Context: an optimization exercise on an open-source flow, tuned for a short achievable clock period and few clock cycles. The choices shown serve that exercise and are no tape-out recipe. In this exercise RTL edits were held to simulation tests only and were not proved equivalent to the original. Some runs may be left out. An edit can pass the tests and still lose a function that they never use. Power and IR drop assume default switching activity.

==> flow/design.v <==
module programCounter (
  input wire clk,     
  input wire clk_en,  
  input wire rst_n,   
  input wire [31:0] programCounterIn,
  output reg [31:0] programCounterOut
);
always @(posedge clk, posedge rst_n) 
  begin
    if(rst_n)
        programCounterOut <= 0;
    else
        programCounterOut <= programCounterIn;
  end
endmodule
module registerBank (
  input wire clk,     
  input wire rst_n,   
  input wire [4:0] readReg1, 
  input wire [4:0] readReg2,
  output reg [31:0] readData1,
  output reg [31:0] readData2,
  input wire [4:0] writeReg,
  input wire regWrite,
  input wire [31:0] writeData
);
reg [31:0] Reg [31:0];  
integer i;
always @(posedge clk, posedge rst_n)
  begin
    if(rst_n)
      begin
        for(i = 0; i < 32; i = i + 1)
          Reg[i] <= i;
      end
    else 
      begin 
        if(regWrite)
          Reg[writeReg] <= writeData;
      end 
  end 
always @(*)
  begin 
    readData1 = Reg[readReg1];
    readData2 = Reg[readReg2];
  end 
endmodule
module immGen (
  input wire [31:0] instr,
  input wire [1:0] immSel, 
  output wire [31:0] immOut
);
reg [11:0] imm;
localparam [2:0] I_type = 2'b00, S_type = 2'b01, B_type = 2'b10;
always @(*)
  begin
    case(immSel)
      I_type: 
        imm = instr[31:20];
      S_type: 
        imm = {instr[31:25],instr[11:7]};
      B_type: 
        imm = {instr[31],instr[7],instr[30:25],instr[11:8]};
      default: 
        imm = 12'bx;
    endcase
  end
assign immOut = {{20{imm[11]}}, imm[11:0]};
endmodule
module controlUnit (
  input wire [6:0] opcode,
  output reg [1:0] immSel,
  output reg [1:0] aluOp,
  output reg regWrite,
  output reg memToReg,
  output reg aluSrc, 
  output reg memRead, memWrite, 
  output reg branch  
);
localparam [6:0] R_type = 7'b0110011, I_type = 7'b0000011, S_type = 7'b0100011, B_type = 7'b1100011;
always @(*)
  begin
    case(opcode)
      R_type:
        begin
          regWrite = 1'b1;
          aluSrc = 1'b0;
          immSel = 2'bxx;
          aluOp = 2'b10;
          memToReg = 1'b0;
          memWrite = 1'b0;
          memRead = 1'b0;
          branch = 1'b0;
        end 
      I_type:
        begin
          regWrite = 1'b1;
          aluSrc = 1'b1;
          immSel = 2'b00;
          aluOp = 2'b00;
          memToReg = 1'b1;
          memWrite = 1'b0;
          memRead = 1'b1;
          branch = 1'b0;
        end
      S_type:
        begin 
          regWrite = 1'b0;
          aluSrc = 1'b1;
          immSel = 2'b01;
          aluOp = 2'b00;
          memToReg = 1'b1;
          memWrite = 1'b1;
          memRead = 1'b0;
          branch = 1'b0;
        end 
      B_type:
        begin 
          regWrite = 1'b0;
          aluSrc = 1'b0;
          immSel = 2'b10;
          aluOp = 2'b01;
          memToReg = 1'b0;
          memWrite = 1'b0;
          memRead = 1'b0;
          branch = 1'b1;
        end 
      default:
        begin
          regWrite = 1'b1;
          aluSrc = 1'b0;
          immSel = 2'bxx;
          aluOp = 2'b10;
          memToReg = 1'b0;
          memWrite = 1'b0;
          memRead = 1'b0;
          branch = 1'b0; 
        end
    endcase  
  end 
endmodule
module ALUControl (
  input wire [1:0] aluOp,
  input wire [2:0] funct3,
  input wire [6:0] funct7,  
  output reg [3:0] aluControl
);
localparam [3:0] ADD = 4'b0000, SUB = 4'b1000, AND = 4'b0111, OR = 4'b0110;
localparam [1:0] I_type = 2'b00, B_type = 2'b01, R_type = 2'b10;
wire [3:0] funct;
assign funct = {funct7[5], funct3};
always @(*)
  begin 
    case(aluOp)
      I_type:
        aluControl = 4'b0010;
      B_type:
        aluControl = 4'b0110;
      R_type: 
        begin
          case(funct)
            AND: 
              aluControl = 4'b0000;
            OR:
              aluControl = 4'b0001;
            ADD: 
              aluControl = 4'b0010;
            SUB: 
              aluControl = 4'b0110;
            default: 
              aluControl = 4'b0010;
          endcase
        end 
      default: 
        aluControl = 4'bx;
    endcase
  end
endmodule
module ALU (
  input [3:0] aluControl,
  input wire [31:0] data1,
  input wire [31:0] data2,
  output reg [31:0] aluResult,
  output wire zero
);
localparam [3:0] AND = 4'b0000, OR = 4'b0001, ADD = 4'b0010, SUB = 4'b0110, SLT = 4'b1000;
always @(*)
  begin
    case(aluControl)
      AND: 
        aluResult = data1 & data2;
      OR:
        aluResult = data1 | data2;
      ADD:
        aluResult = data1 + data2;
      SUB:
        aluResult = data1 - data2;
      SLT:
        aluResult = (data1 < data2)? 32'b1 : 32'b0;
      default:
        aluResult = 32'bx;
    endcase  
  end
assign zero = (aluResult == 32'b0)? 1'b1 : 1'b0;
endmodule
module CPU (
  input wire clk,     
  input wire rst_n,   
  output wire [31:0] imem_addr,
  input  wire [31:0] imem_rdata,
  output wire [31:0] dmem_addr,
  output wire [31:0] dmem_wdata,
  output wire        dmem_we,
  input  wire [31:0] dmem_rdata
);
wire [31:0] instr;
wire [31:0] pcIn, pcOut;
wire pcSrc, zero, branch;
assign pcSrc = branch & zero;
wire [31:0] readRegData1, readRegData2, writeRegData; 
wire [4:0] rs1, rs2, rd;
wire regWrite;
assign rs1 = instr[19:15];
assign rs2 = instr[24:20];
assign rd = instr[11:7];
wire [31:0] immOut, immShift;
wire [1:0] immSel;
assign immShift= immOut << 1;
wire aluSrc;
wire [3:0] aluCtrl;
wire [31:0] aluResult, aluCtrl2;
wire [1:0] aluOp;
wire [31:0] memData;
wire memToReg;
wire memRead; 
wire memWrite;
assign pcIn = pcSrc? (pcOut + immShift): (pcOut + 4);
programCounter pc (.clk(clk), .clk_en(1'b1), .rst_n(rst_n), .programCounterIn(pcIn), .programCounterOut(pcOut));
assign imem_addr = pcOut;
assign instr = imem_rdata;
controlUnit ctrlUnit (.opcode(instr[6:0]), .immSel(immSel), .aluOp(aluOp), .regWrite(regWrite), .memToReg(memToReg), .aluSrc(aluSrc), .memRead(memRead), .memWrite(memWrite), .branch(branch));
registerBank regFile (.clk(clk), .rst_n(rst_n), .readReg1(rs1), .readReg2(rs2), .readData1(readRegData1), .readData2(readRegData2), .writeReg(rd), .regWrite(regWrite), .writeData(writeRegData));
immGen immgen (.instr(instr), .immSel(immSel), .immOut(immOut));
assign aluCtrl2 = aluSrc? immOut : readRegData2;
ALUControl aluControl (.aluOp(aluOp), .funct3(instr[14:12]), .funct7(instr[31:25]), .aluControl(aluCtrl));
ALU alu (.aluControl(aluCtrl), .data1(readRegData1), .data2(aluCtrl2), .aluResult(aluResult), .zero(zero));
assign dmem_addr = aluResult;
assign dmem_wdata = readRegData2;
assign dmem_we = memWrite;
assign memData = dmem_rdata;
assign writeRegData = memToReg ? memData : aluResult;
endmodule
==> flow/run.sh <==
#!/bin/bash
# synth_recipe.tcl (not shown) runs the flow's synth.tcl, then flattens the netlist and writes it again
# the make line also repeats each setting of config.mk as NAME=value (left out here)
make -C /OpenROAD-flow-scripts/flow DESIGN_CONFIG=/design/flow/config.mk WORK_HOME=/design/flow/orfs CLKGATE_MAP_FILE= SYNTH_SCRIPT=/design/flow/synth_recipe.tcl finish
==> flow/config.mk <==
export PLATFORM = sky130hd
export DESIGN_NAME = CPU
export DESIGN_NICKNAME = CPU
export VERILOG_FILES = /design/flow/design.v
export SDC_FILE = /design/flow/constraint.sdc
export NUM_CORES = 4
export LEC_CHECK = 0
export CAP_MARGIN = 20
export CORE_AREA = 5 5 415 415
export DIE_AREA = 0 0 420 420
export PLACE_DENSITY = 0.6
export SLEW_MARGIN = 20
==> flow/constraint.sdc <==
create_clock -name core_clock -period 12.0 [get_ports {clk}]
set_input_delay 2.4000 -clock core_clock [delete_from_list [all_inputs] [get_ports {clk}]]
set_output_delay 2.4000 -clock core_clock [all_outputs]
set_load 0.01 [all_outputs]
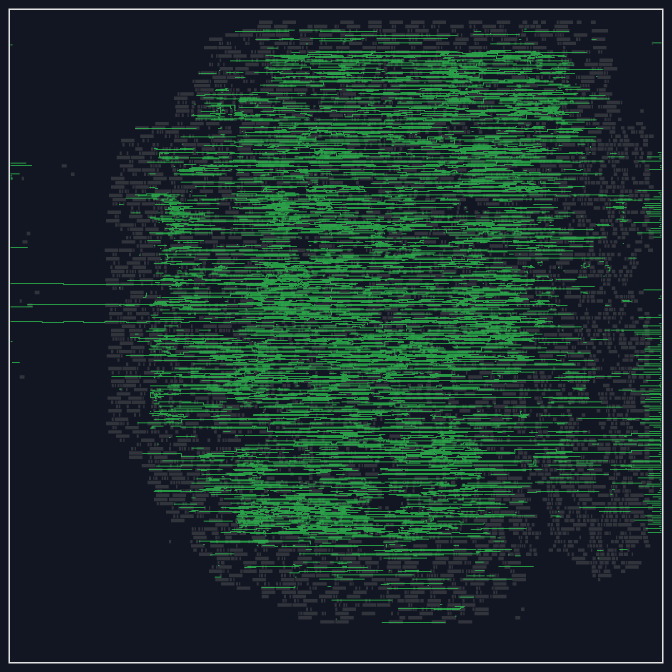
**Above:** run 1 (M3 wires).
- nets with wire on the layer: 1284
- main direction: horizontal
- longest straight run: 269 um

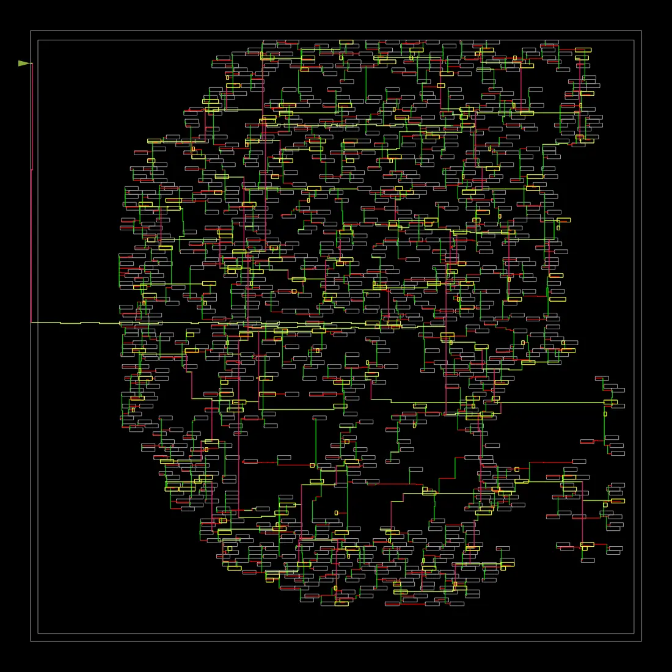
**Above:** run 1 (clock wiring as the flow saved it).
FFs & Latches: 1055
Worst Clk Skew: 83.5 ps

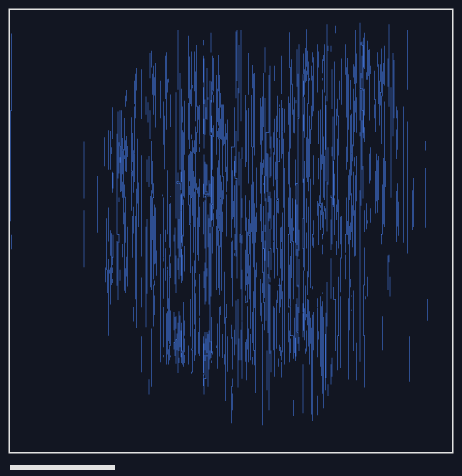
**Above:** run 1 (metal 4).
The bar under the picture is 100 um long.
- share of all routed wire: 8.8%
- nets with wire on the layer: 368
- main direction: vertical
- longest straight run: 186 um
- wire length on this layer: 28.3 mm

[run 1: area by class of cell]
type                            count  share of cell area
Sequential cell                  1055               0.390
Timing Repair Buffer              591              0.0754
Clock buffer                      168              0.0492
Antenna cell                       15            0.000552
Multi-Input combinational cell   5121               0.431
Tap cell                         2204              0.0406
Inverter                           57             0.00320
Clock inverter                     44             0.00978
[run 1: stage by stage]
stage / worst slack (ps) / util / total power [mW]
6_report: 343 / 0.406 / 17.3
2_1_floorplan: -4880 / - / 9.67
3_3_place_gp: 408 / 0.382 / 13.0
5_1_grt: 28.9 / 0.406 / 17.9
3_5_place_dp: 378 / 0.382 / 13.1
4_1_cts: 362 / 0.406 / 16.9
[run 1: cell families after synthesis]
group,synth area share
muxes,0.00834
and+or+nand+nor,0.228
xor gates and xnor gates,0.0154
AOI/OAI and AO/OA,0.224
adders and majority gates,0.0187
other,0.0000647
DFF,0.458
buffers and inverters,0.0484
[run 1: layer usage]
| layer | share of wire | routed length (um) |
|---|---|---|
| met1 | 0.36 | 116000 |
| met2 | 0.39 | 126000 |
| met3 | 0.16 | 50800 |
| met4 | 0.088 | 28300 |
| met5 | 0.00036 | 116 |
[run 1: cell usage after synthesis (12+ instances only)]
cell and instances:
a211oi_1 12, nor2b_1 27, a222oi_1 20, nor4_1 56, o22ai_1 17, buf_6 14, nand2b_1 28, buf_2 78
or3_1 17, maj3_1 19, a22o_1 39, a22oi_1 443, o22a_1 17, a31oi_1 19, nor2_1 203, nand4_1 194
ha_1 68, nand2_1 1294, nand3_1 563, and3_1 240, a21oi_2 18, xor2_1 38, a21oi_1 131, a221oi_1 45
and2_1 23, dfstp_2 80, or4_1 17, xnor2_1 62, nor3_1 56, buf_1 43, dfrtp_1 975, o21a_1 18
o21bai_1 13, clkbuf_1 492, a21o_1 16, mux2i_1 36, a2111oi_0 67, inv_1 57, o21ai_0 1108
[run 1: flip-flops by register name (all words and copies together) (netlist names)]
register,cells
pc.programCounterOut,31
regFile.Reg,1024
[run 1: path summary, 6_finish.rpt]
check	endpoint	start	depth (start not counted)
min in group asynchronous	regFile.Reg[6][0]	rst_n	2
min	regFile.Reg[24][4]	regFile.Reg[24][4]	2
max reg2reg	pc.programCounterOut[9]	regFile.Reg[2][9]	29
max in group asynchronous	regFile.Reg[3][20]	rst_n	4
min reg2reg	regFile.Reg[24][4]	regFile.Reg[24][4]	2
max	dmem_addr[31]	imem_rdata[19]	25
[run 1: power by group]
part / internal, mW / switching, mW / total, mW
clock: 2.18 / 1.64 / 3.82
combinational: 2.10 / 4.46 / 6.57
sequential: 5.15 / 1.74 / 6.90
total: 9.43 / 7.85 / 17.3
[run 1: worst max-delay path: cells and delay by family]
kind	cells	cell delay [ps]
muxes	1	270
buffers and inverters	6	2020
xor gates and xnor gates	1	220
and+or+nand+nor	8	1690
adders and majority gates	1	370
AOI/OAI and AO/OA	8	2260
[run 1: cell usage in the layout (no fill, tap or decap), types with 56 or more instances in the layout]
cell / count
a22oi_1: 443
xnor2_1: 62
nand3_1: 563
nor2_1: 178
buf_4: 405
dfstp_2: 80
dfrtp_1: 975
a2111oi_0: 64
o21ai_0: 1101
ha_1: 68
and3_1: 240
nand4_1: 194
nor4_1: 56
clkbuf_16: 114
clkdlybuf4s50_1: 154
inv_1: 56
nand2_1: 1260
a21oi_1: 125
==> metrics.cfg, run 1 <==
[min_path]
hp-class = flop to flop

[worst_setup_path]
cpMostUsedCell = buf_4
slowest_delay_ps = 910
critPathRequiredTime_ps = 9600
crit_type = input port to output port
worst_path_max_delay_cell = clkdlybuf4s50_1
cp_data_arrival_time_ps = 9260
cp_max_fo = 10
cp-end-kind = output port

[die]
die_x_um = 420
coreArea_um2 = 167000
fp-row-count = 150
ios = 163
die_y_um = 420
initial_core_util = 0.346

[routing]
avgRoutedWirePerCell_um = 34.7
drtPass1Iterations = 13
drcViolationCount = 0
avgViaCountPerCell = 6.68
drt_iter0_markers = 11823
ant_nets = 0
vias = 61819
wl_mm = 321

[sta]
final_hold_viol_count = 0
setup_viol = 0
timing.final.crit_share = 0.971
setup_tns_ps = 0
worst_pin_slew_ps = 1400
period_minus_slack_ps = 11660

[job]
max_cap_viol_count = 0

[power_and_ir_drop]
p_leak_nw = 30.3
vdd_drop_max_mv = 0.311
pwr_density_cell_nw_per_um2 = 254

[clock_tree]
cts_root_buf = clkbuf_16
cts_buffers = 113
clk_pin_slew_worst_paths_ps = 60
clockBufferDepth = 3
cts_resized = 0
post-cts-setup-buffers = 0
cts_tree = done

[synthesis]
synth-warning-count = 7
synth-main-ff-cell = dfrtp_1
synthDistinctLibCells = 101
synth-seq-area-share = 0.458
synth-async-reset-ratio = 1.00
syn_inst = 6864
ys_ff_latch = 1055
yosysTopAreaCell = dfrtp_1
yosysTopAreaCellShare = 0.421
synth.avg_cell_area_um2 = 8.44
synth_top_cells_by_area = dfrtp_1, o21ai_0, nand2_1

[grt]
grt_overflow = 0
grt_util_met1 = 0.441
grt_pass1_vias = 56894
grtUsageMet2 = 0.490
antenna_found_initial = 24
grtUsageMet3 = 0.145
top_usage_layer = met2

[place]
dpl.hpwl_mm = 211
port_buffers = 161
placed_cell_area_um2 = 63800

[run_status]
outcome = timing/DRC/antenna clean

[finish]
nets = 7075
fillCellCount = 16692
instances_no_fill = 9255
layout-drive-gt1-share = 0.128

Testbench counts for the RTL of run 1, summed over its fixed seeds: cycles 29,577.
**Run 1: signal wires on met1**

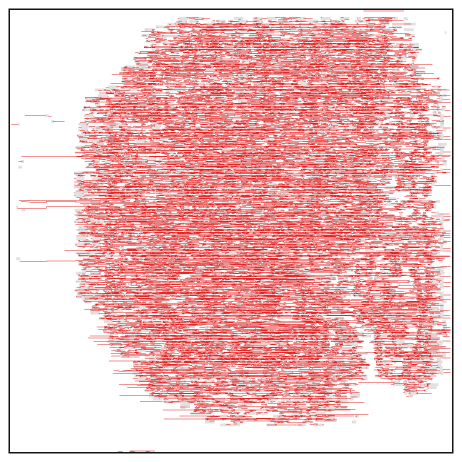

--- run 2 (changed files replaced; the others as in run 1) ---
removed: flow/run.sh
==> flow/design.v <==
module CPU (
  input  wire        clk,
  input  wire        rst_n,    
  output wire [31:0] imem_addr,
  input  wire [31:0] imem_rdata,
  output wire [31:0] dmem_addr,
  output wire [31:0] dmem_wdata,
  output wire        dmem_we,
  input  wire [31:0] dmem_rdata
);
localparam [6:0] OP_LD = 7'b0000011, OP_ST = 7'b0100011, OP_BR = 7'b1100011;
reg  [31:0] pc_f;
reg         v_d;
reg  [31:0] ir_d;
reg  [31:0] pc_d;
reg         v_e;
reg  [31:0] a_e, b_e, imm_e, tgt_e;
reg  [4:0]  rd_e;
reg         ld_e, st_e, br_e, wr_e;    
reg  [1:0]  op_e;                      
reg         wfwd_e;                    
reg  [31:0] addr_m, wdata_m, res_m;
reg         we_m, ld_m, wr_m;
reg  [4:0]  rd_m;
reg  [31:0] val_w;
reg         wr_w;
reg  [4:0]  rd_w;
reg  [31:0] rf [0:31];
assign imem_addr  = pc_f;
assign dmem_addr  = addr_m;
assign dmem_wdata = wdata_m;
assign dmem_we    = we_m;
wire [6:0]  opc_d  = ir_d[6:0];
wire [4:0]  rs1_d  = ir_d[19:15];
wire [4:0]  rs2_d  = ir_d[24:20];
wire [4:0]  rd_d   = ir_d[11:7];
wire        isld_d = opc_d == OP_LD;
wire        isst_d = opc_d == OP_ST;
wire        isbr_d = opc_d == OP_BR;
wire        isal_d = !isld_d && !isst_d && !isbr_d;
wire        same_d = rs1_d == rs2_d;
wire        jmp_d  = v_d && isbr_d && same_d;       
wire        cbr_d  = isbr_d && !same_d;             
wire [31:0] boff_d = {{20{ir_d[31]}}, ir_d[7], ir_d[30:25], ir_d[11:8], 1'b0};
wire [31:0] tgt_d  = pc_d + boff_d;
wire [31:0] imm_d  = isst_d ? {{20{ir_d[31]}}, ir_d[31:25], ir_d[11:7]}
                            : {{20{ir_d[31]}}, ir_d[31:20]};
wire [3:0]  f_d    = {ir_d[30], ir_d[14:12]};
wire [1:0]  aop_d  = (f_d == 4'b1000) ? 2'd1 :
                     (f_d == 4'b0111) ? 2'd2 :
                     (f_d == 4'b0110) ? 2'd3 : 2'd0;
wire        use1_d = !(isbr_d && same_d);
wire        use2_d = isal_d || cbr_d;
wire [31:0] sum_e = a_e + b_e;
wire [31:0] dif_e = a_e - b_e;
reg  [31:0] alu_e;
always @(*)
  case (op_e)
    2'd0: alu_e = sum_e;
    2'd1: alu_e = dif_e;
    2'd2: alu_e = a_e & b_e;
    default: alu_e = a_e | b_e;
  endcase
wire        fe1 = v_e && wr_e && rd_e == rs1_d;
wire        fe2 = v_e && wr_e && rd_e == rs2_d;
wire        le1 = v_e && ld_e && rd_e == rs1_d;
wire        le2 = v_e && ld_e && rd_e == rs2_d;
wire [31:0] val_m = ld_m ? dmem_rdata : res_m;
wire        fm1 = wr_m && rd_m == rs1_d;
wire        fm2 = wr_m && rd_m == rs2_d;
wire        fw1 = wr_w && rd_w == rs1_d;
wire        fw2 = wr_w && rd_w == rs2_d;
wire [31:0] op1_d = fe1 ? alu_e : fm1 ? val_m : fw1 ? val_w : rf[rs1_d];
wire [31:0] op2_d = fe2 ? alu_e : fm2 ? val_m : fw2 ? val_w : rf[rs2_d];
wire stall = v_d && ((use1_d && le1) || (use2_d && le2));
wire [31:0] addr_e  = a_e + imm_e;
wire        redir_e = v_e && br_e && (a_e == b_e);
wire        redir_d = jmp_d && !redir_e;
always @(posedge clk, posedge rst_n)
  if (rst_n) begin
    pc_f <= 32'd0;
    v_d  <= 1'b0;
    v_e  <= 1'b0;
    we_m <= 1'b0;
    wr_m <= 1'b0;
    wr_w <= 1'b0;
  end else begin
    if (redir_e)      pc_f <= tgt_e;
    else if (redir_d) pc_f <= tgt_d;
    else if (!stall)  pc_f <= pc_f + 32'd4;
    if (redir_e || redir_d) v_d <= 1'b0;
    else if (!stall)        v_d <= 1'b1;
    v_e  <= v_d && !stall && !redir_e && !jmp_d;
    we_m <= v_e && st_e;
    wr_m <= v_e && (wr_e || ld_e);
    wr_w <= wr_m;
  end
always @(posedge clk) begin
  if (!stall) begin
    ir_d <= imem_rdata;
    pc_d <= pc_f;
  end
  a_e    <= op1_d;
  b_e    <= op2_d;
  imm_e  <= imm_d;
  tgt_e  <= tgt_d;
  rd_e   <= rd_d;
  ld_e   <= isld_d;
  st_e   <= isst_d;
  br_e   <= cbr_d;
  wr_e   <= isal_d;
  op_e   <= aop_d;
  wfwd_e <= isst_d && le2 && !(use1_d && le1);
  addr_m  <= addr_e;
  wdata_m <= wfwd_e ? dmem_rdata : b_e;
  res_m   <= alu_e;
  ld_m    <= ld_e;
  rd_m    <= rd_e;
  val_w   <= val_m;
  rd_w    <= rd_m;
end
integer i;
always @(posedge clk, posedge rst_n)
  if (rst_n) begin
    for (i = 0; i < 32; i = i + 1)
      rf[i] <= i;
  end else if (wr_w)
    rf[rd_w] <= val_w;
endmodule
==> flow/flow/run.sh <==
#!/bin/bash
set -euo pipefail
cd "$(dirname "$0")/.."
bash standard.sh SETUP_SLACK_MARGIN=8.3 finish > flow_make.log 2>&1
==> flow/standard.sh <==
#!/bin/bash
# synth_recipe.tcl (not shown) runs the flow's synth.tcl, then flattens the netlist and writes it again
# the make line also repeats each setting of config.mk as NAME=value (left out here)
make -C /OpenROAD-flow-scripts/flow DESIGN_CONFIG=/design/flow/config.mk WORK_HOME=/design/flow/orfs CLKGATE_MAP_FILE= SYNTH_SCRIPT=/design/flow/synth_recipe.tcl "${@:-finish}"
==> flow/config.mk <==
export PLATFORM = sky130hd
export DESIGN_NAME = CPU
export DESIGN_NICKNAME = CPU
export VERILOG_FILES = /design/flow/design.v
export SDC_FILE = /design/flow/constraint.sdc
export NUM_CORES = 4
export LEC_CHECK = 0
export CAP_MARGIN = 20
export CORE_AREA = 5 5 415 415
export DIE_AREA = 0 0 420 420
export GPL_TIMING_DRIVEN = 1
export PLACE_DENSITY = 0.6
export SLEW_MARGIN = 20
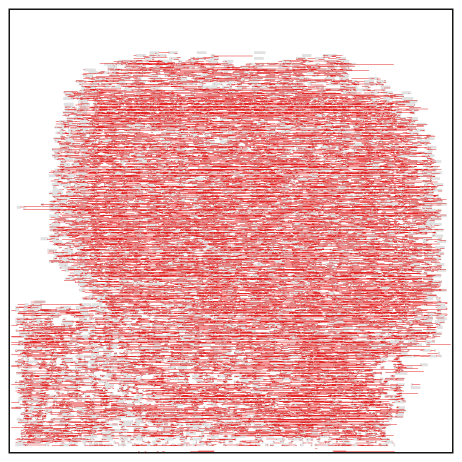
**Above:** run 2 (signal wires on met1).
- wire length on this layer: 126 mm
- nets with wire on the layer: 6462
- share of all routed wire: 38%

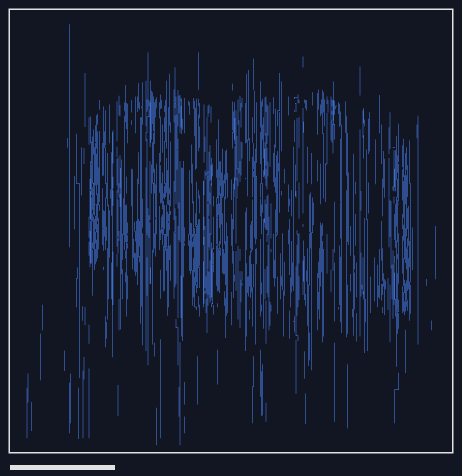
**Above:** run 2 (metal 4).
The bar under the picture is 100 um long.
- main direction: vertical
- share of all routed wire: 8.2%

==> run 2 against run 1 <==
Effect of this change:
- sequential share of layout area increased by 2.2 points
- clock skew decreased by 40 ps
- cell area increased by 21%
- die area stayed put
- largest power group unchanged
- critical path depth down 14
- non-clock buffer count is 133 lower
- wire length up 2.6%
- clock power increased by 29%
- fmax increased to 3.0 times the previous value
- sequential power up 26%
- global-route usage is 1.2 points higher
- synthesized cell count down 3.6%
- critical endpoint is now b_e[29]
==> metrics.cfg, run 2 <==
[synthesis]
synth-warning-count = 2  ; -5
yosysTopAreaCellShare = 0.344  ; -0.0768
synth-seq-area-share = 0.474  ; +0.0161
synth-async-reset-ratio = 0.767  ; -0.233
yosysTopAreaCell = dfrtp_1
synth-main-ff-cell = dfrtp_1
synthTopCellsByCount = mux2_2, dfrtp_1, a22oi_1
synth.avg_cell_area_um2 = 10.8  ; +28%

[finish]
nets = 6917  ; -2.2%
regMostFlops = rf
fillCellCount = 15037  ; -9.9%
largest_reg_flops = 1024  ; unchanged
mostFrequentLayoutCells = mux2_2, dfrtp_1, a22oi_1

[run_status]
outcome = timing/DRC/antenna clean

[worst_setup_path]
crit_buf_inv = 2  ; -4
cp-end-kind = flop
r2r_end = b_e[29]
r2r_cells = 11  ; -62%
cp_max_fo = 21  ; +11
worst_path_max_delay_cell = o31ai_1
cp_data_arrival_time_ps = 4580  ; -4680 ps
cp.depth = 11  ; -56%
slowest_delay_ps = 820  ; -90 ps
cpMostUsedCell = buf_4

[sta]
worst_pin_slew_ps = 1230  ; -172 ps
final_hold_viol_count = 0  ; unchanged
period_minus_slack_ps = 3850  ; -7800 ps
timing.final.crit_share = 0.321  ; -0.650
setup_viol = 0  ; unchanged

[die]
ios = 163  ; unchanged
fp-row-count = 150  ; unchanged
initial_core_util = 0.426  ; +0.0798
die_y_um = 420  ; unchanged
die_x_um = 420  ; unchanged
coreArea_um2 = 167000  ; unchanged

[min_path]
hp-class = flop to flop
hold_depth = 0  ; -2

[routing]
ant_nets = 0  ; unchanged
drcViolationCount = 0  ; unchanged

[clock_tree]
clk_pin_slew_worst_paths_ps = 60  ; about the same
cts_tree = done

[power_and_ir_drop]
p_leak_nw = 36.1  ; +19%
vdd_drop_max_mv = 0.149  ; -52%
pwr_density_cell_nw_per_um2 = 239  ; -6.2%

[grt]
grt_util_met1 = 0.479  ; +0.0382
grtUsageMet3 = 0.140  ; -0.00459
antenna_found_initial = 11  ; -54%

[place]
dpl_worst_slack_ps = 6340  ; +5960 ps
dpl.hpwl_mm = 190  ; -10%
placed_cell_area_um2 = 75400  ; +18%

[job]
max_cap_viol_count = 0  ; unchanged

Testbench counts for the RTL of run 2, summed over its fixed seeds: cycles 33,871.
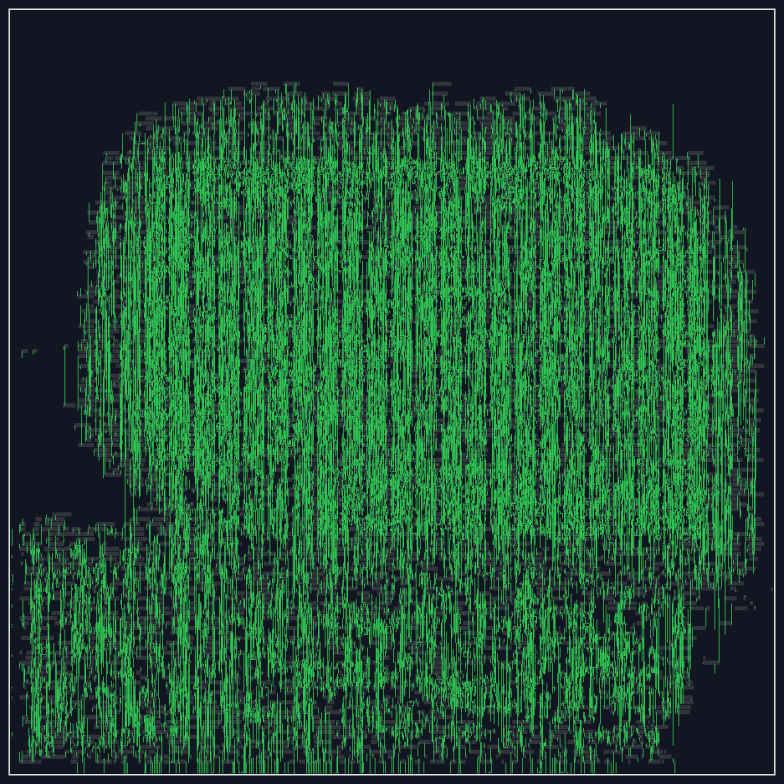
**Above:** run 2 (the metal 2 layer).
- share of all routed wire: 39%
- main direction: vertical
- wire length on this layer: 130 mm
Vias: 63635
drt total wl: 329 mm
M2 GR Usage: 0.497

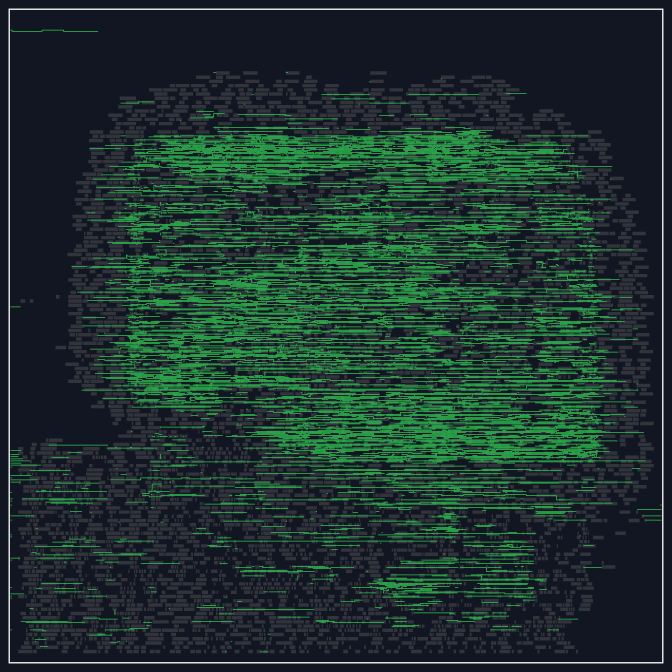
**Above:** run 2 (M3 wires).
- share of all routed wire: 14%
- longest straight run: 142 um
- main direction: horizontal
- wire length on this layer: 46.5 mm

[run 2: timing repair]
item                                    in CTS  in global routing
hold buffers                                 0                  0
setup buffers                               88                 40
pin swaps                                   36                 24
endpoints found under the setup margin     768                 99
gates cloned                                 4                  0
endpoints found under the hold margin        0                  0
resized for setup                          523                 70
[run 2: how the worst min path moves through the flow]
stage | from | endpoint
floorplan | pc_d[0] | tgt_e[0]
global placement | pc_d[0] | tgt_e[0]
detailed placement | pc_d[0] | tgt_e[0]
CTS | pc_d[0] | tgt_e[0]
global route | pc_d[0] | tgt_e[0]
finish | pc_d[0] | tgt_e[0]
[run 2: final cells by class]
cell class                      count  area, um^2  share of cell area
Tap cell                         2204        2760              0.0336
Inverter                          136         514             0.00626
Timing Repair inverter              1        5.00           0.0000610
Clock buffer                      232        4590              0.0559
Sequential cell                  1384       33800               0.412
Timing Repair Buffer              458        3930              0.0479
Multi-Input combinational cell   4556       35900               0.437
Clock inverter                     46         589             0.00718
Antenna cell                       14        35.0            0.000427
[run 2: power by group]
group	total [mW]	switching (mW)	internal, mW	leakage (nW)
Clock	4.92	2.04	2.87	2.54
Combinational	5.99	3.36	2.63	17.1
Sequential	8.69	2.01	6.68	16.5
[run 2: through the flow]
stage / util / instances / power [mW]
floorplan: - / 6616 / 11.9
CTS: 0.487 / 8977 / 19.2
global placement: 0.451 / 8607 / 14.1
detailed placement: 0.451 / 8607 / 14.3
global route: 0.491 / 9017 / 20.3
finish: 0.491 / 9031 / 19.6
[run 2: metal layers]
layer,wire length [um],vias to the layer above
li1,-,24945
met1,126000,31592
met2,130000,5449
met3,46500,1638
met4,27100,11
met5,206,-
[run 2: cells by family (layout without fill, tap and decap cells)]
kind of cell,Yosys count,after routing,share of synthesized area
fa+ha+maj,164,164,0.0292
mux,1109,1109,0.174
compound gates,1778,1778,0.178
buf+inv,676,873,0.0383
other cells,0,14,0
flops,1384,1384,0.474
xor+xnor,121,121,0.0149
simple gates,1384,1384,0.0913
**Run 2: clock wiring as the flow saved it**

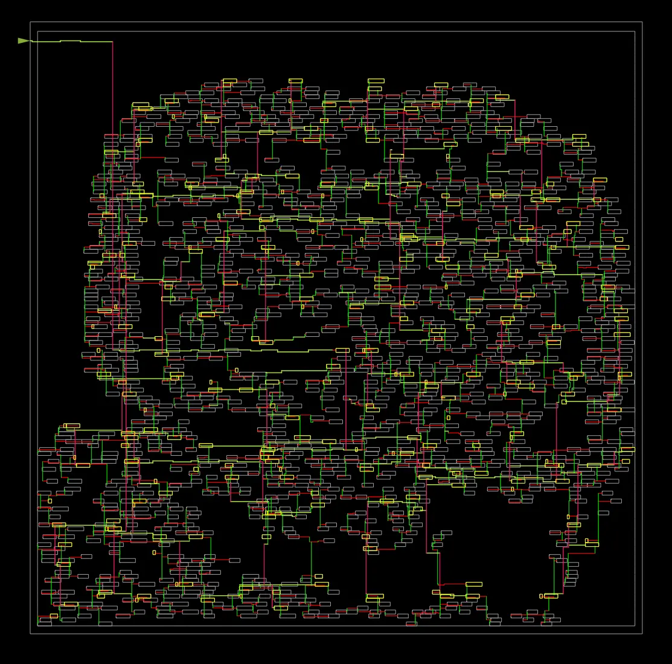

--- run 3 (diff from run 2) ---
--- a/flow/design.v
+++ b/flow/design.v
@@ -13,6 +13,7 @@
 reg         v_d;
 reg  [31:0] ir_d;
 reg  [31:0] pc_d;
+reg  [31:0] s1_d, s2_d;                
 reg         v_e;
 reg  [31:0] a_e, b_e, imm_e, tgt_e;
 reg  [4:0]  rd_e;
@@ -70,8 +71,18 @@
 wire        fm2 = wr_m && rd_m == rs2_d;
 wire        fw1 = wr_w && rd_w == rs1_d;
 wire        fw2 = wr_w && rd_w == rs2_d;
-wire [31:0] op1_d = fe1 ? alu_e : fm1 ? val_m : fw1 ? val_w : rf[rs1_d];
-wire [31:0] op2_d = fe2 ? alu_e : fm2 ? val_m : fw2 ? val_w : rf[rs2_d];
+reg  [31:0] r1_d, r2_d;
+integer k;
+always @(*) begin
+  r1_d = 32'd0;
+  r2_d = 32'd0;
+  for (k = 0; k < 32; k = k + 1) begin
+    r1_d = r1_d | (rf[k] & {32{s1_d[k]}});
+    r2_d = r2_d | (rf[k] & {32{s2_d[k]}});
+  end
+end
+wire [31:0] op1_d = fe1 ? alu_e : fm1 ? val_m : fw1 ? val_w : r1_d;
+wire [31:0] op2_d = fe2 ? alu_e : fm2 ? val_m : fw2 ? val_w : r2_d;
 wire stall = v_d && ((use1_d && le1) || (use2_d && le2));
 wire [31:0] addr_e  = a_e + imm_e;
 wire        redir_e = v_e && br_e && (a_e == b_e);
@@ -99,6 +110,8 @@
   if (!stall) begin
     ir_d <= imem_rdata;
     pc_d <= pc_f;
+    s1_d <= 32'd1 << imem_rdata[19:15];
+    s2_d <= 32'd1 << imem_rdata[24:20];
   end
   a_e    <= op1_d;
   b_e    <= op2_d;
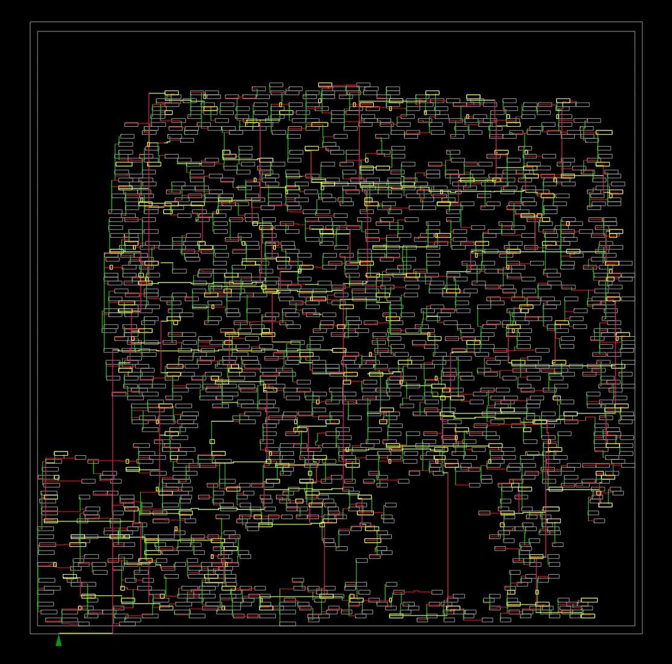
**Above:** run 3 (clock wiring as the flow saved it).
FFs & Latches: 1448
Worst Clk Skew: 20.3 ps

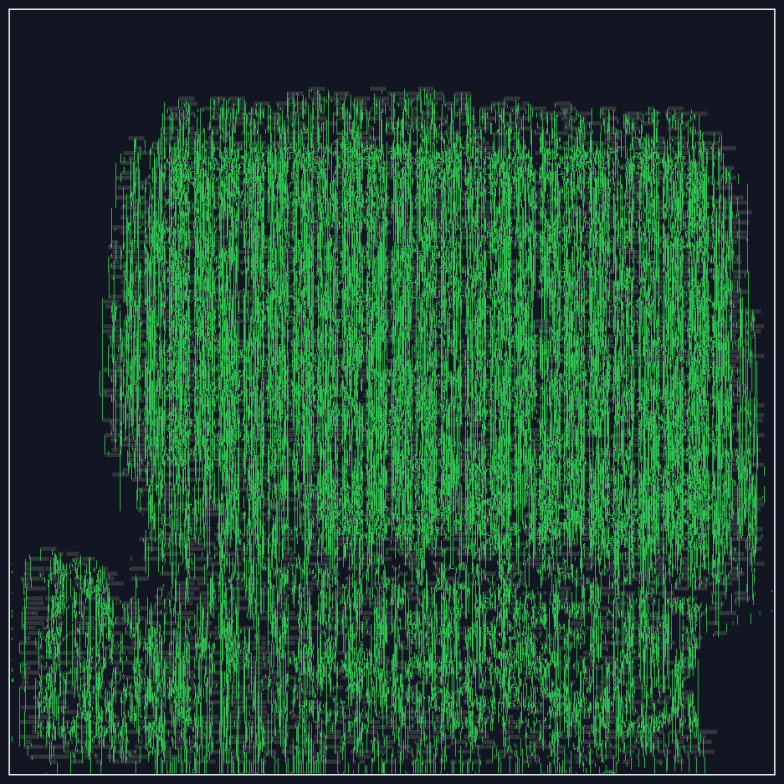
**Above:** run 3 (the metal 2 layer).
- share of all routed wire: 40%
- main direction: vertical
- longest straight run: 135 um

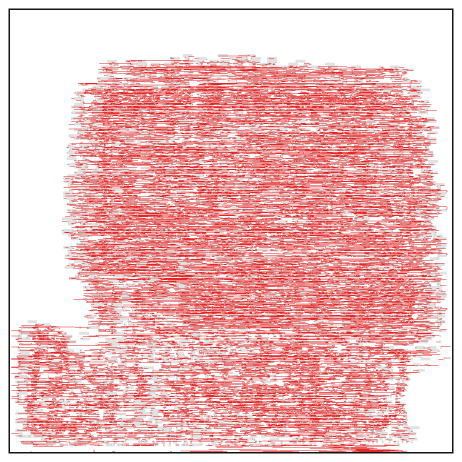
**Above:** run 3 (signal wires on met1).
- wire length on this layer: 117 mm
- nets with wire on the layer: 6196
- longest straight run: 128 um
- share of all routed wire: 37%
- main direction: horizontal

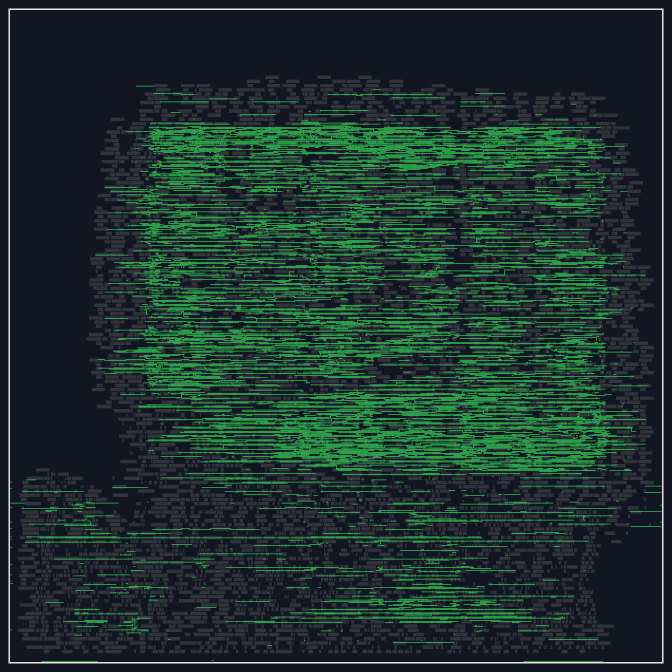
**Above:** run 3 (M3 wires).
- share of all routed wire: 14%
- main direction: horizontal
- wire length on this layer: 45.5 mm

==> run 3 against run 2 <==
Effect of this change:
- global-route usage shrank 1.6 points
- die area unchanged
- clock power barely moved
- first-iteration DRC count down 6.7%
- clock-buffer cell count fell by 13
- sequential power grew 2.8%
- critical endpoint is now b_e[16]
- worst hold slack improved by 7.0 ps
- synthesized area rose by 0.32%
- synthesized cell count fell by 4.1%
- sequential share of layout area increased by 2.6 points
- fmax up 1.4%
==> metrics.cfg, run 3 <==
[routing]
drcViolationCount = 0  ; unchanged
ant_nets = 0  ; unchanged
vias = 61044  ; -4.1%
wl_mm = 315  ; -4.2%

[die]
initial_core_util = 0.428  ; +0.00135
fp-row-count = 150  ; unchanged
die_y_um = 420  ; unchanged
die_x_um = 420  ; unchanged

[place]
dpl.hpwl_mm = 175  ; -8.2%
dpl_worst_slack_ps = 6740  ; +404 ps
dp_cells = 8371  ; -2.7%

[synthesis]
synthTopCellsByCount = mux2_2, dfrtp_1, a22oi_1
synth-xor-area-share = 0.0138  ; -0.00103
synth_compound_area_frac = 0.179  ; +0.000993
yosys.area_share.simple = 0.0748  ; -0.0165
synth-seq-area-share = 0.499  ; +0.0254
synthMuxAreaShare = 0.169  ; -0.00554
synth.avg_cell_area_um2 = 11.3  ; +4.6%
synth-main-ff-cell = dfrtp_1

[power_and_ir_drop]
switching_share = 0.365  ; -0.0125
vdd_drop_max_mv = 0.154  ; +3.5%
p_total_mw = 19.7  ; +0.32%
pwr_density_cell_nw_per_um2 = 241  ; +0.92%
pwr-share-seq = 0.454  ; +0.011
p_int_mw = 12.5  ; +2.3%
p_sw_mw = 7.18  ; -3.0%
pwr-share-clk = 0.249  ; -0.002

[worst_setup_path]
cp_max_fo = 23  ; +9.5%
cp-end-kind = flop
cp_data_arrival_time_ps = 4450  ; -130 ps

[finish]
regMostFlops = rf
nets = 6604  ; -4.5%
seq_area_um2 = 35800  ; +5.7%
largest_reg_flops = 1024  ; unchanged

[grt]
antenna_found_initial = 11  ; unchanged
grt_util_met1 = 0.447  ; -0.0323
grtUsageMet3 = 0.138  ; -0.00198
grtUsageMet2 = 0.484  ; -0.0135

[run_status]
outcome = timing/DRC/antenna clean

[min_path]
hp-class = flop to flop

[clock_tree]
hold_buffers = 0  ; unchanged
clk_pin_slew_worst_paths_ps = 60  ; about the same

[sta]
setup_viol = 0  ; unchanged
worst_pin_slew_ps = 1320  ; +91.3 ps
timing.final.crit_share = 0.317  ; -0.00455

Testbench counts for the RTL of run 3, summed over its fixed seeds: cycles 33,871.
## run 3: changes by cell type in the layout (fill, tap and decap cells not counted), sizes merged, moves of 55 or more
cell	previous run	this run
nand4	90	146
buf	388	333
a211oi	57	113
nand2	566	238
edfxtp	64	128
a221oi	47	148
a22o	36	135
nand3	101	174
a22oi	856	755
## run 3: cell families after synthesis
kind of cell / count (synthesis)
compound gates: 1783
buf+inv: 673
mux: 1073
xor+xnor: 113
simple gates: 1096
flops: 1448
fa+ha+maj: 161
## run 3: final timing paths
path | startpoint | end | slack [ps] | cells past startpoint
worst max-delay path | s2_d[18] | b_e[16] | 8200 | 8
worst min-delay path | pc_d[0] | tgt_e[0] | 370 | 0
worst max register to register | s2_d[18] | b_e[16] | 8200 | 8
worst min register to register | pc_d[0] | tgt_e[0] | 370 | 0
max in group asynchronous | rst_n | rf[28][16] | 8390 | 5
min in group asynchronous | rst_n | rf[2][5] | 2230 | 3
## run 3: metal layers
layer / vias up / wire length (um) / part of all wire
met3: 1463 / 45500 / 0.14
met1: 30360 / 117000 / 0.37
met2: 4987 / 127000 / 0.40
met4: 11 / 26000 / 0.082
met5: - / 209 / 0.00066
li1: 24223 / - / -
## run 3: area by class of cell
class	count	share of cell area
Inverter	144	0.00676
Timing Repair Buffer	402	0.0420
Timing Repair inverter	1	0.0000613
Clock inverter	57	0.00809
Tap cell	2204	0.0338
Multi-Input combinational cell	4226	0.417
Clock buffer	219	0.0542
Antenna cell	14	0.000429
Sequential cell	1448	0.438
## run 3: timing repair
item                                    in CTS  in global routing
endpoints found under the setup margin     918                696
buffers inserted                            32                 14
pin swaps                                    2                 12
gates resized for setup                    486                 62
cloned                                       3                  2
## run 3: critical path, stage by stage, from the launching register on
cell,delay (ps)
edfxtp_1,760
buf_4,570
a22o_1,320
a221oi_1,200
nand3_1,110
nor4_1,1060
a211oi_1,270
a211oi_1,280
a21oi_1,60
## run 3: power by group through the flow
stage	Sequential, mW	Combinational [mW]	Clock [mW]
after floorplan	8.19	3.94	0
after global placement	8.82	5.39	0
after detailed placement	8.87	5.52	0
after CTS	8.80	5.54	4.94
after global routing	9.08	6.26	5.14
final	8.93	5.83	4.90
## run 3: per-stage QoR
step | instance area [um^2] | utilization
finish | 81600 | 0.488
global route | 81600 | 0.488
CTS | 81000 | 0.485
detailed placement | 75700 | 0.453
global placement | 75700 | 0.453
floorplan | 71500 | -
**Run 3: metal 4**

The bar under the picture is 100 um long.
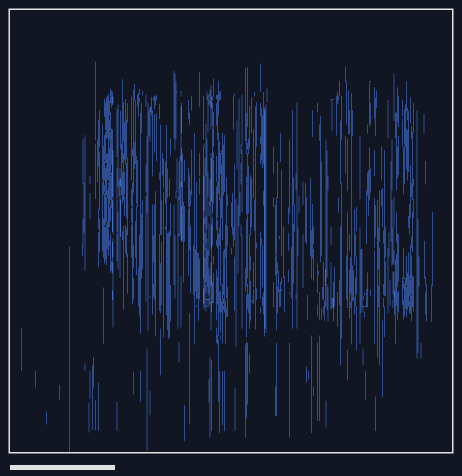

## Run 4: files that changed since run 3, shown whole
==> flow/design.v <==
module jtarget (
  input  wire [31:0] pc,
  input  wire [31:0] ir,
  output wire [11:0] lo,     
  output wire        cy,     
  output wire        sg,     
  output wire [18:0] hip,    
  output wire [18:0] him     
);
wire [12:0] off = {ir[31], ir[7], ir[30:25], ir[11:8], 1'b0};
ksh #(.W(12)) tadd (.a(pc[12:1]), .b(off[12:1]), .cin(1'b0), .s(lo), .cout(cy));
incdec #(.W(19)) hid (.x(pc[31:13]), .inc(hip), .dec(him));
assign sg = off[12];
endmodule
module jdet (input wire [31:0] ir, output wire j);
assign j = ir[6:0] == 7'b1100011 && ir[19:15] == ir[24:20];
endmodule
module pcsel (
  input  wire [31:0] pc,
  input  wire [11:0] lo,
  input  wire        cy,
  input  wire        sg,
  input  wire [18:0] hip,
  input  wire [18:0] him,
  input  wire [31:0] other,
  input  wire        jsel,
  output wire [31:0] pc_n
);
wire [18:0] hi = pc[31:13];
wire [18:0] th = cy ? (sg ? hi : hip) : (sg ? him : hi);
assign pc_n = jsel ? {th, lo, pc[0]} : other;
endmodule
module incdec #(parameter W = 19) (
  input  wire [W-1:0] x,
  output wire [W-1:0] inc,
  output wire [W-1:0] dec
);
genvar i;
generate
  for (i = 0; i < W; i = i + 1) begin : b
    if (i == 0) begin : lsb
      assign inc[i] = ~x[i];
      assign dec[i] = ~x[i];
    end else begin : upper
      assign inc[i] = x[i] ^ (&x[i-1:0]);
      assign dec[i] = x[i] ^ ~(|x[i-1:0]);
    end
  end
endgenerate
endmodule
module ksh #(parameter W = 12) (
  input  wire [W-1:0] a,
  input  wire [W-1:0] b,
  input  wire         cin,
  output wire [W-1:0] s,
  output wire         cout
);
localparam L = (W <= 2) ? 1 : (W <= 4) ? 2 : (W <= 8) ? 3 : (W <= 16) ? 4 : (W <= 32) ? 5 : 6;
wire [W-1:0] g [0:L];
wire [W-1:0] p [0:L];
wire [W-1:0] h;
genvar l, i;
generate
  for (i = 0; i < W; i = i + 1) begin : base
    if (i == 0) begin : c0
      gen2c u (.a(a[i]), .b(b[i]), .c(cin), .g(g[0][i]), .t(p[0][i]));
    end else begin : cn
      gen2 u (.a(a[i]), .b(b[i]), .g(g[0][i]), .t(p[0][i]));
    end
    xr   x (.a(a[i]), .b(b[i]), .y(h[i]));
  end
  for (l = 0; l < L; l = l + 1) begin : lvl
    for (i = 0; i < W; i = i + 1) begin : bt
      if (i >= (1 << l)) begin : m
        pgc u (.g(g[l][i]), .p(p[l][i]), .gl(g[l][i-(1<<l)]), .pl(p[l][i-(1<<l)]),
               .go(g[l+1][i]), .po(p[l+1][i]));
      end else begin : pass
        assign g[l+1][i] = g[l][i];
        assign p[l+1][i] = p[l][i];
      end
    end
  end
  for (i = 0; i < W; i = i + 1) begin : sm
    if (i == 0) begin : z
      xr x (.a(h[i]), .b(cin), .y(s[i]));
    end else begin : nz
      xr x (.a(h[i]), .b(g[L][i-1]), .y(s[i]));
    end
  end
endgenerate
assign cout = g[L][W-1];
endmodule
module gen2 (input wire a, input wire b, output wire g, output wire t);
assign g = a & b;
assign t = a | b;
endmodule
module gen2c (input wire a, input wire b, input wire c, output wire g, output wire t);
assign g = (a & b) | ((a | b) & c);
assign t = a | b;
endmodule
module pgc (input wire g, input wire p, input wire gl, input wire pl,
            output wire go, output wire po);
assign go = g | (p & gl);
assign po = p & pl;
endmodule
module xr (input wire a, input wire b, output wire y);
assign y = a ^ b;
endmodule
module CPU (
  input  wire        clk,
  input  wire        rst_n,    
  output wire [31:0] imem_addr,
  input  wire [31:0] imem_rdata,
  output wire [31:0] dmem_addr,
  output wire [31:0] dmem_wdata,
  output wire        dmem_we,
  input  wire [31:0] dmem_rdata
);
localparam [6:0] OP_LD = 7'b0000011, OP_ST = 7'b0100011, OP_BR = 7'b1100011;
reg  [31:0] pc_f;
reg  [31:0] pc_o;                      
reg         v_d;
reg  [31:0] ir_d;
reg  [31:0] pc_d;
reg  [31:0] s1_d, s2_d;                
reg         v_e;
reg  [31:0] a_e, b_e, imm_e, tgt_e;
reg  [4:0]  rd_e;
reg         ld_e, st_e, br_e, wr_e;    
reg  [1:0]  op_e;                      
reg         wfwd_e;                    
reg         lf1_e, lf2_e;              
reg  [31:0] addr_m, wdata_m, res_m;
reg         we_m, ld_m, wr_m;
reg  [4:0]  rd_m;
reg  [31:0] val_w;
reg         wr_w;
reg  [4:0]  rd_w;
reg  [31:0] rf [0:31];
assign imem_addr  = pc_o;
assign dmem_addr  = addr_m;
assign dmem_wdata = wdata_m;
assign dmem_we    = we_m;
wire [6:0]  opc_d  = ir_d[6:0];
wire [4:0]  rs1_d  = ir_d[19:15];
wire [4:0]  rs2_d  = ir_d[24:20];
wire [4:0]  rd_d   = ir_d[11:7];
wire        isld_d = opc_d == OP_LD;
wire        isst_d = opc_d == OP_ST;
wire        isbr_d = opc_d == OP_BR;
wire        isal_d = !isld_d && !isst_d && !isbr_d;
wire        cbr_d  = isbr_d;                        
wire [31:0] boff_d = {{20{ir_d[31]}}, ir_d[7], ir_d[30:25], ir_d[11:8], 1'b0};
wire [31:0] tgt_d  = pc_d + boff_d;
wire [31:0] imm_d  = isst_d ? {{20{ir_d[31]}}, ir_d[31:25], ir_d[11:7]}
                            : {{20{ir_d[31]}}, ir_d[31:20]};
wire [3:0]  f_d    = {ir_d[30], ir_d[14:12]};
wire [1:0]  aop_d  = (f_d == 4'b1000) ? 2'd1 :
                     (f_d == 4'b0111) ? 2'd2 :
                     (f_d == 4'b0110) ? 2'd3 : 2'd0;
wire        use1_d = 1'b1;
wire        use2_d = isal_d || cbr_d;
wire        late_d = isal_d && aop_d[1];
wire [31:0] al_e  = lf1_e ? dmem_rdata : a_e;
wire [31:0] bl_e  = lf2_e ? dmem_rdata : b_e;
wire [31:0] sum_e, dif_e;
ksh #(.W(32)) sadd (.a(a_e), .b(b_e),  .cin(1'b0), .s(sum_e), .cout());
ksh #(.W(32)) dsub (.a(a_e), .b(~b_e), .cin(1'b1), .s(dif_e), .cout());
reg  [31:0] alu_e;
always @(*)
  case (op_e)
    2'd0: alu_e = sum_e;
    2'd1: alu_e = dif_e;
    2'd2: alu_e = al_e & bl_e;
    default: alu_e = al_e | bl_e;
  endcase
wire        fe1 = v_e && wr_e && rd_e == rs1_d;
wire        fe2 = v_e && wr_e && rd_e == rs2_d;
wire        le1 = v_e && ld_e && rd_e == rs1_d;
wire        le2 = v_e && ld_e && rd_e == rs2_d;
wire [31:0] val_m = ld_m ? dmem_rdata : res_m;
wire        fm1 = wr_m && rd_m == rs1_d;
wire        fm2 = wr_m && rd_m == rs2_d;
wire        fw1 = wr_w && rd_w == rs1_d;
wire        fw2 = wr_w && rd_w == rs2_d;
reg  [31:0] r1_d, r2_d;
integer k;
always @(*) begin
  r1_d = 32'd0;
  r2_d = 32'd0;
  for (k = 0; k < 32; k = k + 1) begin
    r1_d = r1_d | (rf[k] & {32{s1_d[k]}});
    r2_d = r2_d | (rf[k] & {32{s2_d[k]}});
  end
end
wire [31:0] op1_d = fe1 ? alu_e : fm1 ? val_m : fw1 ? val_w : r1_d;
wire [31:0] op2_d = fe2 ? alu_e : fm2 ? val_m : fw2 ? val_w : r2_d;
wire stall = v_d && !late_d && ((use1_d && le1) || (use2_d && le2));
wire [31:0] addr_e;
ksh #(.W(32)) aadd (.a(a_e), .b(imm_e), .cin(1'b0), .s(addr_e), .cout());
wire        redir_e = v_e && br_e && (a_e == b_e);
wire        jmp_f;
jdet jd (.ir(imem_rdata), .j(jmp_f));
wire [11:0] lo_f;
wire        cy_f, sg_f;
wire [18:0] hip_f, him_f;
wire [31:0] pc_n, pc_n2;
wire [31:0] pc_oth = redir_e ? tgt_e : stall ? pc_f : pc_f + 32'd4;
wire        jsel_f = jmp_f && !redir_e && !stall;
jtarget jt  (.pc(pc_f), .ir(imem_rdata), .lo(lo_f), .cy(cy_f), .sg(sg_f), .hip(hip_f), .him(him_f));
pcsel   ps  (.pc(pc_f), .lo(lo_f), .cy(cy_f), .sg(sg_f), .hip(hip_f), .him(him_f),
             .other(pc_oth), .jsel(jsel_f), .pc_n(pc_n));
pcsel   ps2 (.pc(pc_f), .lo(lo_f), .cy(cy_f), .sg(sg_f), .hip(hip_f), .him(him_f),
             .other(pc_oth), .jsel(jsel_f), .pc_n(pc_n2));
always @(posedge clk, posedge rst_n)
  if (rst_n) begin
    pc_f <= 32'd0;
    pc_o <= 32'd0;
    v_d  <= 1'b0;
    v_e  <= 1'b0;
    we_m <= 1'b0;
    wr_m <= 1'b0;
    wr_w <= 1'b0;
  end else begin
    pc_f <= pc_n;
    pc_o <= pc_n2;
    if (redir_e)     v_d <= 1'b0;
    else if (!stall) v_d <= !jmp_f;
    v_e  <= v_d && !stall && !redir_e;
    we_m <= v_e && st_e;
    wr_m <= v_e && (wr_e || ld_e);
    wr_w <= wr_m;
  end
always @(posedge clk) begin
  if (!stall) begin
    ir_d <= imem_rdata;
    pc_d <= pc_f;
    s1_d <= 32'd1 << imem_rdata[19:15];
    s2_d <= 32'd1 << imem_rdata[24:20];
  end
  a_e    <= op1_d;
  b_e    <= op2_d;
  imm_e  <= imm_d;
  tgt_e  <= tgt_d;
  rd_e   <= rd_d;
  ld_e   <= isld_d;
  st_e   <= isst_d;
  br_e   <= cbr_d;
  wr_e   <= isal_d;
  op_e   <= aop_d;
  wfwd_e <= isst_d && le2 && !(use1_d && le1);
  lf1_e  <= late_d && use1_d && le1;
  lf2_e  <= late_d && use2_d && le2;
  addr_m  <= addr_e;
  wdata_m <= wfwd_e ? dmem_rdata : b_e;
  res_m   <= alu_e;
  ld_m    <= ld_e;
  rd_m    <= rd_e;
  val_w   <= val_m;
  rd_w    <= rd_m;
end
integer i;
always @(posedge clk, posedge rst_n)
  if (rst_n) begin
    for (i = 0; i < 32; i = i + 1)
      rf[i] <= i;
  end else if (wr_w)
    rf[rd_w] <= val_w;
endmodule
==> flow/config.mk <==
export PLATFORM = sky130hd
export DESIGN_NAME = CPU
export DESIGN_NICKNAME = CPU
export VERILOG_FILES = /design/flow/design.v
export SDC_FILE = /design/flow/constraint.sdc
export NUM_CORES = 4
export LEC_CHECK = 0
export CAP_MARGIN = 20
export CORE_AREA = 5 5 415 415
export DIE_AREA = 0 0 420 420
export GPL_TIMING_DRIVEN = 1
export PLACE_DENSITY = 0.6
export SLEW_MARGIN = 20
export SYNTH_HIERARCHICAL = 1
export SYNTH_MINIMUM_KEEP_SIZE = 0
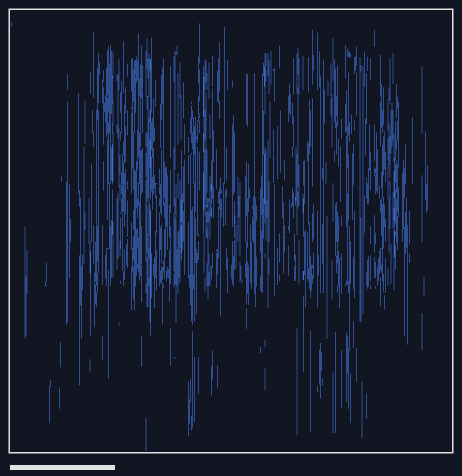
**Above:** run 4 (metal 4).
The bar under the picture is 100 um long.
- nets with wire on the layer: 287
- wire length on this layer: 27.5 mm
- share of all routed wire: 7.8%
drt total wl: 353 mm
Vias: 67790

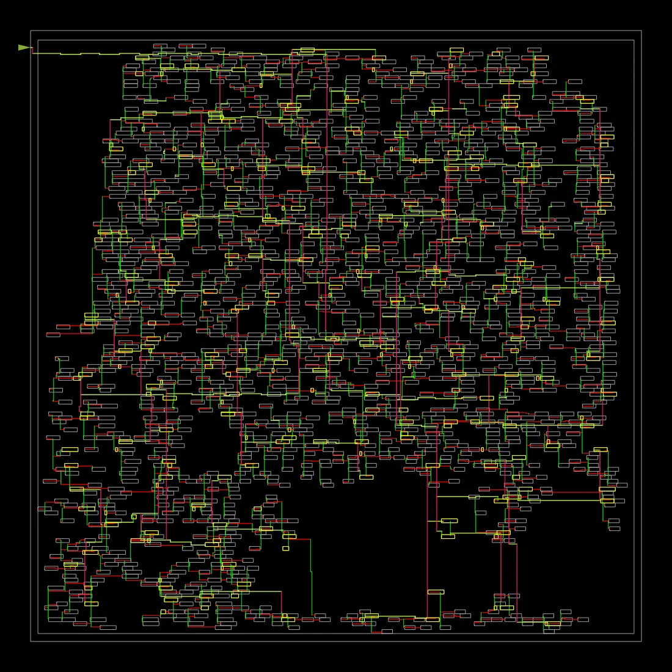
**Above:** run 4 (clock wiring as the flow saved it).
FFs & Latches: 1482
Layout clock buffers: 256
CTS Buf Count: 162
Worst Clk Skew: 32.3 ps
Clock Sinks: 1482

==> run 4 against run 3 <==
Effect of this change:
- still clean
- clock-buffer cell count is 37 higher
- clock skew grew 12 ps
- first-iteration DRC count is 6.9% higher
- critical path type unchanged
- largest cell class is now multi-input combinational cells
- largest power group unchanged
==> metrics.cfg, run 4 <==
[worst_setup_path]
cp_max_fo = 23  ; unchanged
worst_path_max_delay_cell = edfxtp_1
crit_buf_inv = 1  ; unchanged
startpoint_type = flop
critPathRequiredTime_ps = 12740
slowest_delay_ps = 1260  ; +200 ps
r2r_end = a_e[22]
r2r-start = s1_d[11]
ff2ff_setup_slack_ps = 8080  ; -120 ps
worstPathCellList = buf_4, a22oi_1, nand4_1, nor4_1, a211oi_1, a21oi_1, o21ai_0
r2r_cells = 7  ; -1
cp_data_arrival_time_ps = 4660  ; +210 ps
cpLargestDelayFamily = compound AO/OA/AOI/OAI gates
crit_type = flop to flop
cp-end-kind = flop

[routing]
drt_iter0_markers = 11380
ant_nets = 0  ; unchanged
drcViolationCount = 0  ; unchanged
avgViaCountPerCell = 7.06
avgRoutedWirePerCell_um = 36.7
drtPass1Iterations = 10

[place]
placed_cell_area_um2 = 83300  ; +10%
port_buffers = 162
dpl.hpwl_mm = 200  ; +15%
gp_congestion = 0.950
dpl_worst_slack_ps = 6140  ; -601 ps

[clock_tree]
cts_tree = done
htree_levels = 4
clockBufferDepth = 3
cts_root_buf = clkbuf_16
clk_latency_ps = 840
clk_pin_slew_worst_paths_ps = 60  ; about the same

[synthesis]
synth.avg_cell_area_um2 = 11.0  ; -2.3%
synth-warning-count = 10
netlist_area_um2 = 79100
syn_inst = 7187

[finish]
fin_util = 0.537  ; +0.0492
final_common_cell = mux2_2
layout-drive-gt1-share = 0.286
mostFrequentLayoutCells = mux2_2, dfrtp_1, a22oi_1
nets = 7358  ; +11%
fillCellCount = 14547
final_area_um2 = 89800  ; +10%
largest_reg_flops = 1024  ; unchanged
syn_to_final_growth_pct = 13.5
regMostFlops = rf

[die]
initial_core_util = 0.473  ; +0.0456
coreArea_um2 = 167000
die_y_um = 420  ; unchanged
die_x_um = 420  ; unchanged
ios = 163
fp-row-count = 150  ; unchanged
die_area_um2 = 176000

[grt]
grt_overflow = 0
grt_max_degree = 166
grt_pass1_vias = 65622
antenna_found_initial = 8  ; -3
grt_pass1_wl_mm = 492
grt_usage = 0.390

[power_and_ir_drop]
p_comb_frac = 0.323
p_sw_mw = 8.23  ; +15%
vdd_drop_max_mv = 0.213  ; +38%
pwr-share-seq = 0.440  ; -0.014
p_int_mw = 13.5  ; +7.8%
p_leak_nw = 40.3
pwr-share-clk = 0.236  ; -0.013
pwr_density_cell_nw_per_um2 = 241  ; +0.22%
switching_share = 0.380  ; +0.0143

[job]
max_cap_viol_count = 0

[sta]
worst_slack_ps = 8080
final_hold_viol_count = 0
max_slew_margin = 0.0923
max_freq_mhz = 255
rsz0062_at_grt = true
worst_pin_slew_ps = 1360  ; +44.1 ps
final-max-slew-violation-count = 0
period_minus_slack_ps = 3920
timing.final.crit_share = 0.326  ; +0.00981
whs_ps = 353
setup_viol = 0  ; unchanged

[min_path]
hp-class = flop to flop
worstHoldStart = pc_d[0]
hold_depth = 0  ; unchanged
min_to = tgt_e[0]

[run_status]
outcome = timing/DRC/antenna clean

Testbench counts for the RTL of run 4, summed over its fixed seeds: cycles 31,563.
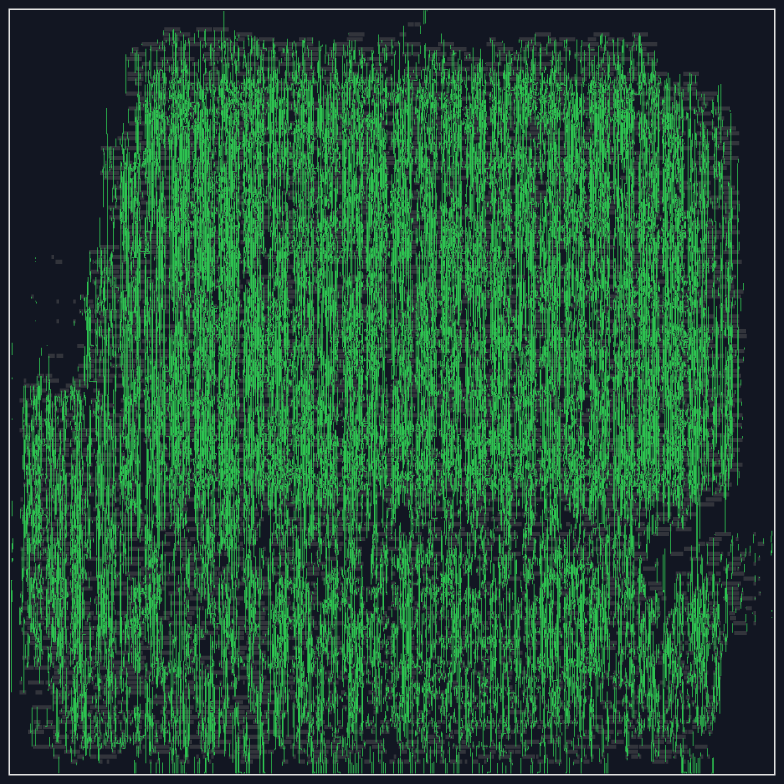
**Above:** run 4 (the metal 2 layer).
- share of all routed wire: 41%
- nets with wire on the layer: 6401
M2 GR Usage: 0.550

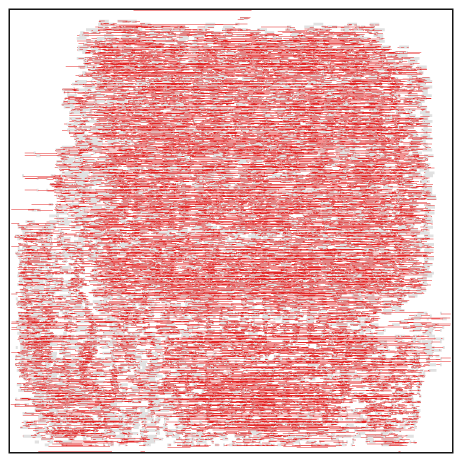
**Above:** run 4 (signal wires on met1).
- wire length on this layer: 132 mm
- main direction: horizontal
- nets with wire on the layer: 6935
- share of all routed wire: 37%

[run 4: timing repair]
| item | 4_1_cts | 5_1_grt |
|---|---|---|
| resized for setup | 577 | 68 |
| endpoints found under the setup margin | 937 | 780 |
| pin swaps | 28 | 27 |
| setup buffers | 26 | 15 |
| hold buffers | 0 | 0 |
| hold endpoints to repair | 0 | 0 |
| gates cloned | 16 | 2 |
[run 4: worst max path at each step]
stage / startpoint / end / slack [ps] / cells after the start
2_1_floorplan: rst_n / pc_f[0] / -5410 / 1
3_3_place_gp: imem_rdata[15] / pc_o[31] / 6140 / 10
3_5_place_dp: imem_rdata[15] / pc_o[19] / 6140 / 10
4_1_cts: pc_o[9] / imem_addr[9] / 8170 / 1
5_1_grt: pc_o[5] / imem_addr[5] / 8190 / 1
6_report: s1_d[11] / a_e[22] / 8080 / 7
[run 4: stage by stage]
step / std cells / power (mW) / setup TNS, ps
2_1_floorplan: 7192 / 13.5 / -5572100
3_3_place_gp: 9228 / 16.1 / 0
3_5_place_dp: 9228 / 16.3 / 0
4_1_cts: 9571 / 21.3 / 0
5_1_grt: 9592 / 22.5 / 0
6_report: 9604 / 21.7 / 0
[run 4: power groups by stage]
stage / Sequential, mW / Combinational (mW) / Clock, mW
CTS: 9.39 / 6.81 / 5.15
global placement: 9.41 / 6.71 / 0
global route: 9.69 / 7.49 / 5.35
floorplan: 8.54 / 4.98 / 0
finish: 9.54 / 7.01 / 5.13
detailed placement: 9.46 / 6.81 / 0
[run 4: cell type report]
type                            count  area (um^2)  share of cell area
Timing Repair inverter              1         5.00           0.0000557
Tap cell                         2204         2760              0.0307
Antenna cell                       13         32.5            0.000362
Clock buffer                      256         4930              0.0549
Clock inverter                     45          467             0.00519
Multi-Input combinational cell   5083        40800               0.455
Sequential cell                  1482        36600               0.407
Timing Repair Buffer              409         3820              0.0425
Inverter                          111          423             0.00471
[run 4: layer usage]
layer,wire length (um),vias to the layer above,GRT usage,part of all wire
met1,132000,33767,0.504,0.37
li1,-,27042,-,-
met3,49100,1552,0.148,0.14
met5,144,-,0.00583,0.00041
met4,27500,6,0.238,0.078
met2,144000,5423,0.550,0.41
**Run 4: M3 wires**

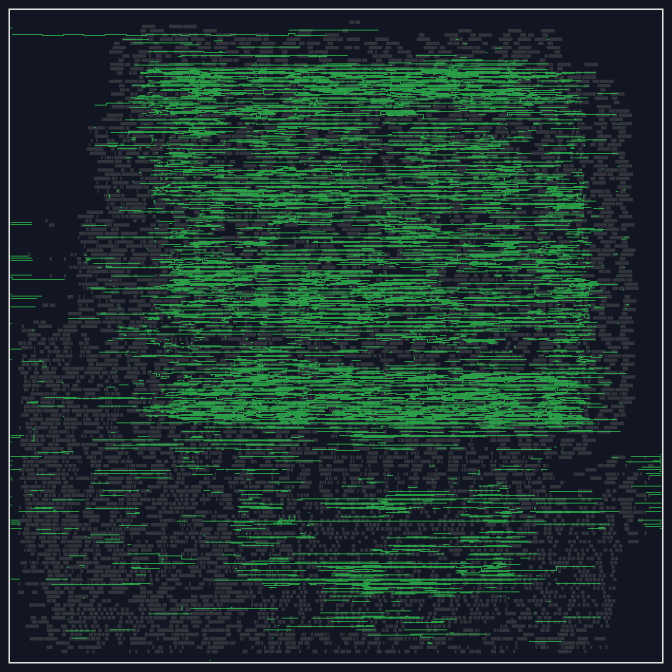

--- run 5 (diff from run 4) ---
--- a/flow/design.v
+++ b/flow/design.v
@@ -14,6 +14,9 @@
 endmodule
 module jdet (input wire [31:0] ir, output wire j);
 assign j = ir[6:0] == 7'b1100011 && ir[19:15] == ir[24:20];
+endmodule
+module dec5 (input wire [4:0] a, output wire [31:0] y);
+assign y = 32'd1 << a;
 endmodule
 module pcsel (
   input  wire [31:0] pc,
@@ -122,7 +125,7 @@
 reg         v_d;
 reg  [31:0] ir_d;
 reg  [31:0] pc_d;
-reg  [31:0] s1_d, s2_d;                
+reg  [31:0] s1l_d, s1h_d, s2l_d, s2h_d;
 reg         v_e;
 reg  [31:0] a_e, b_e, imm_e, tgt_e;
 reg  [4:0]  rd_e;
@@ -189,8 +192,8 @@
   r1_d = 32'd0;
   r2_d = 32'd0;
   for (k = 0; k < 32; k = k + 1) begin
-    r1_d = r1_d | (rf[k] & {32{s1_d[k]}});
-    r2_d = r2_d | (rf[k] & {32{s2_d[k]}});
+    r1_d = r1_d | (rf[k] & {{16{s1h_d[k]}}, {16{s1l_d[k]}}});
+    r2_d = r2_d | (rf[k] & {{16{s2h_d[k]}}, {16{s2l_d[k]}}});
   end
 end
 wire [31:0] op1_d = fe1 ? alu_e : fm1 ? val_m : fw1 ? val_w : r1_d;
@@ -199,19 +202,26 @@
 wire [31:0] addr_e;
 ksh #(.W(32)) aadd (.a(a_e), .b(imm_e), .cin(1'b0), .s(addr_e), .cout());
 wire        redir_e = v_e && br_e && (a_e == b_e);
-wire        jmp_f;
-jdet jd (.ir(imem_rdata), .j(jmp_f));
+wire [31:0] s1l_f, s1h_f, s2l_f, s2h_f;
+dec5 d1l (.a(imem_rdata[19:15]), .y(s1l_f));
+dec5 d1h (.a(imem_rdata[19:15]), .y(s1h_f));
+dec5 d2l (.a(imem_rdata[24:20]), .y(s2l_f));
+dec5 d2h (.a(imem_rdata[24:20]), .y(s2h_f));
+wire        jmp_f, jmp2_f;
+jdet jd  (.ir(imem_rdata), .j(jmp_f));
+jdet jd2 (.ir(imem_rdata), .j(jmp2_f));
 wire [11:0] lo_f;
 wire        cy_f, sg_f;
 wire [18:0] hip_f, him_f;
 wire [31:0] pc_n, pc_n2;
 wire [31:0] pc_oth = redir_e ? tgt_e : stall ? pc_f : pc_f + 32'd4;
-wire        jsel_f = jmp_f && !redir_e && !stall;
+wire        jsel_f  = jmp_f && !redir_e && !stall;
+wire        jsel2_f = jmp2_f && !redir_e && !stall;
 jtarget jt  (.pc(pc_f), .ir(imem_rdata), .lo(lo_f), .cy(cy_f), .sg(sg_f), .hip(hip_f), .him(him_f));
 pcsel   ps  (.pc(pc_f), .lo(lo_f), .cy(cy_f), .sg(sg_f), .hip(hip_f), .him(him_f),
              .other(pc_oth), .jsel(jsel_f), .pc_n(pc_n));
 pcsel   ps2 (.pc(pc_f), .lo(lo_f), .cy(cy_f), .sg(sg_f), .hip(hip_f), .him(him_f),
-             .other(pc_oth), .jsel(jsel_f), .pc_n(pc_n2));
+             .other(pc_oth), .jsel(jsel2_f), .pc_n(pc_n2));
 always @(posedge clk, posedge rst_n)
   if (rst_n) begin
     pc_f <= 32'd0;
@@ -235,8 +245,10 @@
   if (!stall) begin
     ir_d <= imem_rdata;
     pc_d <= pc_f;
-    s1_d <= 32'd1 << imem_rdata[19:15];
-    s2_d <= 32'd1 << imem_rdata[24:20];
+    s1l_d <= s1l_f;
+    s1h_d <= s1h_f;
+    s2l_d <= s2l_f;
+    s2h_d <= s2h_f;
   end
   a_e    <= op1_d;
   b_e    <= op2_d;
==> flow/flow/run.sh (replaced) <==
#!/bin/bash
set -euo pipefail
cd "$(dirname "$0")/.."
bash standard.sh SETUP_SLACK_MARGIN=8.6 finish > flow_make.log 2>&1
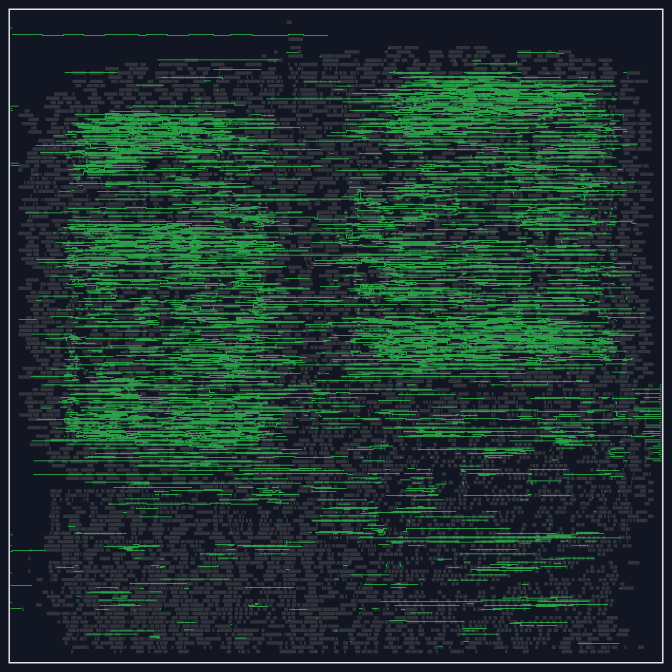
**Above:** run 5 (M3 wires).
- wire length on this layer: 49.2 mm
- share of all routed wire: 14%
- main direction: horizontal
- nets with wire on the layer: 1048

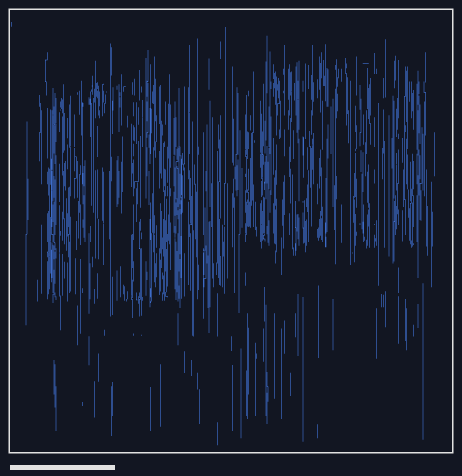
**Above:** run 5 (metal 4).
The bar under the picture is 100 um long.
- share of all routed wire: 7.3%
- longest straight run: 259 um

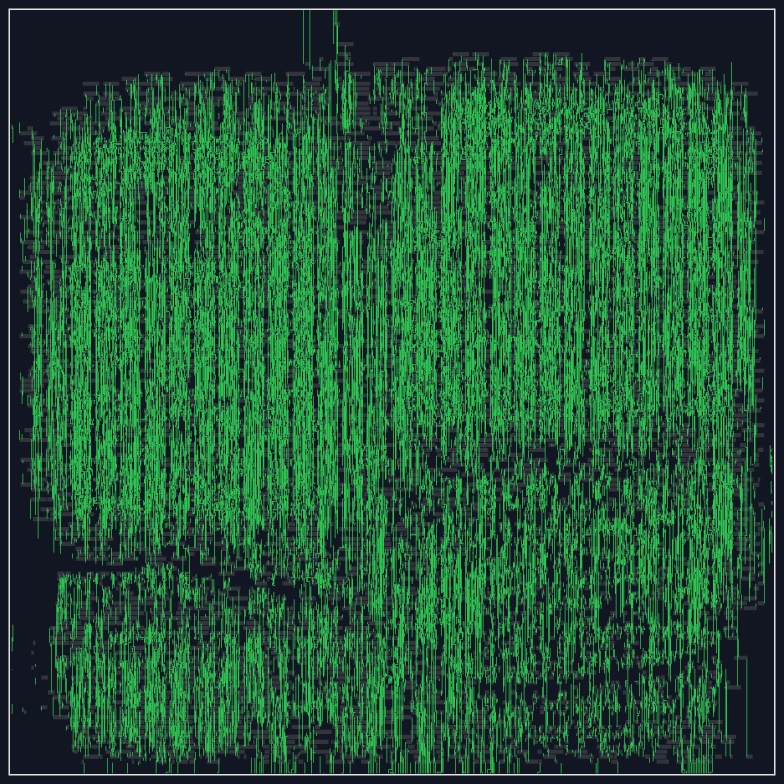
**Above:** run 5 (the metal 2 layer).
- wire length on this layer: 145 mm
- nets with wire on the layer: 6713
- share of all routed wire: 41%
drt total wl: 358 mm
Vias: 69585

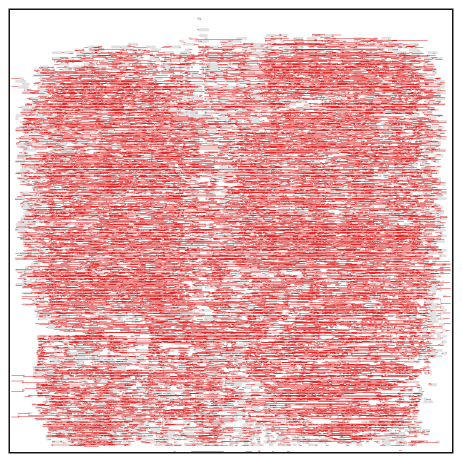
**Above:** run 5 (signal wires on met1).
- wire length on this layer: 137 mm
- main direction: horizontal
- longest straight run: 150 um
- nets with wire on the layer: 7212
- share of all routed wire: 38%

==> run 5 against run 4 <==
Effect of this change:
- sequential cell count up 64
- worst hold slack better by 16 ps
- register-to-register slack better by 320 ps
- clock power up 4%
- total power up 2.1%
- cell area up 4.5%
==> metrics.cfg, run 5 <==
[run_status]
outcome = timing/DRC/antenna clean

[synthesis]
netlist_area_um2 = 81900  ; +3.5%
synth.avg_cell_area_um2 = 11.0  ; -0.40%
synth-warning-count = 10  ; unchanged
syn_inst = 7470  ; +3.9%

[routing]
drt_iter0_markers = 12077  ; +6.1%
avgRoutedWirePerCell_um = 36.2  ; -1.4%
ant_nets = 0  ; unchanged
avgViaCountPerCell = 7.05  ; -0.14%
drtPass1Iterations = 10  ; unchanged
drcViolationCount = 0  ; unchanged

[clock_tree]
cts_root_buf = clkbuf_16
clk_pin_slew_worst_paths_ps = 60  ; about the same
clockBufferDepth = 3  ; unchanged
htree_levels = 4  ; unchanged
cts_buffers = 163  ; +0.62%
clock-sinks = 1546  ; +4.3%
cts_tree = done
clk_latency_ps = 830  ; about the same
hold_buffers = 0  ; unchanged

[finish]
largest_reg_flops = 1024  ; unchanged
final_common_cell = mux2_2
regMostFlops = rf
final_area_um2 = 93800  ; +4.5%
syn_to_final_growth_pct = 14.6
layout-drive-gt1-share = 0.298  ; +0.0116
nets = 7627  ; +3.7%
mostFrequentLayoutCells = mux2_2, a22oi_1, dfrtp_1
fillCellCount = 14195  ; -2.4%
instances_no_fill = 9872  ; +2.8%

[sta]
rsz0062_at_grt = true
clock_skew_ps = 26.7  ; -5.56 ps
max_slew_margin = 0.170  ; +0.0779
final_hold_viol_count = 0  ; unchanged
timing.final.crit_share = 0.317  ; -0.00939
final-max-slew-violation-count = 0  ; unchanged
worst_pin_slew_ps = 1240  ; -124 ps
setup_viol = 0  ; unchanged
max_freq_mhz = 263  ; +3.0%
period_minus_slack_ps = 3800  ; -113 ps

[worst_setup_path]
critPathCapture = imem_addr[8]
startpoint_type = flop
cp-end-kind = output port
r2r_end = pc_f[22]
slowest_delay_ps = 430  ; -830 ps
cp_max_fo = 1  ; -96%
cpLargestDelayFamily = flip-flops
worstPathCellList = buf_2
crit_buf_inv = 1  ; unchanged
ff2ff_setup_slack_ps = 8400  ; +320 ps
cp.depth = 1  ; -6
crit_start = pc_o[8]
worst_path_max_delay_cell = dfrtp_1
cp_data_arrival_time_ps = 1400  ; -3260 ps
r2r-start = a_e[2]
r2r_cells = 13  ; +6
critPathRequiredTime_ps = 9600  ; -3140 ps

[power_and_ir_drop]
vdd_drop_max_mv = 0.175  ; -18%
pwr_density_cell_nw_per_um2 = 236  ; -2.3%
p_leak_nw = 41.4  ; +2.7%

[die]
coreArea_um2 = 167000  ; unchanged
initial_core_util = 0.490  ; +0.0167
fp-row-count = 150  ; unchanged
die_y_um = 420  ; unchanged
die_area_um2 = 176000  ; unchanged
ios = 163  ; unchanged

[place]
placed_cell_area_um2 = 86000  ; +3.2%
dp_cells = 9463  ; +2.5%
gp_congestion = 0.967  ; +1.8%
port_buffers = 162  ; unchanged
dpl.hpwl_mm = 209  ; +4.3%

[grt]
grt_max_degree = 140  ; -16%
antenna_found_initial = 16  ; +8
grt_usage = 0.394  ; +0.00492
grt_overflow = 0  ; unchanged
grt_pass1_wl_mm = 500  ; +1.6%
grt_pass1_vias = 66855  ; +1.9%

[job]
max_cap_viol_count = 0  ; unchanged

[min_path]
worstHoldStart = pc_d[0]
hp-class = flop to flop

Testbench counts for the RTL of run 5, summed over its fixed seeds: cycles 31,563.
-- run 5: changes by cell type in the layout (fill, tap and decap cells not counted), sizes merged, moves of 23 or more --
| cell | delta |
|---|---|
| buf | +61 |
| nor2 | +63 |
| nand3 | -123 |
| nand4 | +138 |
| xor2 | -25 |
| a221oi | -134 |
| clkinv | +23 |
| xnor2 | +28 |
| edfxtp | +64 |
| clkbuf | -35 |
| a22oi | +263 |
| a22o | -131 |
-- run 5: report_power, final --
| group | total [mW] | internal (mW) | switching [mW] |
|---|---|---|---|
| Clock | 5.31 | 3.04 | 2.27 |
| Combinational | 6.94 | 3.36 | 3.58 |
| Sequential | 9.88 | 7.46 | 2.42 |
| Total | 22.1 | 13.9 | 8.27 |
-- run 5: worst min-delay path by stage --
| stage | to | slack, ps | cells past startpoint |
|---|---|---|---|
| after floorplan | tgt_e[0] | 320 | 0 |
| after global placement | tgt_e[0] | 330 | 0 |
| after detailed placement | tgt_e[0] | 340 | 0 |
| after CTS | tgt_e[0] | 370 | 0 |
| after global routing | tgt_e[0] | 380 | 0 |
| final | tgt_e[0] | 370 | 0 |
-- run 5: what timing repair did --
action | CTS | global route
gates resized for setup | 710 | 138
endpoints found under the setup margin | 1067 | 735
pin swaps | 48 | 33
endpoints found under the hold margin | 0 | 0
setup buffers | 51 | 17
cloned | 23 | 3
-- run 5: stage by stage --
step,total power [mW],util,TNS (ps),setup WS [ps],hold WS (ps)
floorplan,13.7,-,-5572100,-5410,323
CTS,21.8,0.557,0,8140,372
finish,22.1,0.561,0,8200,369
global route,23.0,0.561,0,8180,385
global placement,16.2,0.514,0,5420,329
detailed placement,16.4,0.514,0,5420,342
-- run 5: per-layer routing --
layer  share of wire  vias up  track usage
met2            0.41     5367        0.551
met4           0.073       16        0.231
met1            0.38    34656        0.515
li1                -    27995            -
met5         0.00040        -      0.00389
met3            0.14     1551        0.157
-- run 5: area by class of cell --
cell class / count / area (um^2) / share of cell area
diodes: 8 / 20.0 / 0.000213
clock buffers: 225 / 4610 / 0.0492
clock inverters: 81 / 967 / 0.0103
inverters: 105 / 402 / 0.00428
multi-input cells: 5232 / 41800 / 0.445
flip-flops and latches: 1546 / 38500 / 0.411
well taps: 2204 / 2760 / 0.0294
repair buffers: 470 / 4750 / 0.0506
repair inverters: 1 / 5.00 / 0.0000533
**Run 5: clock wiring as the flow saved it**

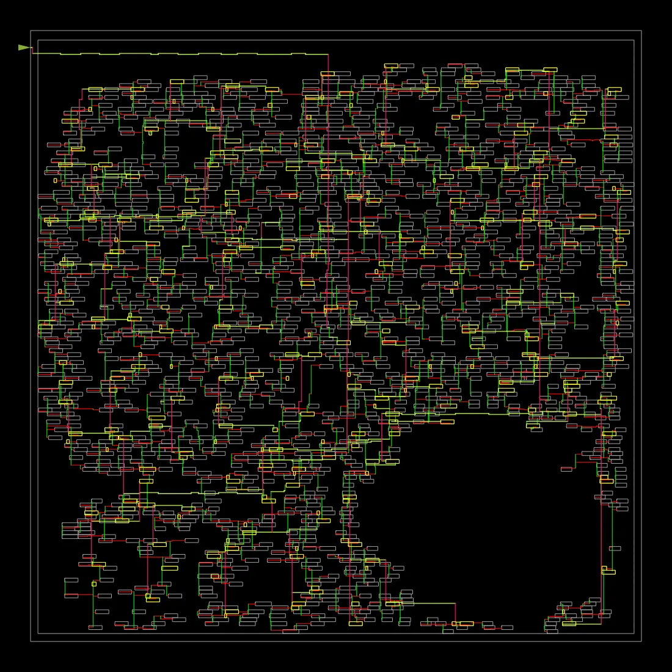

--- run 6 (diff from run 5) ---
--- a/flow/design.v
+++ b/flow/design.v
@@ -202,11 +202,13 @@
 wire [31:0] addr_e;
 ksh #(.W(32)) aadd (.a(a_e), .b(imm_e), .cin(1'b0), .s(addr_e), .cout());
 wire        redir_e = v_e && br_e && (a_e == b_e);
+wire [4:0]  rs1_n = stall ? rs1_d : imem_rdata[19:15];
+wire [4:0]  rs2_n = stall ? rs2_d : imem_rdata[24:20];
 wire [31:0] s1l_f, s1h_f, s2l_f, s2h_f;
-dec5 d1l (.a(imem_rdata[19:15]), .y(s1l_f));
-dec5 d1h (.a(imem_rdata[19:15]), .y(s1h_f));
-dec5 d2l (.a(imem_rdata[24:20]), .y(s2l_f));
-dec5 d2h (.a(imem_rdata[24:20]), .y(s2h_f));
+dec5 d1l (.a(rs1_n), .y(s1l_f));
+dec5 d1h (.a(rs1_n), .y(s1h_f));
+dec5 d2l (.a(rs2_n), .y(s2l_f));
+dec5 d2h (.a(rs2_n), .y(s2h_f));
 wire        jmp_f, jmp2_f;
 jdet jd  (.ir(imem_rdata), .j(jmp_f));
 jdet jd2 (.ir(imem_rdata), .j(jmp2_f));
@@ -245,11 +247,11 @@
   if (!stall) begin
     ir_d <= imem_rdata;
     pc_d <= pc_f;
-    s1l_d <= s1l_f;
-    s1h_d <= s1h_f;
-    s2l_d <= s2l_f;
-    s2h_d <= s2h_f;
-  end
+  end
+  s1l_d  <= s1l_f;
+  s1h_d  <= s1h_f;
+  s2l_d  <= s2l_f;
+  s2h_d  <= s2h_f;
   a_e    <= op1_d;
   b_e    <= op2_d;
   imm_e  <= imm_d;
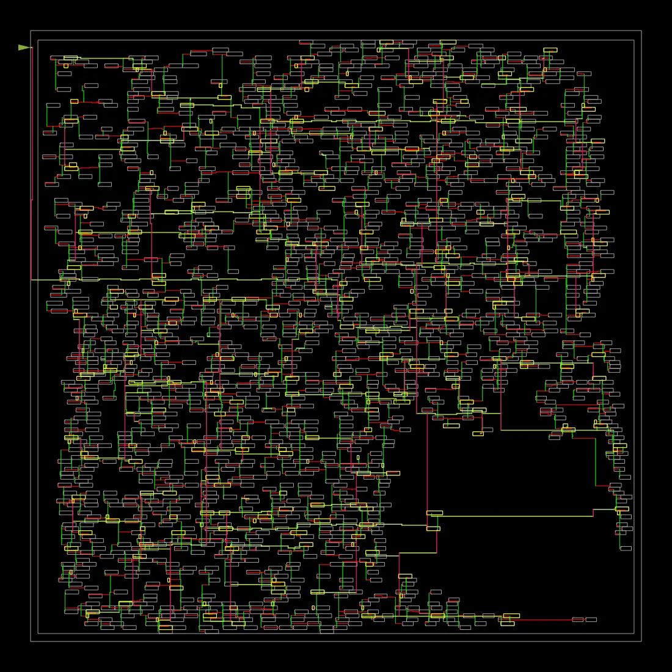
**Above:** run 6 (clock wiring as the flow saved it).
Clock Sinks: 1546
FFs & Latches: 1546

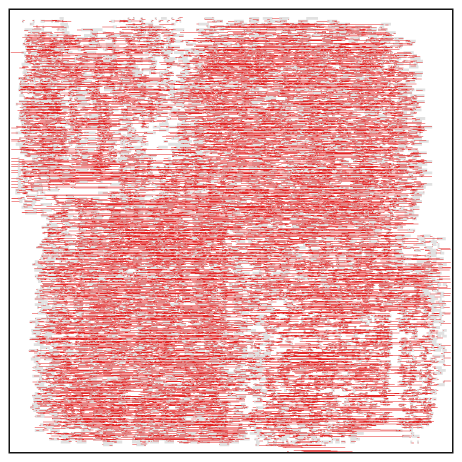
**Above:** run 6 (signal wires on met1).
- nets with wire on the layer: 7188
- longest straight run: 152 um
Vias: 69405
GR met1 Demand/Resource: 0.502
drt total wl: 358 mm

==> run 6 against run 5 <==
Effect of this change:
- synthesized area is 1.2% lower
- cell area is 2.0% lower
- worst setup slack lost 33 ps
- largest power group unchanged
- critical path type unchanged
- clock power is 2% higher
==> metrics.cfg, run 6 <==
[finish]
syn_to_final_growth_pct = 13.6
final_common_cell = mux2_2
final_area_um2 = 91900  ; -2.0%
fillCellCount = 14544  ; +2.5%
seq_area_um2 = 37400  ; -3.0%
layout-drive-gt1-share = 0.299  ; +0.000735
largest_reg_flops = 1024  ; unchanged
nets = 7577  ; -0.66%
instances_no_fill = 9830  ; -0.43%
mostFrequentLayoutCells = mux2_2, dfrtp_1, a22oi_1
multi_input_area_um2 = 41900  ; +0.30%
regMostFlops = rf

[die]
coreArea_um2 = 167000  ; unchanged
ios = 163  ; unchanged
die_y_um = 420  ; unchanged
initial_core_util = 0.484  ; -0.00596
fp-row-count = 150  ; unchanged
die_area_um2 = 176000  ; unchanged

[sta]
max_freq_mhz = 261  ; -0.85%
rsz0062_at_grt = true
final_hold_viol_count = 0  ; unchanged
period_minus_slack_ps = 3840  ; +32.6 ps
worst_pin_slew_ps = 1270  ; +30.1 ps
final-max-slew-violation-count = 0  ; unchanged
whs_ps = 341  ; -28.2 ps
setup_viol = 0  ; unchanged
clock_skew_ps = 58.8  ; +32.1 ps
worst_slack_ps = 8160  ; -32.6 ps
timing.final.crit_share = 0.320  ; +0.00272
max_slew_margin = 0.155  ; -0.0151

[clock_tree]
clockBufferDepth = 3  ; unchanged
cts_buffers = 167  ; +2.5%
htree_levels = 4  ; unchanged
cts_root_buf = clkbuf_16
hold_buffers = 0  ; unchanged
clk_latency_ps = 880  ; +50 ps
cts_tree = done
clk_pin_slew_worst_paths_ps = 60  ; about the same

[worst_setup_path]
ff2ff_setup_slack_ps = 8620  ; +220 ps
critPathRequiredTime_ps = 9600  ; about the same
r2r_end = b_e[21]
cpLargestDelayFamily = flip-flops
r2r-start = b_e[19]
cp-end-kind = output port
worstPathCellList = buf_2
cp_max_fo = 1  ; unchanged
slowest_delay_ps = 430  ; about the same
crit_buf_inv = 1  ; unchanged
r2r_cells = 12  ; -1
worst_path_max_delay_cell = dfrtp_1
startpoint_type = flop
cp_data_arrival_time_ps = 1440  ; +40 ps

[routing]
drcViolationCount = 0  ; unchanged
drtPass1Iterations = 11  ; +1
avgViaCountPerCell = 7.06  ; +0.17%
ant_nets = 0  ; unchanged
avgRoutedWirePerCell_um = 36.4  ; +0.51%
drt_iter0_markers = 10541  ; -13%

[synthesis]
synth-warning-count = 10  ; unchanged
synth.avg_cell_area_um2 = 10.8  ; -1.7%
syn_inst = 7503  ; +0.44%
netlist_area_um2 = 80900  ; -1.2%

[grt]
grt_pass1_vias = 66880  ; +0.037%
antenna_found_initial = 19  ; +3
grt_overflow = 0  ; unchanged
grt_usage = 0.393  ; -0.00189
grt_pass1_wl_mm = 496  ; -0.78%
grt_max_degree = 94  ; -33%

[place]
dpl.hpwl_mm = 206  ; -1.3%
placed_cell_area_um2 = 84400  ; -1.8%
dpl_worst_slack_ps = 6360  ; +942 ps
dp_cells = 9423  ; -0.42%
gp_congestion = 0.957  ; -1.1%
port_buffers = 162  ; unchanged

[job]
max_cap_viol_count = 0  ; unchanged

[min_path]
hp-class = flop to flop
hold_depth = 0  ; unchanged
min_to = tgt_e[0]
worstHoldStart = pc_d[0]

[run_status]
outcome = timing/DRC/antenna clean

[power_and_ir_drop]
vdd_drop_max_mv = 0.159  ; -8.7%
pwr_density_cell_nw_per_um2 = 247  ; +4.9%
p_leak_nw = 41.0  ; -0.92%

Testbench counts for the RTL of run 6, summed over its fixed seeds: cycles 31,563.
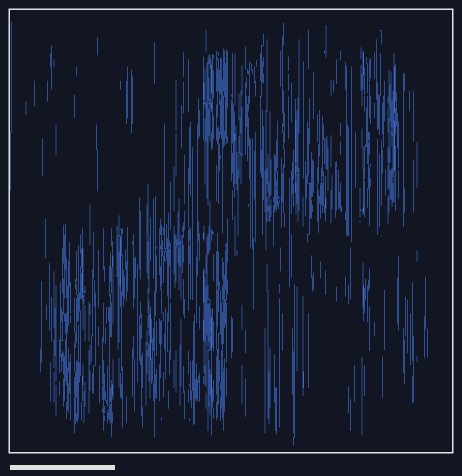
**Above:** run 6 (metal 4).
The bar under the picture is 100 um long.
- nets with wire on the layer: 303
- share of all routed wire: 7.6%
- longest straight run: 167 um

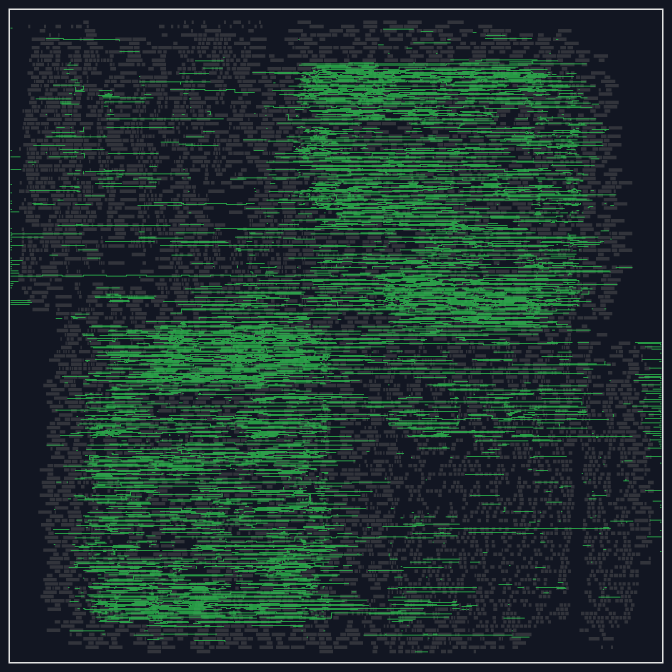
**Above:** run 6 (M3 wires).
- main direction: horizontal
- nets with wire on the layer: 975
- wire length on this layer: 49.3 mm
- longest straight run: 190 um
grt met3 use: 0.159

==> run 6: power by group <==
group | total [mW] | switching [mW] | internal (mW)
clock | 5.42 | 2.35 | 3.07
sequential | 10.0 | 2.56 | 7.43
combinational | 7.32 | 3.75 | 3.57
total | 22.7 | 8.66 | 14.1
==> run 6: per-layer routing <==
layer  global-route usage  wire, um  share of wire
met1                0.502    135000           0.38
met2                0.557    146000           0.41
met3                0.159     49300           0.14
met4                0.230     27100          0.076
met5              0.00750       176        0.00049
==> run 6: worst max path at each step <==
stage              startpoint             to  slack [ps]  cells after the start
2_1_floorplan           rst_n        pc_f[0]       -5410                      1
3_3_place_gp   imem_rdata[31]       pc_f[31]        6440                      9
3_5_place_dp   imem_rdata[31]       pc_f[15]        6360                      9
4_1_cts              pc_o[31]  imem_addr[31]        8100                      1
5_1_grt              pc_o[31]  imem_addr[31]        8110                      1
6_report             pc_o[31]  imem_addr[31]        8160                      1
==> run 6: per-stage QoR <==
step	util	TNS (ps)	power (mW)
CTS	0.543	0	22.4
floorplan	-	-5572100	14.1
global route	0.549	0	23.7
finish	0.550	0	22.7
global placement	0.505	0	16.8
detailed placement	0.505	0	17.0
==> run 6: area by class of cell <==
class                           instances  area share
Antenna cell                           15    0.000408
Clock buffer                          235      0.0522
Clock inverter                         76      0.0105
Inverter                              108     0.00474
Multi-Input combinational cell       5274       0.456
Sequential cell                      1546       0.407
Tap cell                             2204      0.0300
Timing Repair Buffer                  371      0.0395
Timing Repair inverter                  1   0.0000544
==> run 6: timing repair <==
action	CTS	global route
setup buffers	34	12
pin swaps	28	58
gates resized for setup	582	204
cloned	21	13
setup endpoints to repair	1087	915
**Run 6: the metal 2 layer**

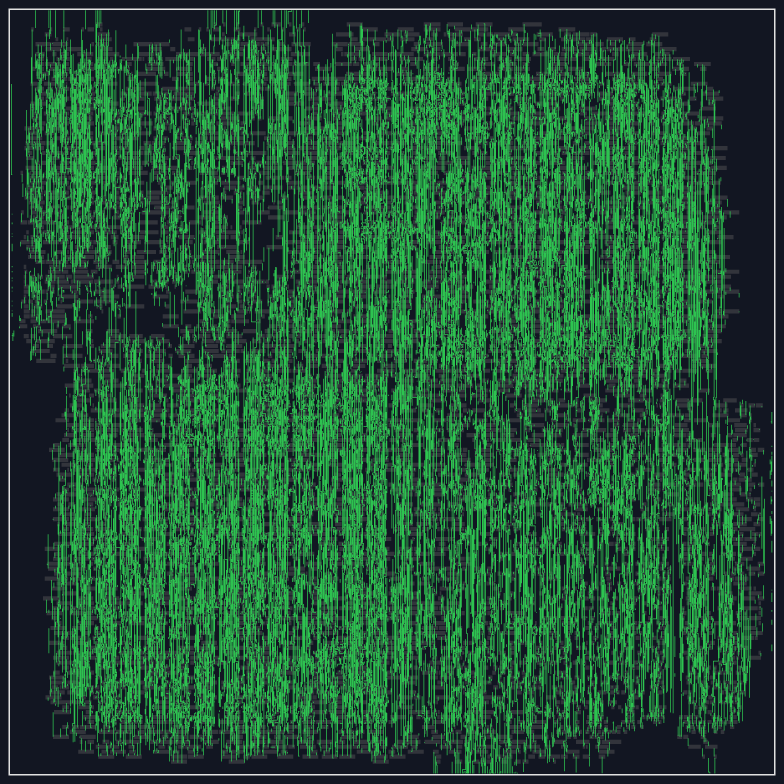

--- run 7 (diff from run 6) ---
--- a/flow/design.v
+++ b/flow/design.v
@@ -126,6 +126,7 @@
 reg  [31:0] ir_d;
 reg  [31:0] pc_d;
 reg  [31:0] s1l_d, s1h_d, s2l_d, s2h_d;
+reg         fe1_d, fe2_d, le1_d, le2_d;
 reg         v_e;
 reg  [31:0] a_e, b_e, imm_e, tgt_e;
 reg  [4:0]  rd_e;
@@ -177,10 +178,10 @@
     2'd2: alu_e = al_e & bl_e;
     default: alu_e = al_e | bl_e;
   endcase
-wire        fe1 = v_e && wr_e && rd_e == rs1_d;
-wire        fe2 = v_e && wr_e && rd_e == rs2_d;
-wire        le1 = v_e && ld_e && rd_e == rs1_d;
-wire        le2 = v_e && ld_e && rd_e == rs2_d;
+wire        fe1 = fe1_d;
+wire        fe2 = fe2_d;
+wire        le1 = le1_d;
+wire        le2 = le2_d;
 wire [31:0] val_m = ld_m ? dmem_rdata : res_m;
 wire        fm1 = wr_m && rd_m == rs1_d;
 wire        fm2 = wr_m && rd_m == rs2_d;
@@ -202,13 +203,11 @@
 wire [31:0] addr_e;
 ksh #(.W(32)) aadd (.a(a_e), .b(imm_e), .cin(1'b0), .s(addr_e), .cout());
 wire        redir_e = v_e && br_e && (a_e == b_e);
-wire [4:0]  rs1_n = stall ? rs1_d : imem_rdata[19:15];
-wire [4:0]  rs2_n = stall ? rs2_d : imem_rdata[24:20];
 wire [31:0] s1l_f, s1h_f, s2l_f, s2h_f;
-dec5 d1l (.a(rs1_n), .y(s1l_f));
-dec5 d1h (.a(rs1_n), .y(s1h_f));
-dec5 d2l (.a(rs2_n), .y(s2l_f));
-dec5 d2h (.a(rs2_n), .y(s2h_f));
+dec5 d1l (.a(imem_rdata[19:15]), .y(s1l_f));
+dec5 d1h (.a(imem_rdata[19:15]), .y(s1h_f));
+dec5 d2l (.a(imem_rdata[24:20]), .y(s2l_f));
+dec5 d2h (.a(imem_rdata[24:20]), .y(s2h_f));
 wire        jmp_f, jmp2_f;
 jdet jd  (.ir(imem_rdata), .j(jmp_f));
 jdet jd2 (.ir(imem_rdata), .j(jmp2_f));
@@ -247,11 +246,15 @@
   if (!stall) begin
     ir_d <= imem_rdata;
     pc_d <= pc_f;
-  end
-  s1l_d  <= s1l_f;
-  s1h_d  <= s1h_f;
-  s2l_d  <= s2l_f;
-  s2h_d  <= s2h_f;
+    s1l_d <= s1l_f;
+    s1h_d <= s1h_f;
+    s2l_d <= s2l_f;
+    s2h_d <= s2h_f;
+  end
+  fe1_d  <= !stall && v_d && isal_d && rd_d == imem_rdata[19:15];
+  fe2_d  <= !stall && v_d && isal_d && rd_d == imem_rdata[24:20];
+  le1_d  <= !stall && v_d && isld_d && rd_d == imem_rdata[19:15];
+  le2_d  <= !stall && v_d && isld_d && rd_d == imem_rdata[24:20];
   a_e    <= op1_d;
   b_e    <= op2_d;
   imm_e  <= imm_d;
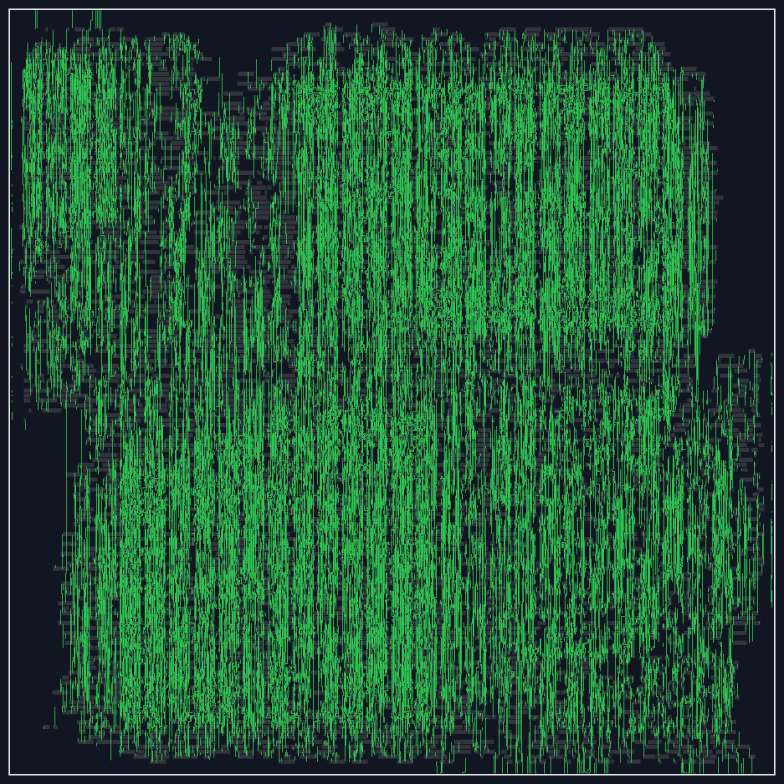
**Above:** run 7 (the metal 2 layer).
- longest straight run: 149 um
- wire length on this layer: 144 mm
- main direction: vertical

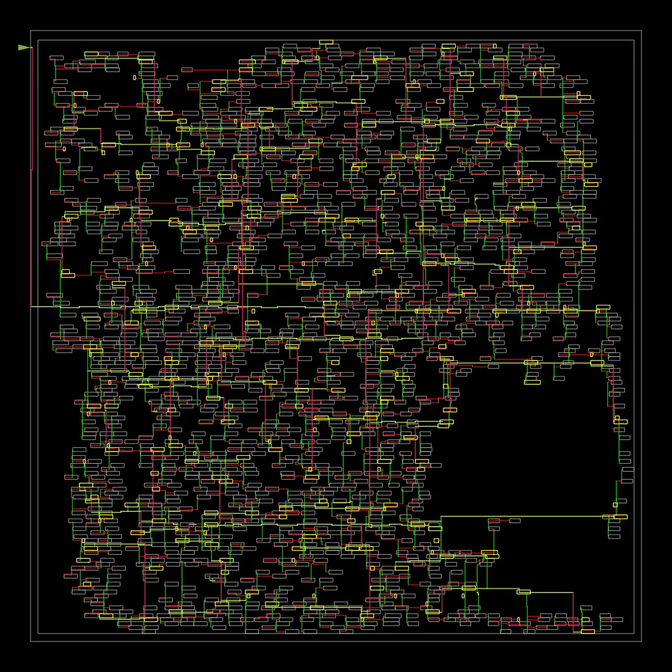
**Above:** run 7 (clock wiring as the flow saved it).
CTS Buf Count: 167
P_clk: 5.40 mW
Layout clock buffers: 258

==> run 7 against run 6 <==
Effect of this change:
- still clean on timing, DRC and antenna
- worst setup slack worse by 7.1 ps
- clock skew is 8.0 ps lower
- clock power barely moved
- sequential power hardly changed
- non-clock buffer count increased by 58
- largest cell class unchanged
- highest routed layer unchanged
==> metrics.cfg, run 7 <==
[run_status]
outcome = timing/DRC/antenna clean

[die]
initial_core_util = 0.489  ; +0.00508
die_y_um = 420  ; unchanged
ios = 163  ; unchanged
die_x_um = 420
coreArea_um2 = 167000  ; unchanged
die_area_um2 = 176000  ; unchanged
fp-row-count = 150  ; unchanged

[synthesis]
syn_inst = 7386  ; -1.6%
synth.avg_cell_area_um2 = 11.1  ; +2.7%
netlist_area_um2 = 81800  ; +1.0%
synth-warning-count = 10  ; unchanged

[clock_tree]
clk_latency_ps = 840  ; -40 ps
cts_root_buf = clkbuf_16
clk_pin_slew_worst_paths_ps = 60  ; about the same
clock-sinks = 1550  ; +0.26%
cts_tree = done
htree_levels = 4  ; unchanged
clockBufferDepth = 3  ; unchanged

[min_path]
hp-class = flop to flop
hold_depth = 0  ; unchanged
min_to = rd_m[0]
worstHoldStart = rd_e[0]

[sta]
clock_skew_ps = 50.8  ; -7.97 ps
rsz0062_at_grt = true
final_hold_viol_count = 0  ; unchanged
timing.final.crit_share = 0.320  ; +0.000594
worst_pin_slew_ps = 1420  ; +156 ps
setup_viol = 0  ; unchanged
period_minus_slack_ps = 3840  ; +7.13 ps
final-max-slew-violation-count = 0  ; unchanged
max_freq_mhz = 260  ; -0.19%
max_slew_margin = 0.0427  ; -0.112

[finish]
regMostFlops = rf
nets = 7524  ; -0.70%
final_common_cell = mux2_2
multi_input_area_um2 = 41600  ; -0.86%
seq_area_um2 = 38600  ; +3.3%
largest_reg_flops = 1024  ; unchanged
fin_util = 0.556  ; +0.00649
layout-drive-gt1-share = 0.303  ; +0.00412
mostFrequentLayoutCells = mux2_2, a22oi_1, dfrtp_1
syn_to_final_growth_pct = 13.7
fillCellCount = 14283  ; -1.8%

[worst_setup_path]
r2r-start = wr_w
crit_buf_inv = 1  ; unchanged
slowest_delay_ps = 470  ; +40 ps
r2r_cells = 4  ; -8
cpLargestDelayFamily = flip-flops
startpoint_type = flop
cp-end-kind = output port
r2r_end = rf[15][10]
worst_path_max_delay_cell = dfrtp_2
crit_type = flop to output port
worstPathCellList = buf_6
ff2ff_setup_slack_ps = 8500  ; -120 ps
critPathRequiredTime_ps = 9600  ; about the same
cp_max_fo = 1  ; unchanged
cp_data_arrival_time_ps = 1440  ; about the same

[routing]
avgRoutedWirePerCell_um = 36.3  ; -0.24%
ant_nets = 0  ; unchanged
vias = 69269  ; -0.20%
wl_mm = 355  ; -0.85%
avgViaCountPerCell = 7.09  ; +0.43%
drt_iter0_markers = 11352  ; +7.7%
drtPass1Iterations = 11  ; unchanged
drcViolationCount = 0  ; unchanged

[place]
dpl.hpwl_mm = 206  ; about the same
port_buffers = 162  ; unchanged
gp_congestion = 0.955  ; -0.21%

[power_and_ir_drop]
vdd_drop_max_mv = 0.159  ; about the same
p_leak_nw = 41.0  ; about the same
pwr_density_cell_nw_per_um2 = 242  ; -2.1%
p_total_mw = 22.5  ; -0.98%

[job]
max_cap_viol_count = 0  ; unchanged

[grt]
antenna_found_initial = 15  ; -4
grt_max_degree = 136  ; +45%
grt_pass1_wl_mm = 495  ; -0.36%
grt_overflow = 0  ; unchanged
grt_usage = 0.390  ; -0.00218
grt_pass1_vias = 66991  ; +0.17%

Testbench counts for the RTL of run 7, summed over its fixed seeds: cycles 31,563.
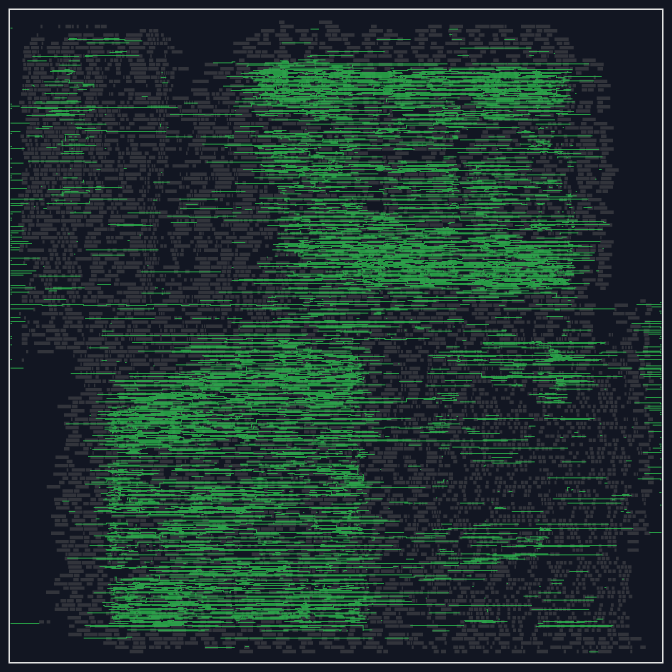
**Above:** run 7 (M3 wires).
- main direction: horizontal
- nets with wire on the layer: 1068
- longest straight run: 168 um
- share of all routed wire: 14%

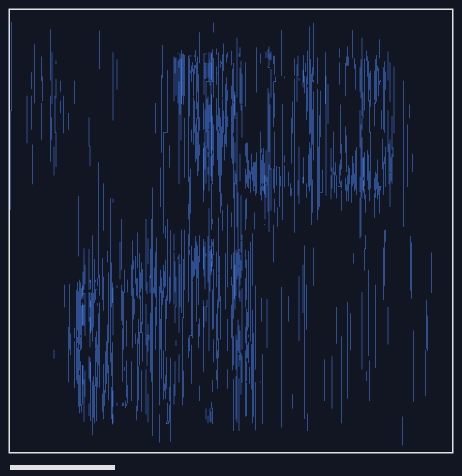
**Above:** run 7 (metal 4).
The bar under the picture is 100 um long.
- share of all routed wire: 6.8%
- longest straight run: 236 um
- main direction: vertical
- wire length on this layer: 24.0 mm

-- run 7: layer usage --
layer / track usage / vias up / share of wire
met5: 0.00806 / - / 0.00058
li1: - / 27643 / -
met1: 0.505 / 34440 / 0.38
met3: 0.171 / 1589 / 0.14
met4: 0.207 / 18 / 0.068
met2: 0.549 / 5579 / 0.41
-- run 7: worst max path at each step --
stage	end	slack, ps	startpoint	depth (start not counted)
floorplan	pc_f[0]	-5410	rst_n	1
global placement	pc_o[29]	6380	imem_rdata[20]	9
detailed placement	pc_o[29]	6260	imem_rdata[20]	9
CTS	dmem_we	8120	we_m	1
global route	dmem_we	8130	we_m	1
finish	dmem_we	8160	we_m	1
-- run 7: layout make-up --
cell class,instances,share of cell area
Sequential cell,1550,0.415
Clock buffer,258,0.0541
Inverter,124,0.00504
Clock inverter,52,0.00670
Antenna cell,8,0.000215
Multi-Input combinational cell,5144,0.447
Timing Repair Buffer,429,0.0422
Tap cell,2204,0.0296
-- run 7: worst register-to-register path, delay by kind of cell, from the launching register on --
| family | cells | cell delay [ps] |
|---|---|---|
| flip-flops | 1 | 860 |
| buffers and inverters | 1 | 630 |
| AND/OR/NAND/NOR | 2 | 1480 |
| multiplexers | 1 | 410 |
-- run 7: what timing repair did --
item / in CTS / in global routing
gates resized for setup: 669 / 160
buffers inserted: 34 / 7
endpoints found under the setup margin: 1065 / 580
cloned: 21 / 5
pin swaps: 48 / 44
hold buffers: 0 / 0
-- run 7: metrics by stage --
stage	hold slack, ps	instance area (um^2)	TNS (ps)	setup slack [ps]	cells
final	294	93000	0	8160	9769
after global routing	297	93000	0	8130	9762
after CTS	295	92200	0	8120	9747
after detailed placement	314	85800	0	6260	9382
after global placement	309	85800	0	6380	9382
after floorplan	310	81900	-5572100	-5410	7391
-- run 7: report_power, final --
group / leakage [nW] / internal (mW) / switching (mW)
Sequential: 18.1 / 7.56 / 2.54
Clock: 2.78 / 3.15 / 2.25
Combinational: 20.2 / 3.45 / 3.56
Total: 41.0 / 14.2 / 8.36
**Run 7: signal wires on met1**

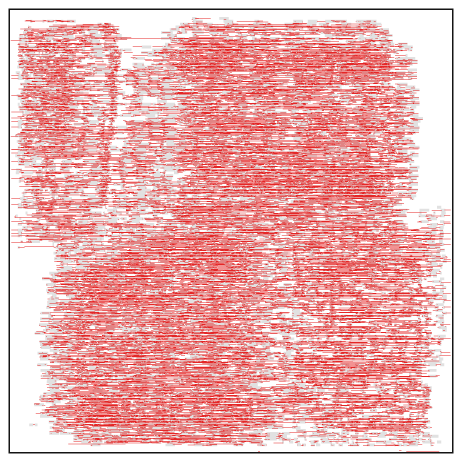

--- run 8 (diff from run 7) ---
--- a/flow/design.v
+++ b/flow/design.v
@@ -134,6 +134,9 @@
 reg  [1:0]  op_e;                      
 reg         wfwd_e;                    
 reg         lf1_e, lf2_e;              
+reg         lsa_e;                     
+reg         lsa_m, lsub_m, lpa_m;      
+reg  [31:0] oth_m;                     
 reg  [31:0] addr_m, wdata_m, res_m;
 reg         we_m, ld_m, wr_m;
 reg  [4:0]  rd_m;
@@ -164,6 +167,9 @@
                      (f_d == 4'b0110) ? 2'd3 : 2'd0;
 wire        use1_d = 1'b1;
 wire        use2_d = isal_d || cbr_d;
+wire        dep1_d = use1_d && le1;
+wire        dep2_d = use2_d && le2;
+wire        lsa_d  = isal_d && !aop_d[1] && (dep1_d ^ dep2_d);
 wire        late_d = isal_d && aop_d[1];
 wire [31:0] al_e  = lf1_e ? dmem_rdata : a_e;
 wire [31:0] bl_e  = lf2_e ? dmem_rdata : b_e;
@@ -182,7 +188,10 @@
 wire        fe2 = fe2_d;
 wire        le1 = le1_d;
 wire        le2 = le2_d;
-wire [31:0] val_m = ld_m ? dmem_rdata : res_m;
+wire [31:0] lsum_m, ldif_m;
+ksh #(.W(32)) msadd (.a(val_w),                  .b(oth_m),                   .cin(1'b0), .s(lsum_m), .cout());
+ksh #(.W(32)) mssub (.a(lpa_m ? val_w : oth_m), .b(lpa_m ? ~oth_m : ~val_w), .cin(1'b1), .s(ldif_m), .cout());
+wire [31:0] val_m = ld_m ? dmem_rdata : lsa_m ? (lsub_m ? ldif_m : lsum_m) : res_m;
 wire        fm1 = wr_m && rd_m == rs1_d;
 wire        fm2 = wr_m && rd_m == rs2_d;
 wire        fw1 = wr_w && rd_w == rs1_d;
@@ -199,7 +208,7 @@
 end
 wire [31:0] op1_d = fe1 ? alu_e : fm1 ? val_m : fw1 ? val_w : r1_d;
 wire [31:0] op2_d = fe2 ? alu_e : fm2 ? val_m : fw2 ? val_w : r2_d;
-wire stall = v_d && !late_d && ((use1_d && le1) || (use2_d && le2));
+wire stall = v_d && ((!late_d && !lsa_d && (dep1_d || dep2_d)) || (lsa_e && (fe1 || fe2)));
 wire [31:0] addr_e;
 ksh #(.W(32)) aadd (.a(a_e), .b(imm_e), .cin(1'b0), .s(addr_e), .cout());
 wire        redir_e = v_e && br_e && (a_e == b_e);
@@ -266,8 +275,13 @@
   wr_e   <= isal_d;
   op_e   <= aop_d;
   wfwd_e <= isst_d && le2 && !(use1_d && le1);
-  lf1_e  <= late_d && use1_d && le1;
-  lf2_e  <= late_d && use2_d && le2;
+  lf1_e  <= (late_d || lsa_d) && dep1_d;
+  lf2_e  <= late_d && dep2_d;
+  lsa_e  <= lsa_d;
+  lsa_m  <= v_e && lsa_e;
+  lsub_m <= op_e[0];
+  lpa_m  <= lf1_e;
+  oth_m  <= lf1_e ? b_e : a_e;
   addr_m  <= addr_e;
   wdata_m <= wfwd_e ? dmem_rdata : b_e;
   res_m   <= alu_e;
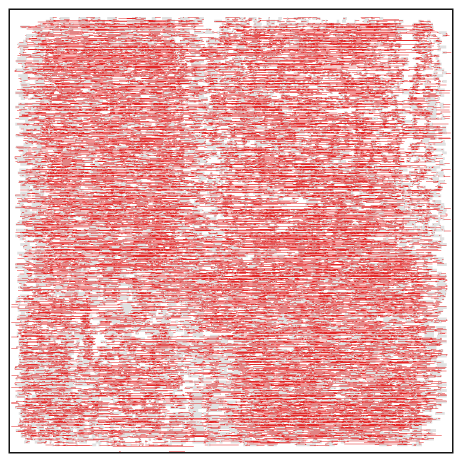
**Above:** run 8 (signal wires on met1).
- wire length on this layer: 148 mm
- share of all routed wire: 37%
Vias: 77434
drt total wl: 399 mm
GR met1 Demand/Resource: 0.556

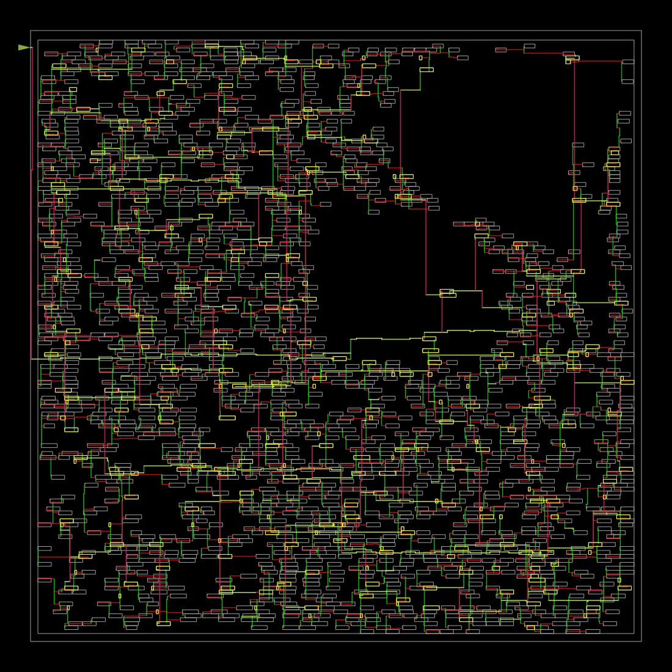
**Above:** run 8 (clock wiring as the flow saved it).
P_clk: 5.51 mW
Clock Sinks: 1586
Worst Clk Skew: 73.5 ps

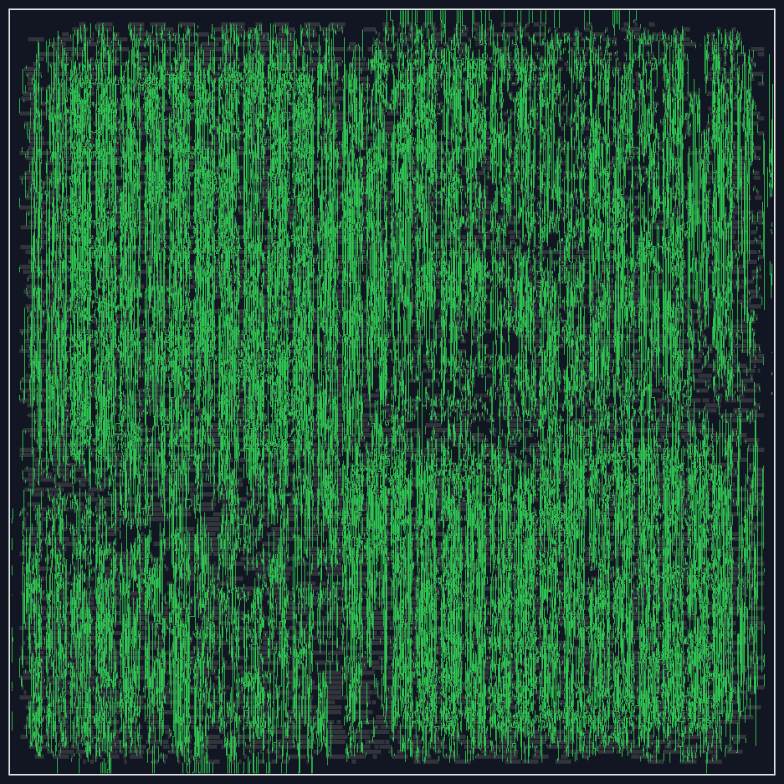
**Above:** run 8 (the metal 2 layer).
- longest straight run: 127 um
- nets with wire on the layer: 7543
- share of all routed wire: 42%
- wire length on this layer: 166 mm

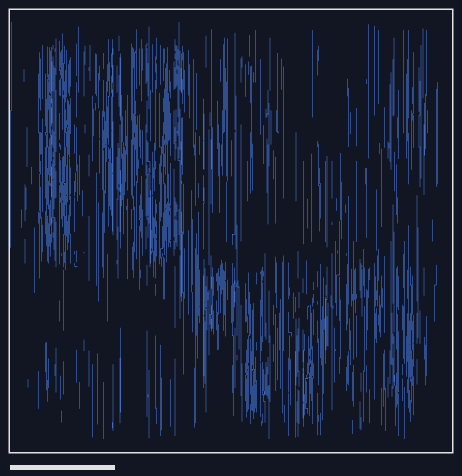
**Above:** run 8 (metal 4).
The bar under the picture is 100 um long.
- share of all routed wire: 8.4%
- nets with wire on the layer: 378
- main direction: vertical

==> run 8 against run 7 <==
Effect of this change:
- via count grew 12%
- total power grew 16%
- worst setup slack gained 28 ps
- clock power grew 2%
- sequential power is essentially flat
==> metrics.cfg, run 8 <==
[power_and_ir_drop]
p_comb_frac = 0.408  ; +0.097
p_int_mw = 15.6  ; +10%
p_leak_nw = 47.9  ; +17%
p_sw_mw = 10.4  ; +25%
vdd_drop_max_mv = 0.173  ; +8.6%
pwr-share-clk = 0.212  ; -0.028
switching_share = 0.401  ; +0.0293
pwr-share-seq = 0.380  ; -0.069
pwr_density_cell_nw_per_um2 = 253  ; +4.6%

[run_status]
outcome = timing/DRC/antenna clean

[grt]
grt_pass1_wl_mm = 554  ; +12%
grt_max_degree = 89  ; -35%
top_usage_layer = met2
grt_pass1_vias = 74444  ; +11%
grt_usage = 0.439  ; +0.0485
antenna_found_initial = 13  ; -2
grt_overflow = 0  ; unchanged
grtUsageMet3 = 0.156  ; -0.0147
grtUsageMet2 = 0.633  ; +0.0840

[clock_tree]
clockBufferDepth = 3  ; unchanged
hold_buffers = 0  ; unchanged
clk_latency_ps = 890  ; +50 ps
cts_root_buf = clkbuf_16
cts_tree = done
cts_buffers = 172  ; +3.0%
htree_levels = 4  ; unchanged
clk_pin_slew_worst_paths_ps = 60  ; about the same

[routing]
drtPass1Iterations = 10  ; -1
ant_nets = 0  ; unchanged
avgViaCountPerCell = 7.10  ; +0.11%
avgRoutedWirePerCell_um = 36.6  ; +0.81%
drcViolationCount = 0  ; unchanged
drt_iter0_markers = 12187  ; +7.4%

[place]
dpl.hpwl_mm = 237  ; +15%
dp_cells = 10419  ; +11%
gp_congestion = 0.969  ; +1.5%
port_buffers = 162  ; unchanged

[worst_setup_path]
cp_max_fo = 1  ; unchanged
cp-end-kind = output port
critPathRequiredTime_ps = 9600  ; about the same
cp_data_arrival_time_ps = 1420  ; -20 ps
crit_buf_inv = 1  ; unchanged
crit_type = flop to output port
cpLargestDelayFamily = flip-flops
worstPathCellList = buf_2
startpoint_type = flop
slowest_delay_ps = 410  ; -60 ps
worst_path_max_delay_cell = dfrtp_1

[die]
coreArea_um2 = 167000  ; unchanged
ios = 163  ; unchanged
initial_core_util = 0.535  ; +0.0459
die_area_um2 = 176000  ; unchanged
die_y_um = 420  ; unchanged
fp-row-count = 150  ; unchanged
die_x_um = 420  ; unchanged

[synthesis]
synth.avg_cell_area_um2 = 10.6  ; -4.2%
syn_inst = 8435  ; +14%
netlist_area_um2 = 89400  ; +9.4%
synth-warning-count = 10  ; unchanged

[finish]
final_common_cell = dfrtp_1
mostFrequentLayoutCells = dfrtp_1, mux2_2, a22oi_1
nets = 8651  ; +15%
regMostFlops = rf
fin_util = 0.615  ; +0.0592
layout-drive-gt1-share = 0.283  ; -0.0194
instances_no_fill = 10909  ; +12%
largest_reg_flops = 1024  ; unchanged
syn_to_final_growth_pct = 15.0

[job]
max_cap_viol_count = 0  ; unchanged

[sta]
whs_ps = 299  ; +5.13 ps
timing.final.crit_share = 0.318  ; -0.00236
final_hold_viol_count = 0  ; unchanged
worst_pin_slew_ps = 1360  ; -62.3 ps
period_minus_slack_ps = 3820  ; -28.3 ps
rsz0062_at_grt = true
setup_viol = 0  ; unchanged
final-max-slew-violation-count = 0  ; unchanged
max_slew_margin = 0.0846  ; +0.0419
max_freq_mhz = 262  ; +0.74%

[min_path]
hp-class = flop to flop

Testbench counts for the RTL of run 8, summed over its fixed seeds: cycles 31,370.
[run 8: path summary, 6_finish.rpt]
check	from	endpoint	slack (ps)	cells past startpoint
hold / removal	ld_e	ld_m	300	0
setup reg to reg	lpa_m	b_e[27]	8380	16
max in group asynchronous	rst_n	rf[11][27]	8700	5
min in group asynchronous	rst_n	rf[1][4]	1820	2
setup / recovery	pc_o[29]	imem_addr[29]	8180	1
hold reg to reg	ld_e	ld_m	300	0
[run 8: power by group through the flow]
stage | Clock, mW | Sequential, mW | Combinational [mW]
6_report | 5.51 | 9.90 | 10.6
5_1_grt | 5.73 | 10.0 | 11.3
4_1_cts | 5.51 | 9.72 | 10.1
3_5_place_dp | 0 | 9.78 | 9.80
3_3_place_gp | 0 | 9.74 | 9.69
2_1_floorplan | 0 | 9.07 | 6.85
[run 8: cell type report]
type,count,area (um^2)
fill,13790,64300
multi-input combinational,6069,48900
sequential,1586,39400
timing repair buffer,572,5560
clock buffer,240,4910
tap,2204,2760
clock inverter,80,875
inverter,141,533
antenna,17,42.5
[run 8: repair_timing]
action                                   CTS  global route
cloned                                    31             6
pin swaps                                169           101
endpoints found under the setup margin  1060          1112
resized for setup                        827           285
setup buffers                             78            38
[run 8: through the flow]
| step | area, um^2 | worst slack (ps) | power [mW] | TNS (ps) |
|---|---|---|---|---|
| floorplan | 89600 | -5410 | 15.9 | -5572100 |
| CTS | 101000 | 8160 | 25.4 | 0 |
| global placement | 93600 | 6310 | 19.4 | 0 |
| global route | 103000 | 8160 | 27.1 | 0 |
| detailed placement | 93600 | 6280 | 19.6 | 0 |
| finish | 103000 | 8180 | 26.0 | 0 |
[run 8: metal layers]
metal / wire [um] / part of all wire
met1: 148000 / 0.37
met2: 166000 / 0.42
met3: 51600 / 0.13
met4: 33700 / 0.084
met5: 161 / 0.00040

## separate check: timing with driven ports
Ports are ideal in the flow. The routed layouts listed here were re-timed in OpenROAD.
Step 1, drivers: a clkbuf_16 drives clk and a buf_2 each remaining input, both assumed.
Step 2, shift: input delay + t, output delay - t, t = (earliest + latest rising clock arrival at the registers) / 2. This alone moves slack from input paths to output paths.
a / b / c = ideal ports / drivers / drivers and shift; a / b = the first two.
run	t, ns	setup WS [ns]	worst data-port slew with drivers (ns)
run 1	0.869	0.343 / 0.272 / 0.272	0.09
run 2	0.912	8.146 / 8.113 / 7.630	0.04
run 3	0.875	8.200 / 8.137 / 7.563	0.11
run 4	0.907	8.082 / 8.082 / 7.358	0.16
run 5	0.887	8.195 / 8.117 / 7.430	0.15
run 6	0.929	8.162 / 8.080 / 7.605	0.06
run 7	0.896	8.155 / 8.071 / 7.582	0.06
run 8	0.941	8.184 / 8.096 / 7.451	0.06
After both steps every run listed still meets setup and hold. The setup slack of run 5, which loses most, moves by -0.078 ns with the drivers and by -0.765 ns with both steps. The worst setup slack also covers recovery checks on asynchronous resets.
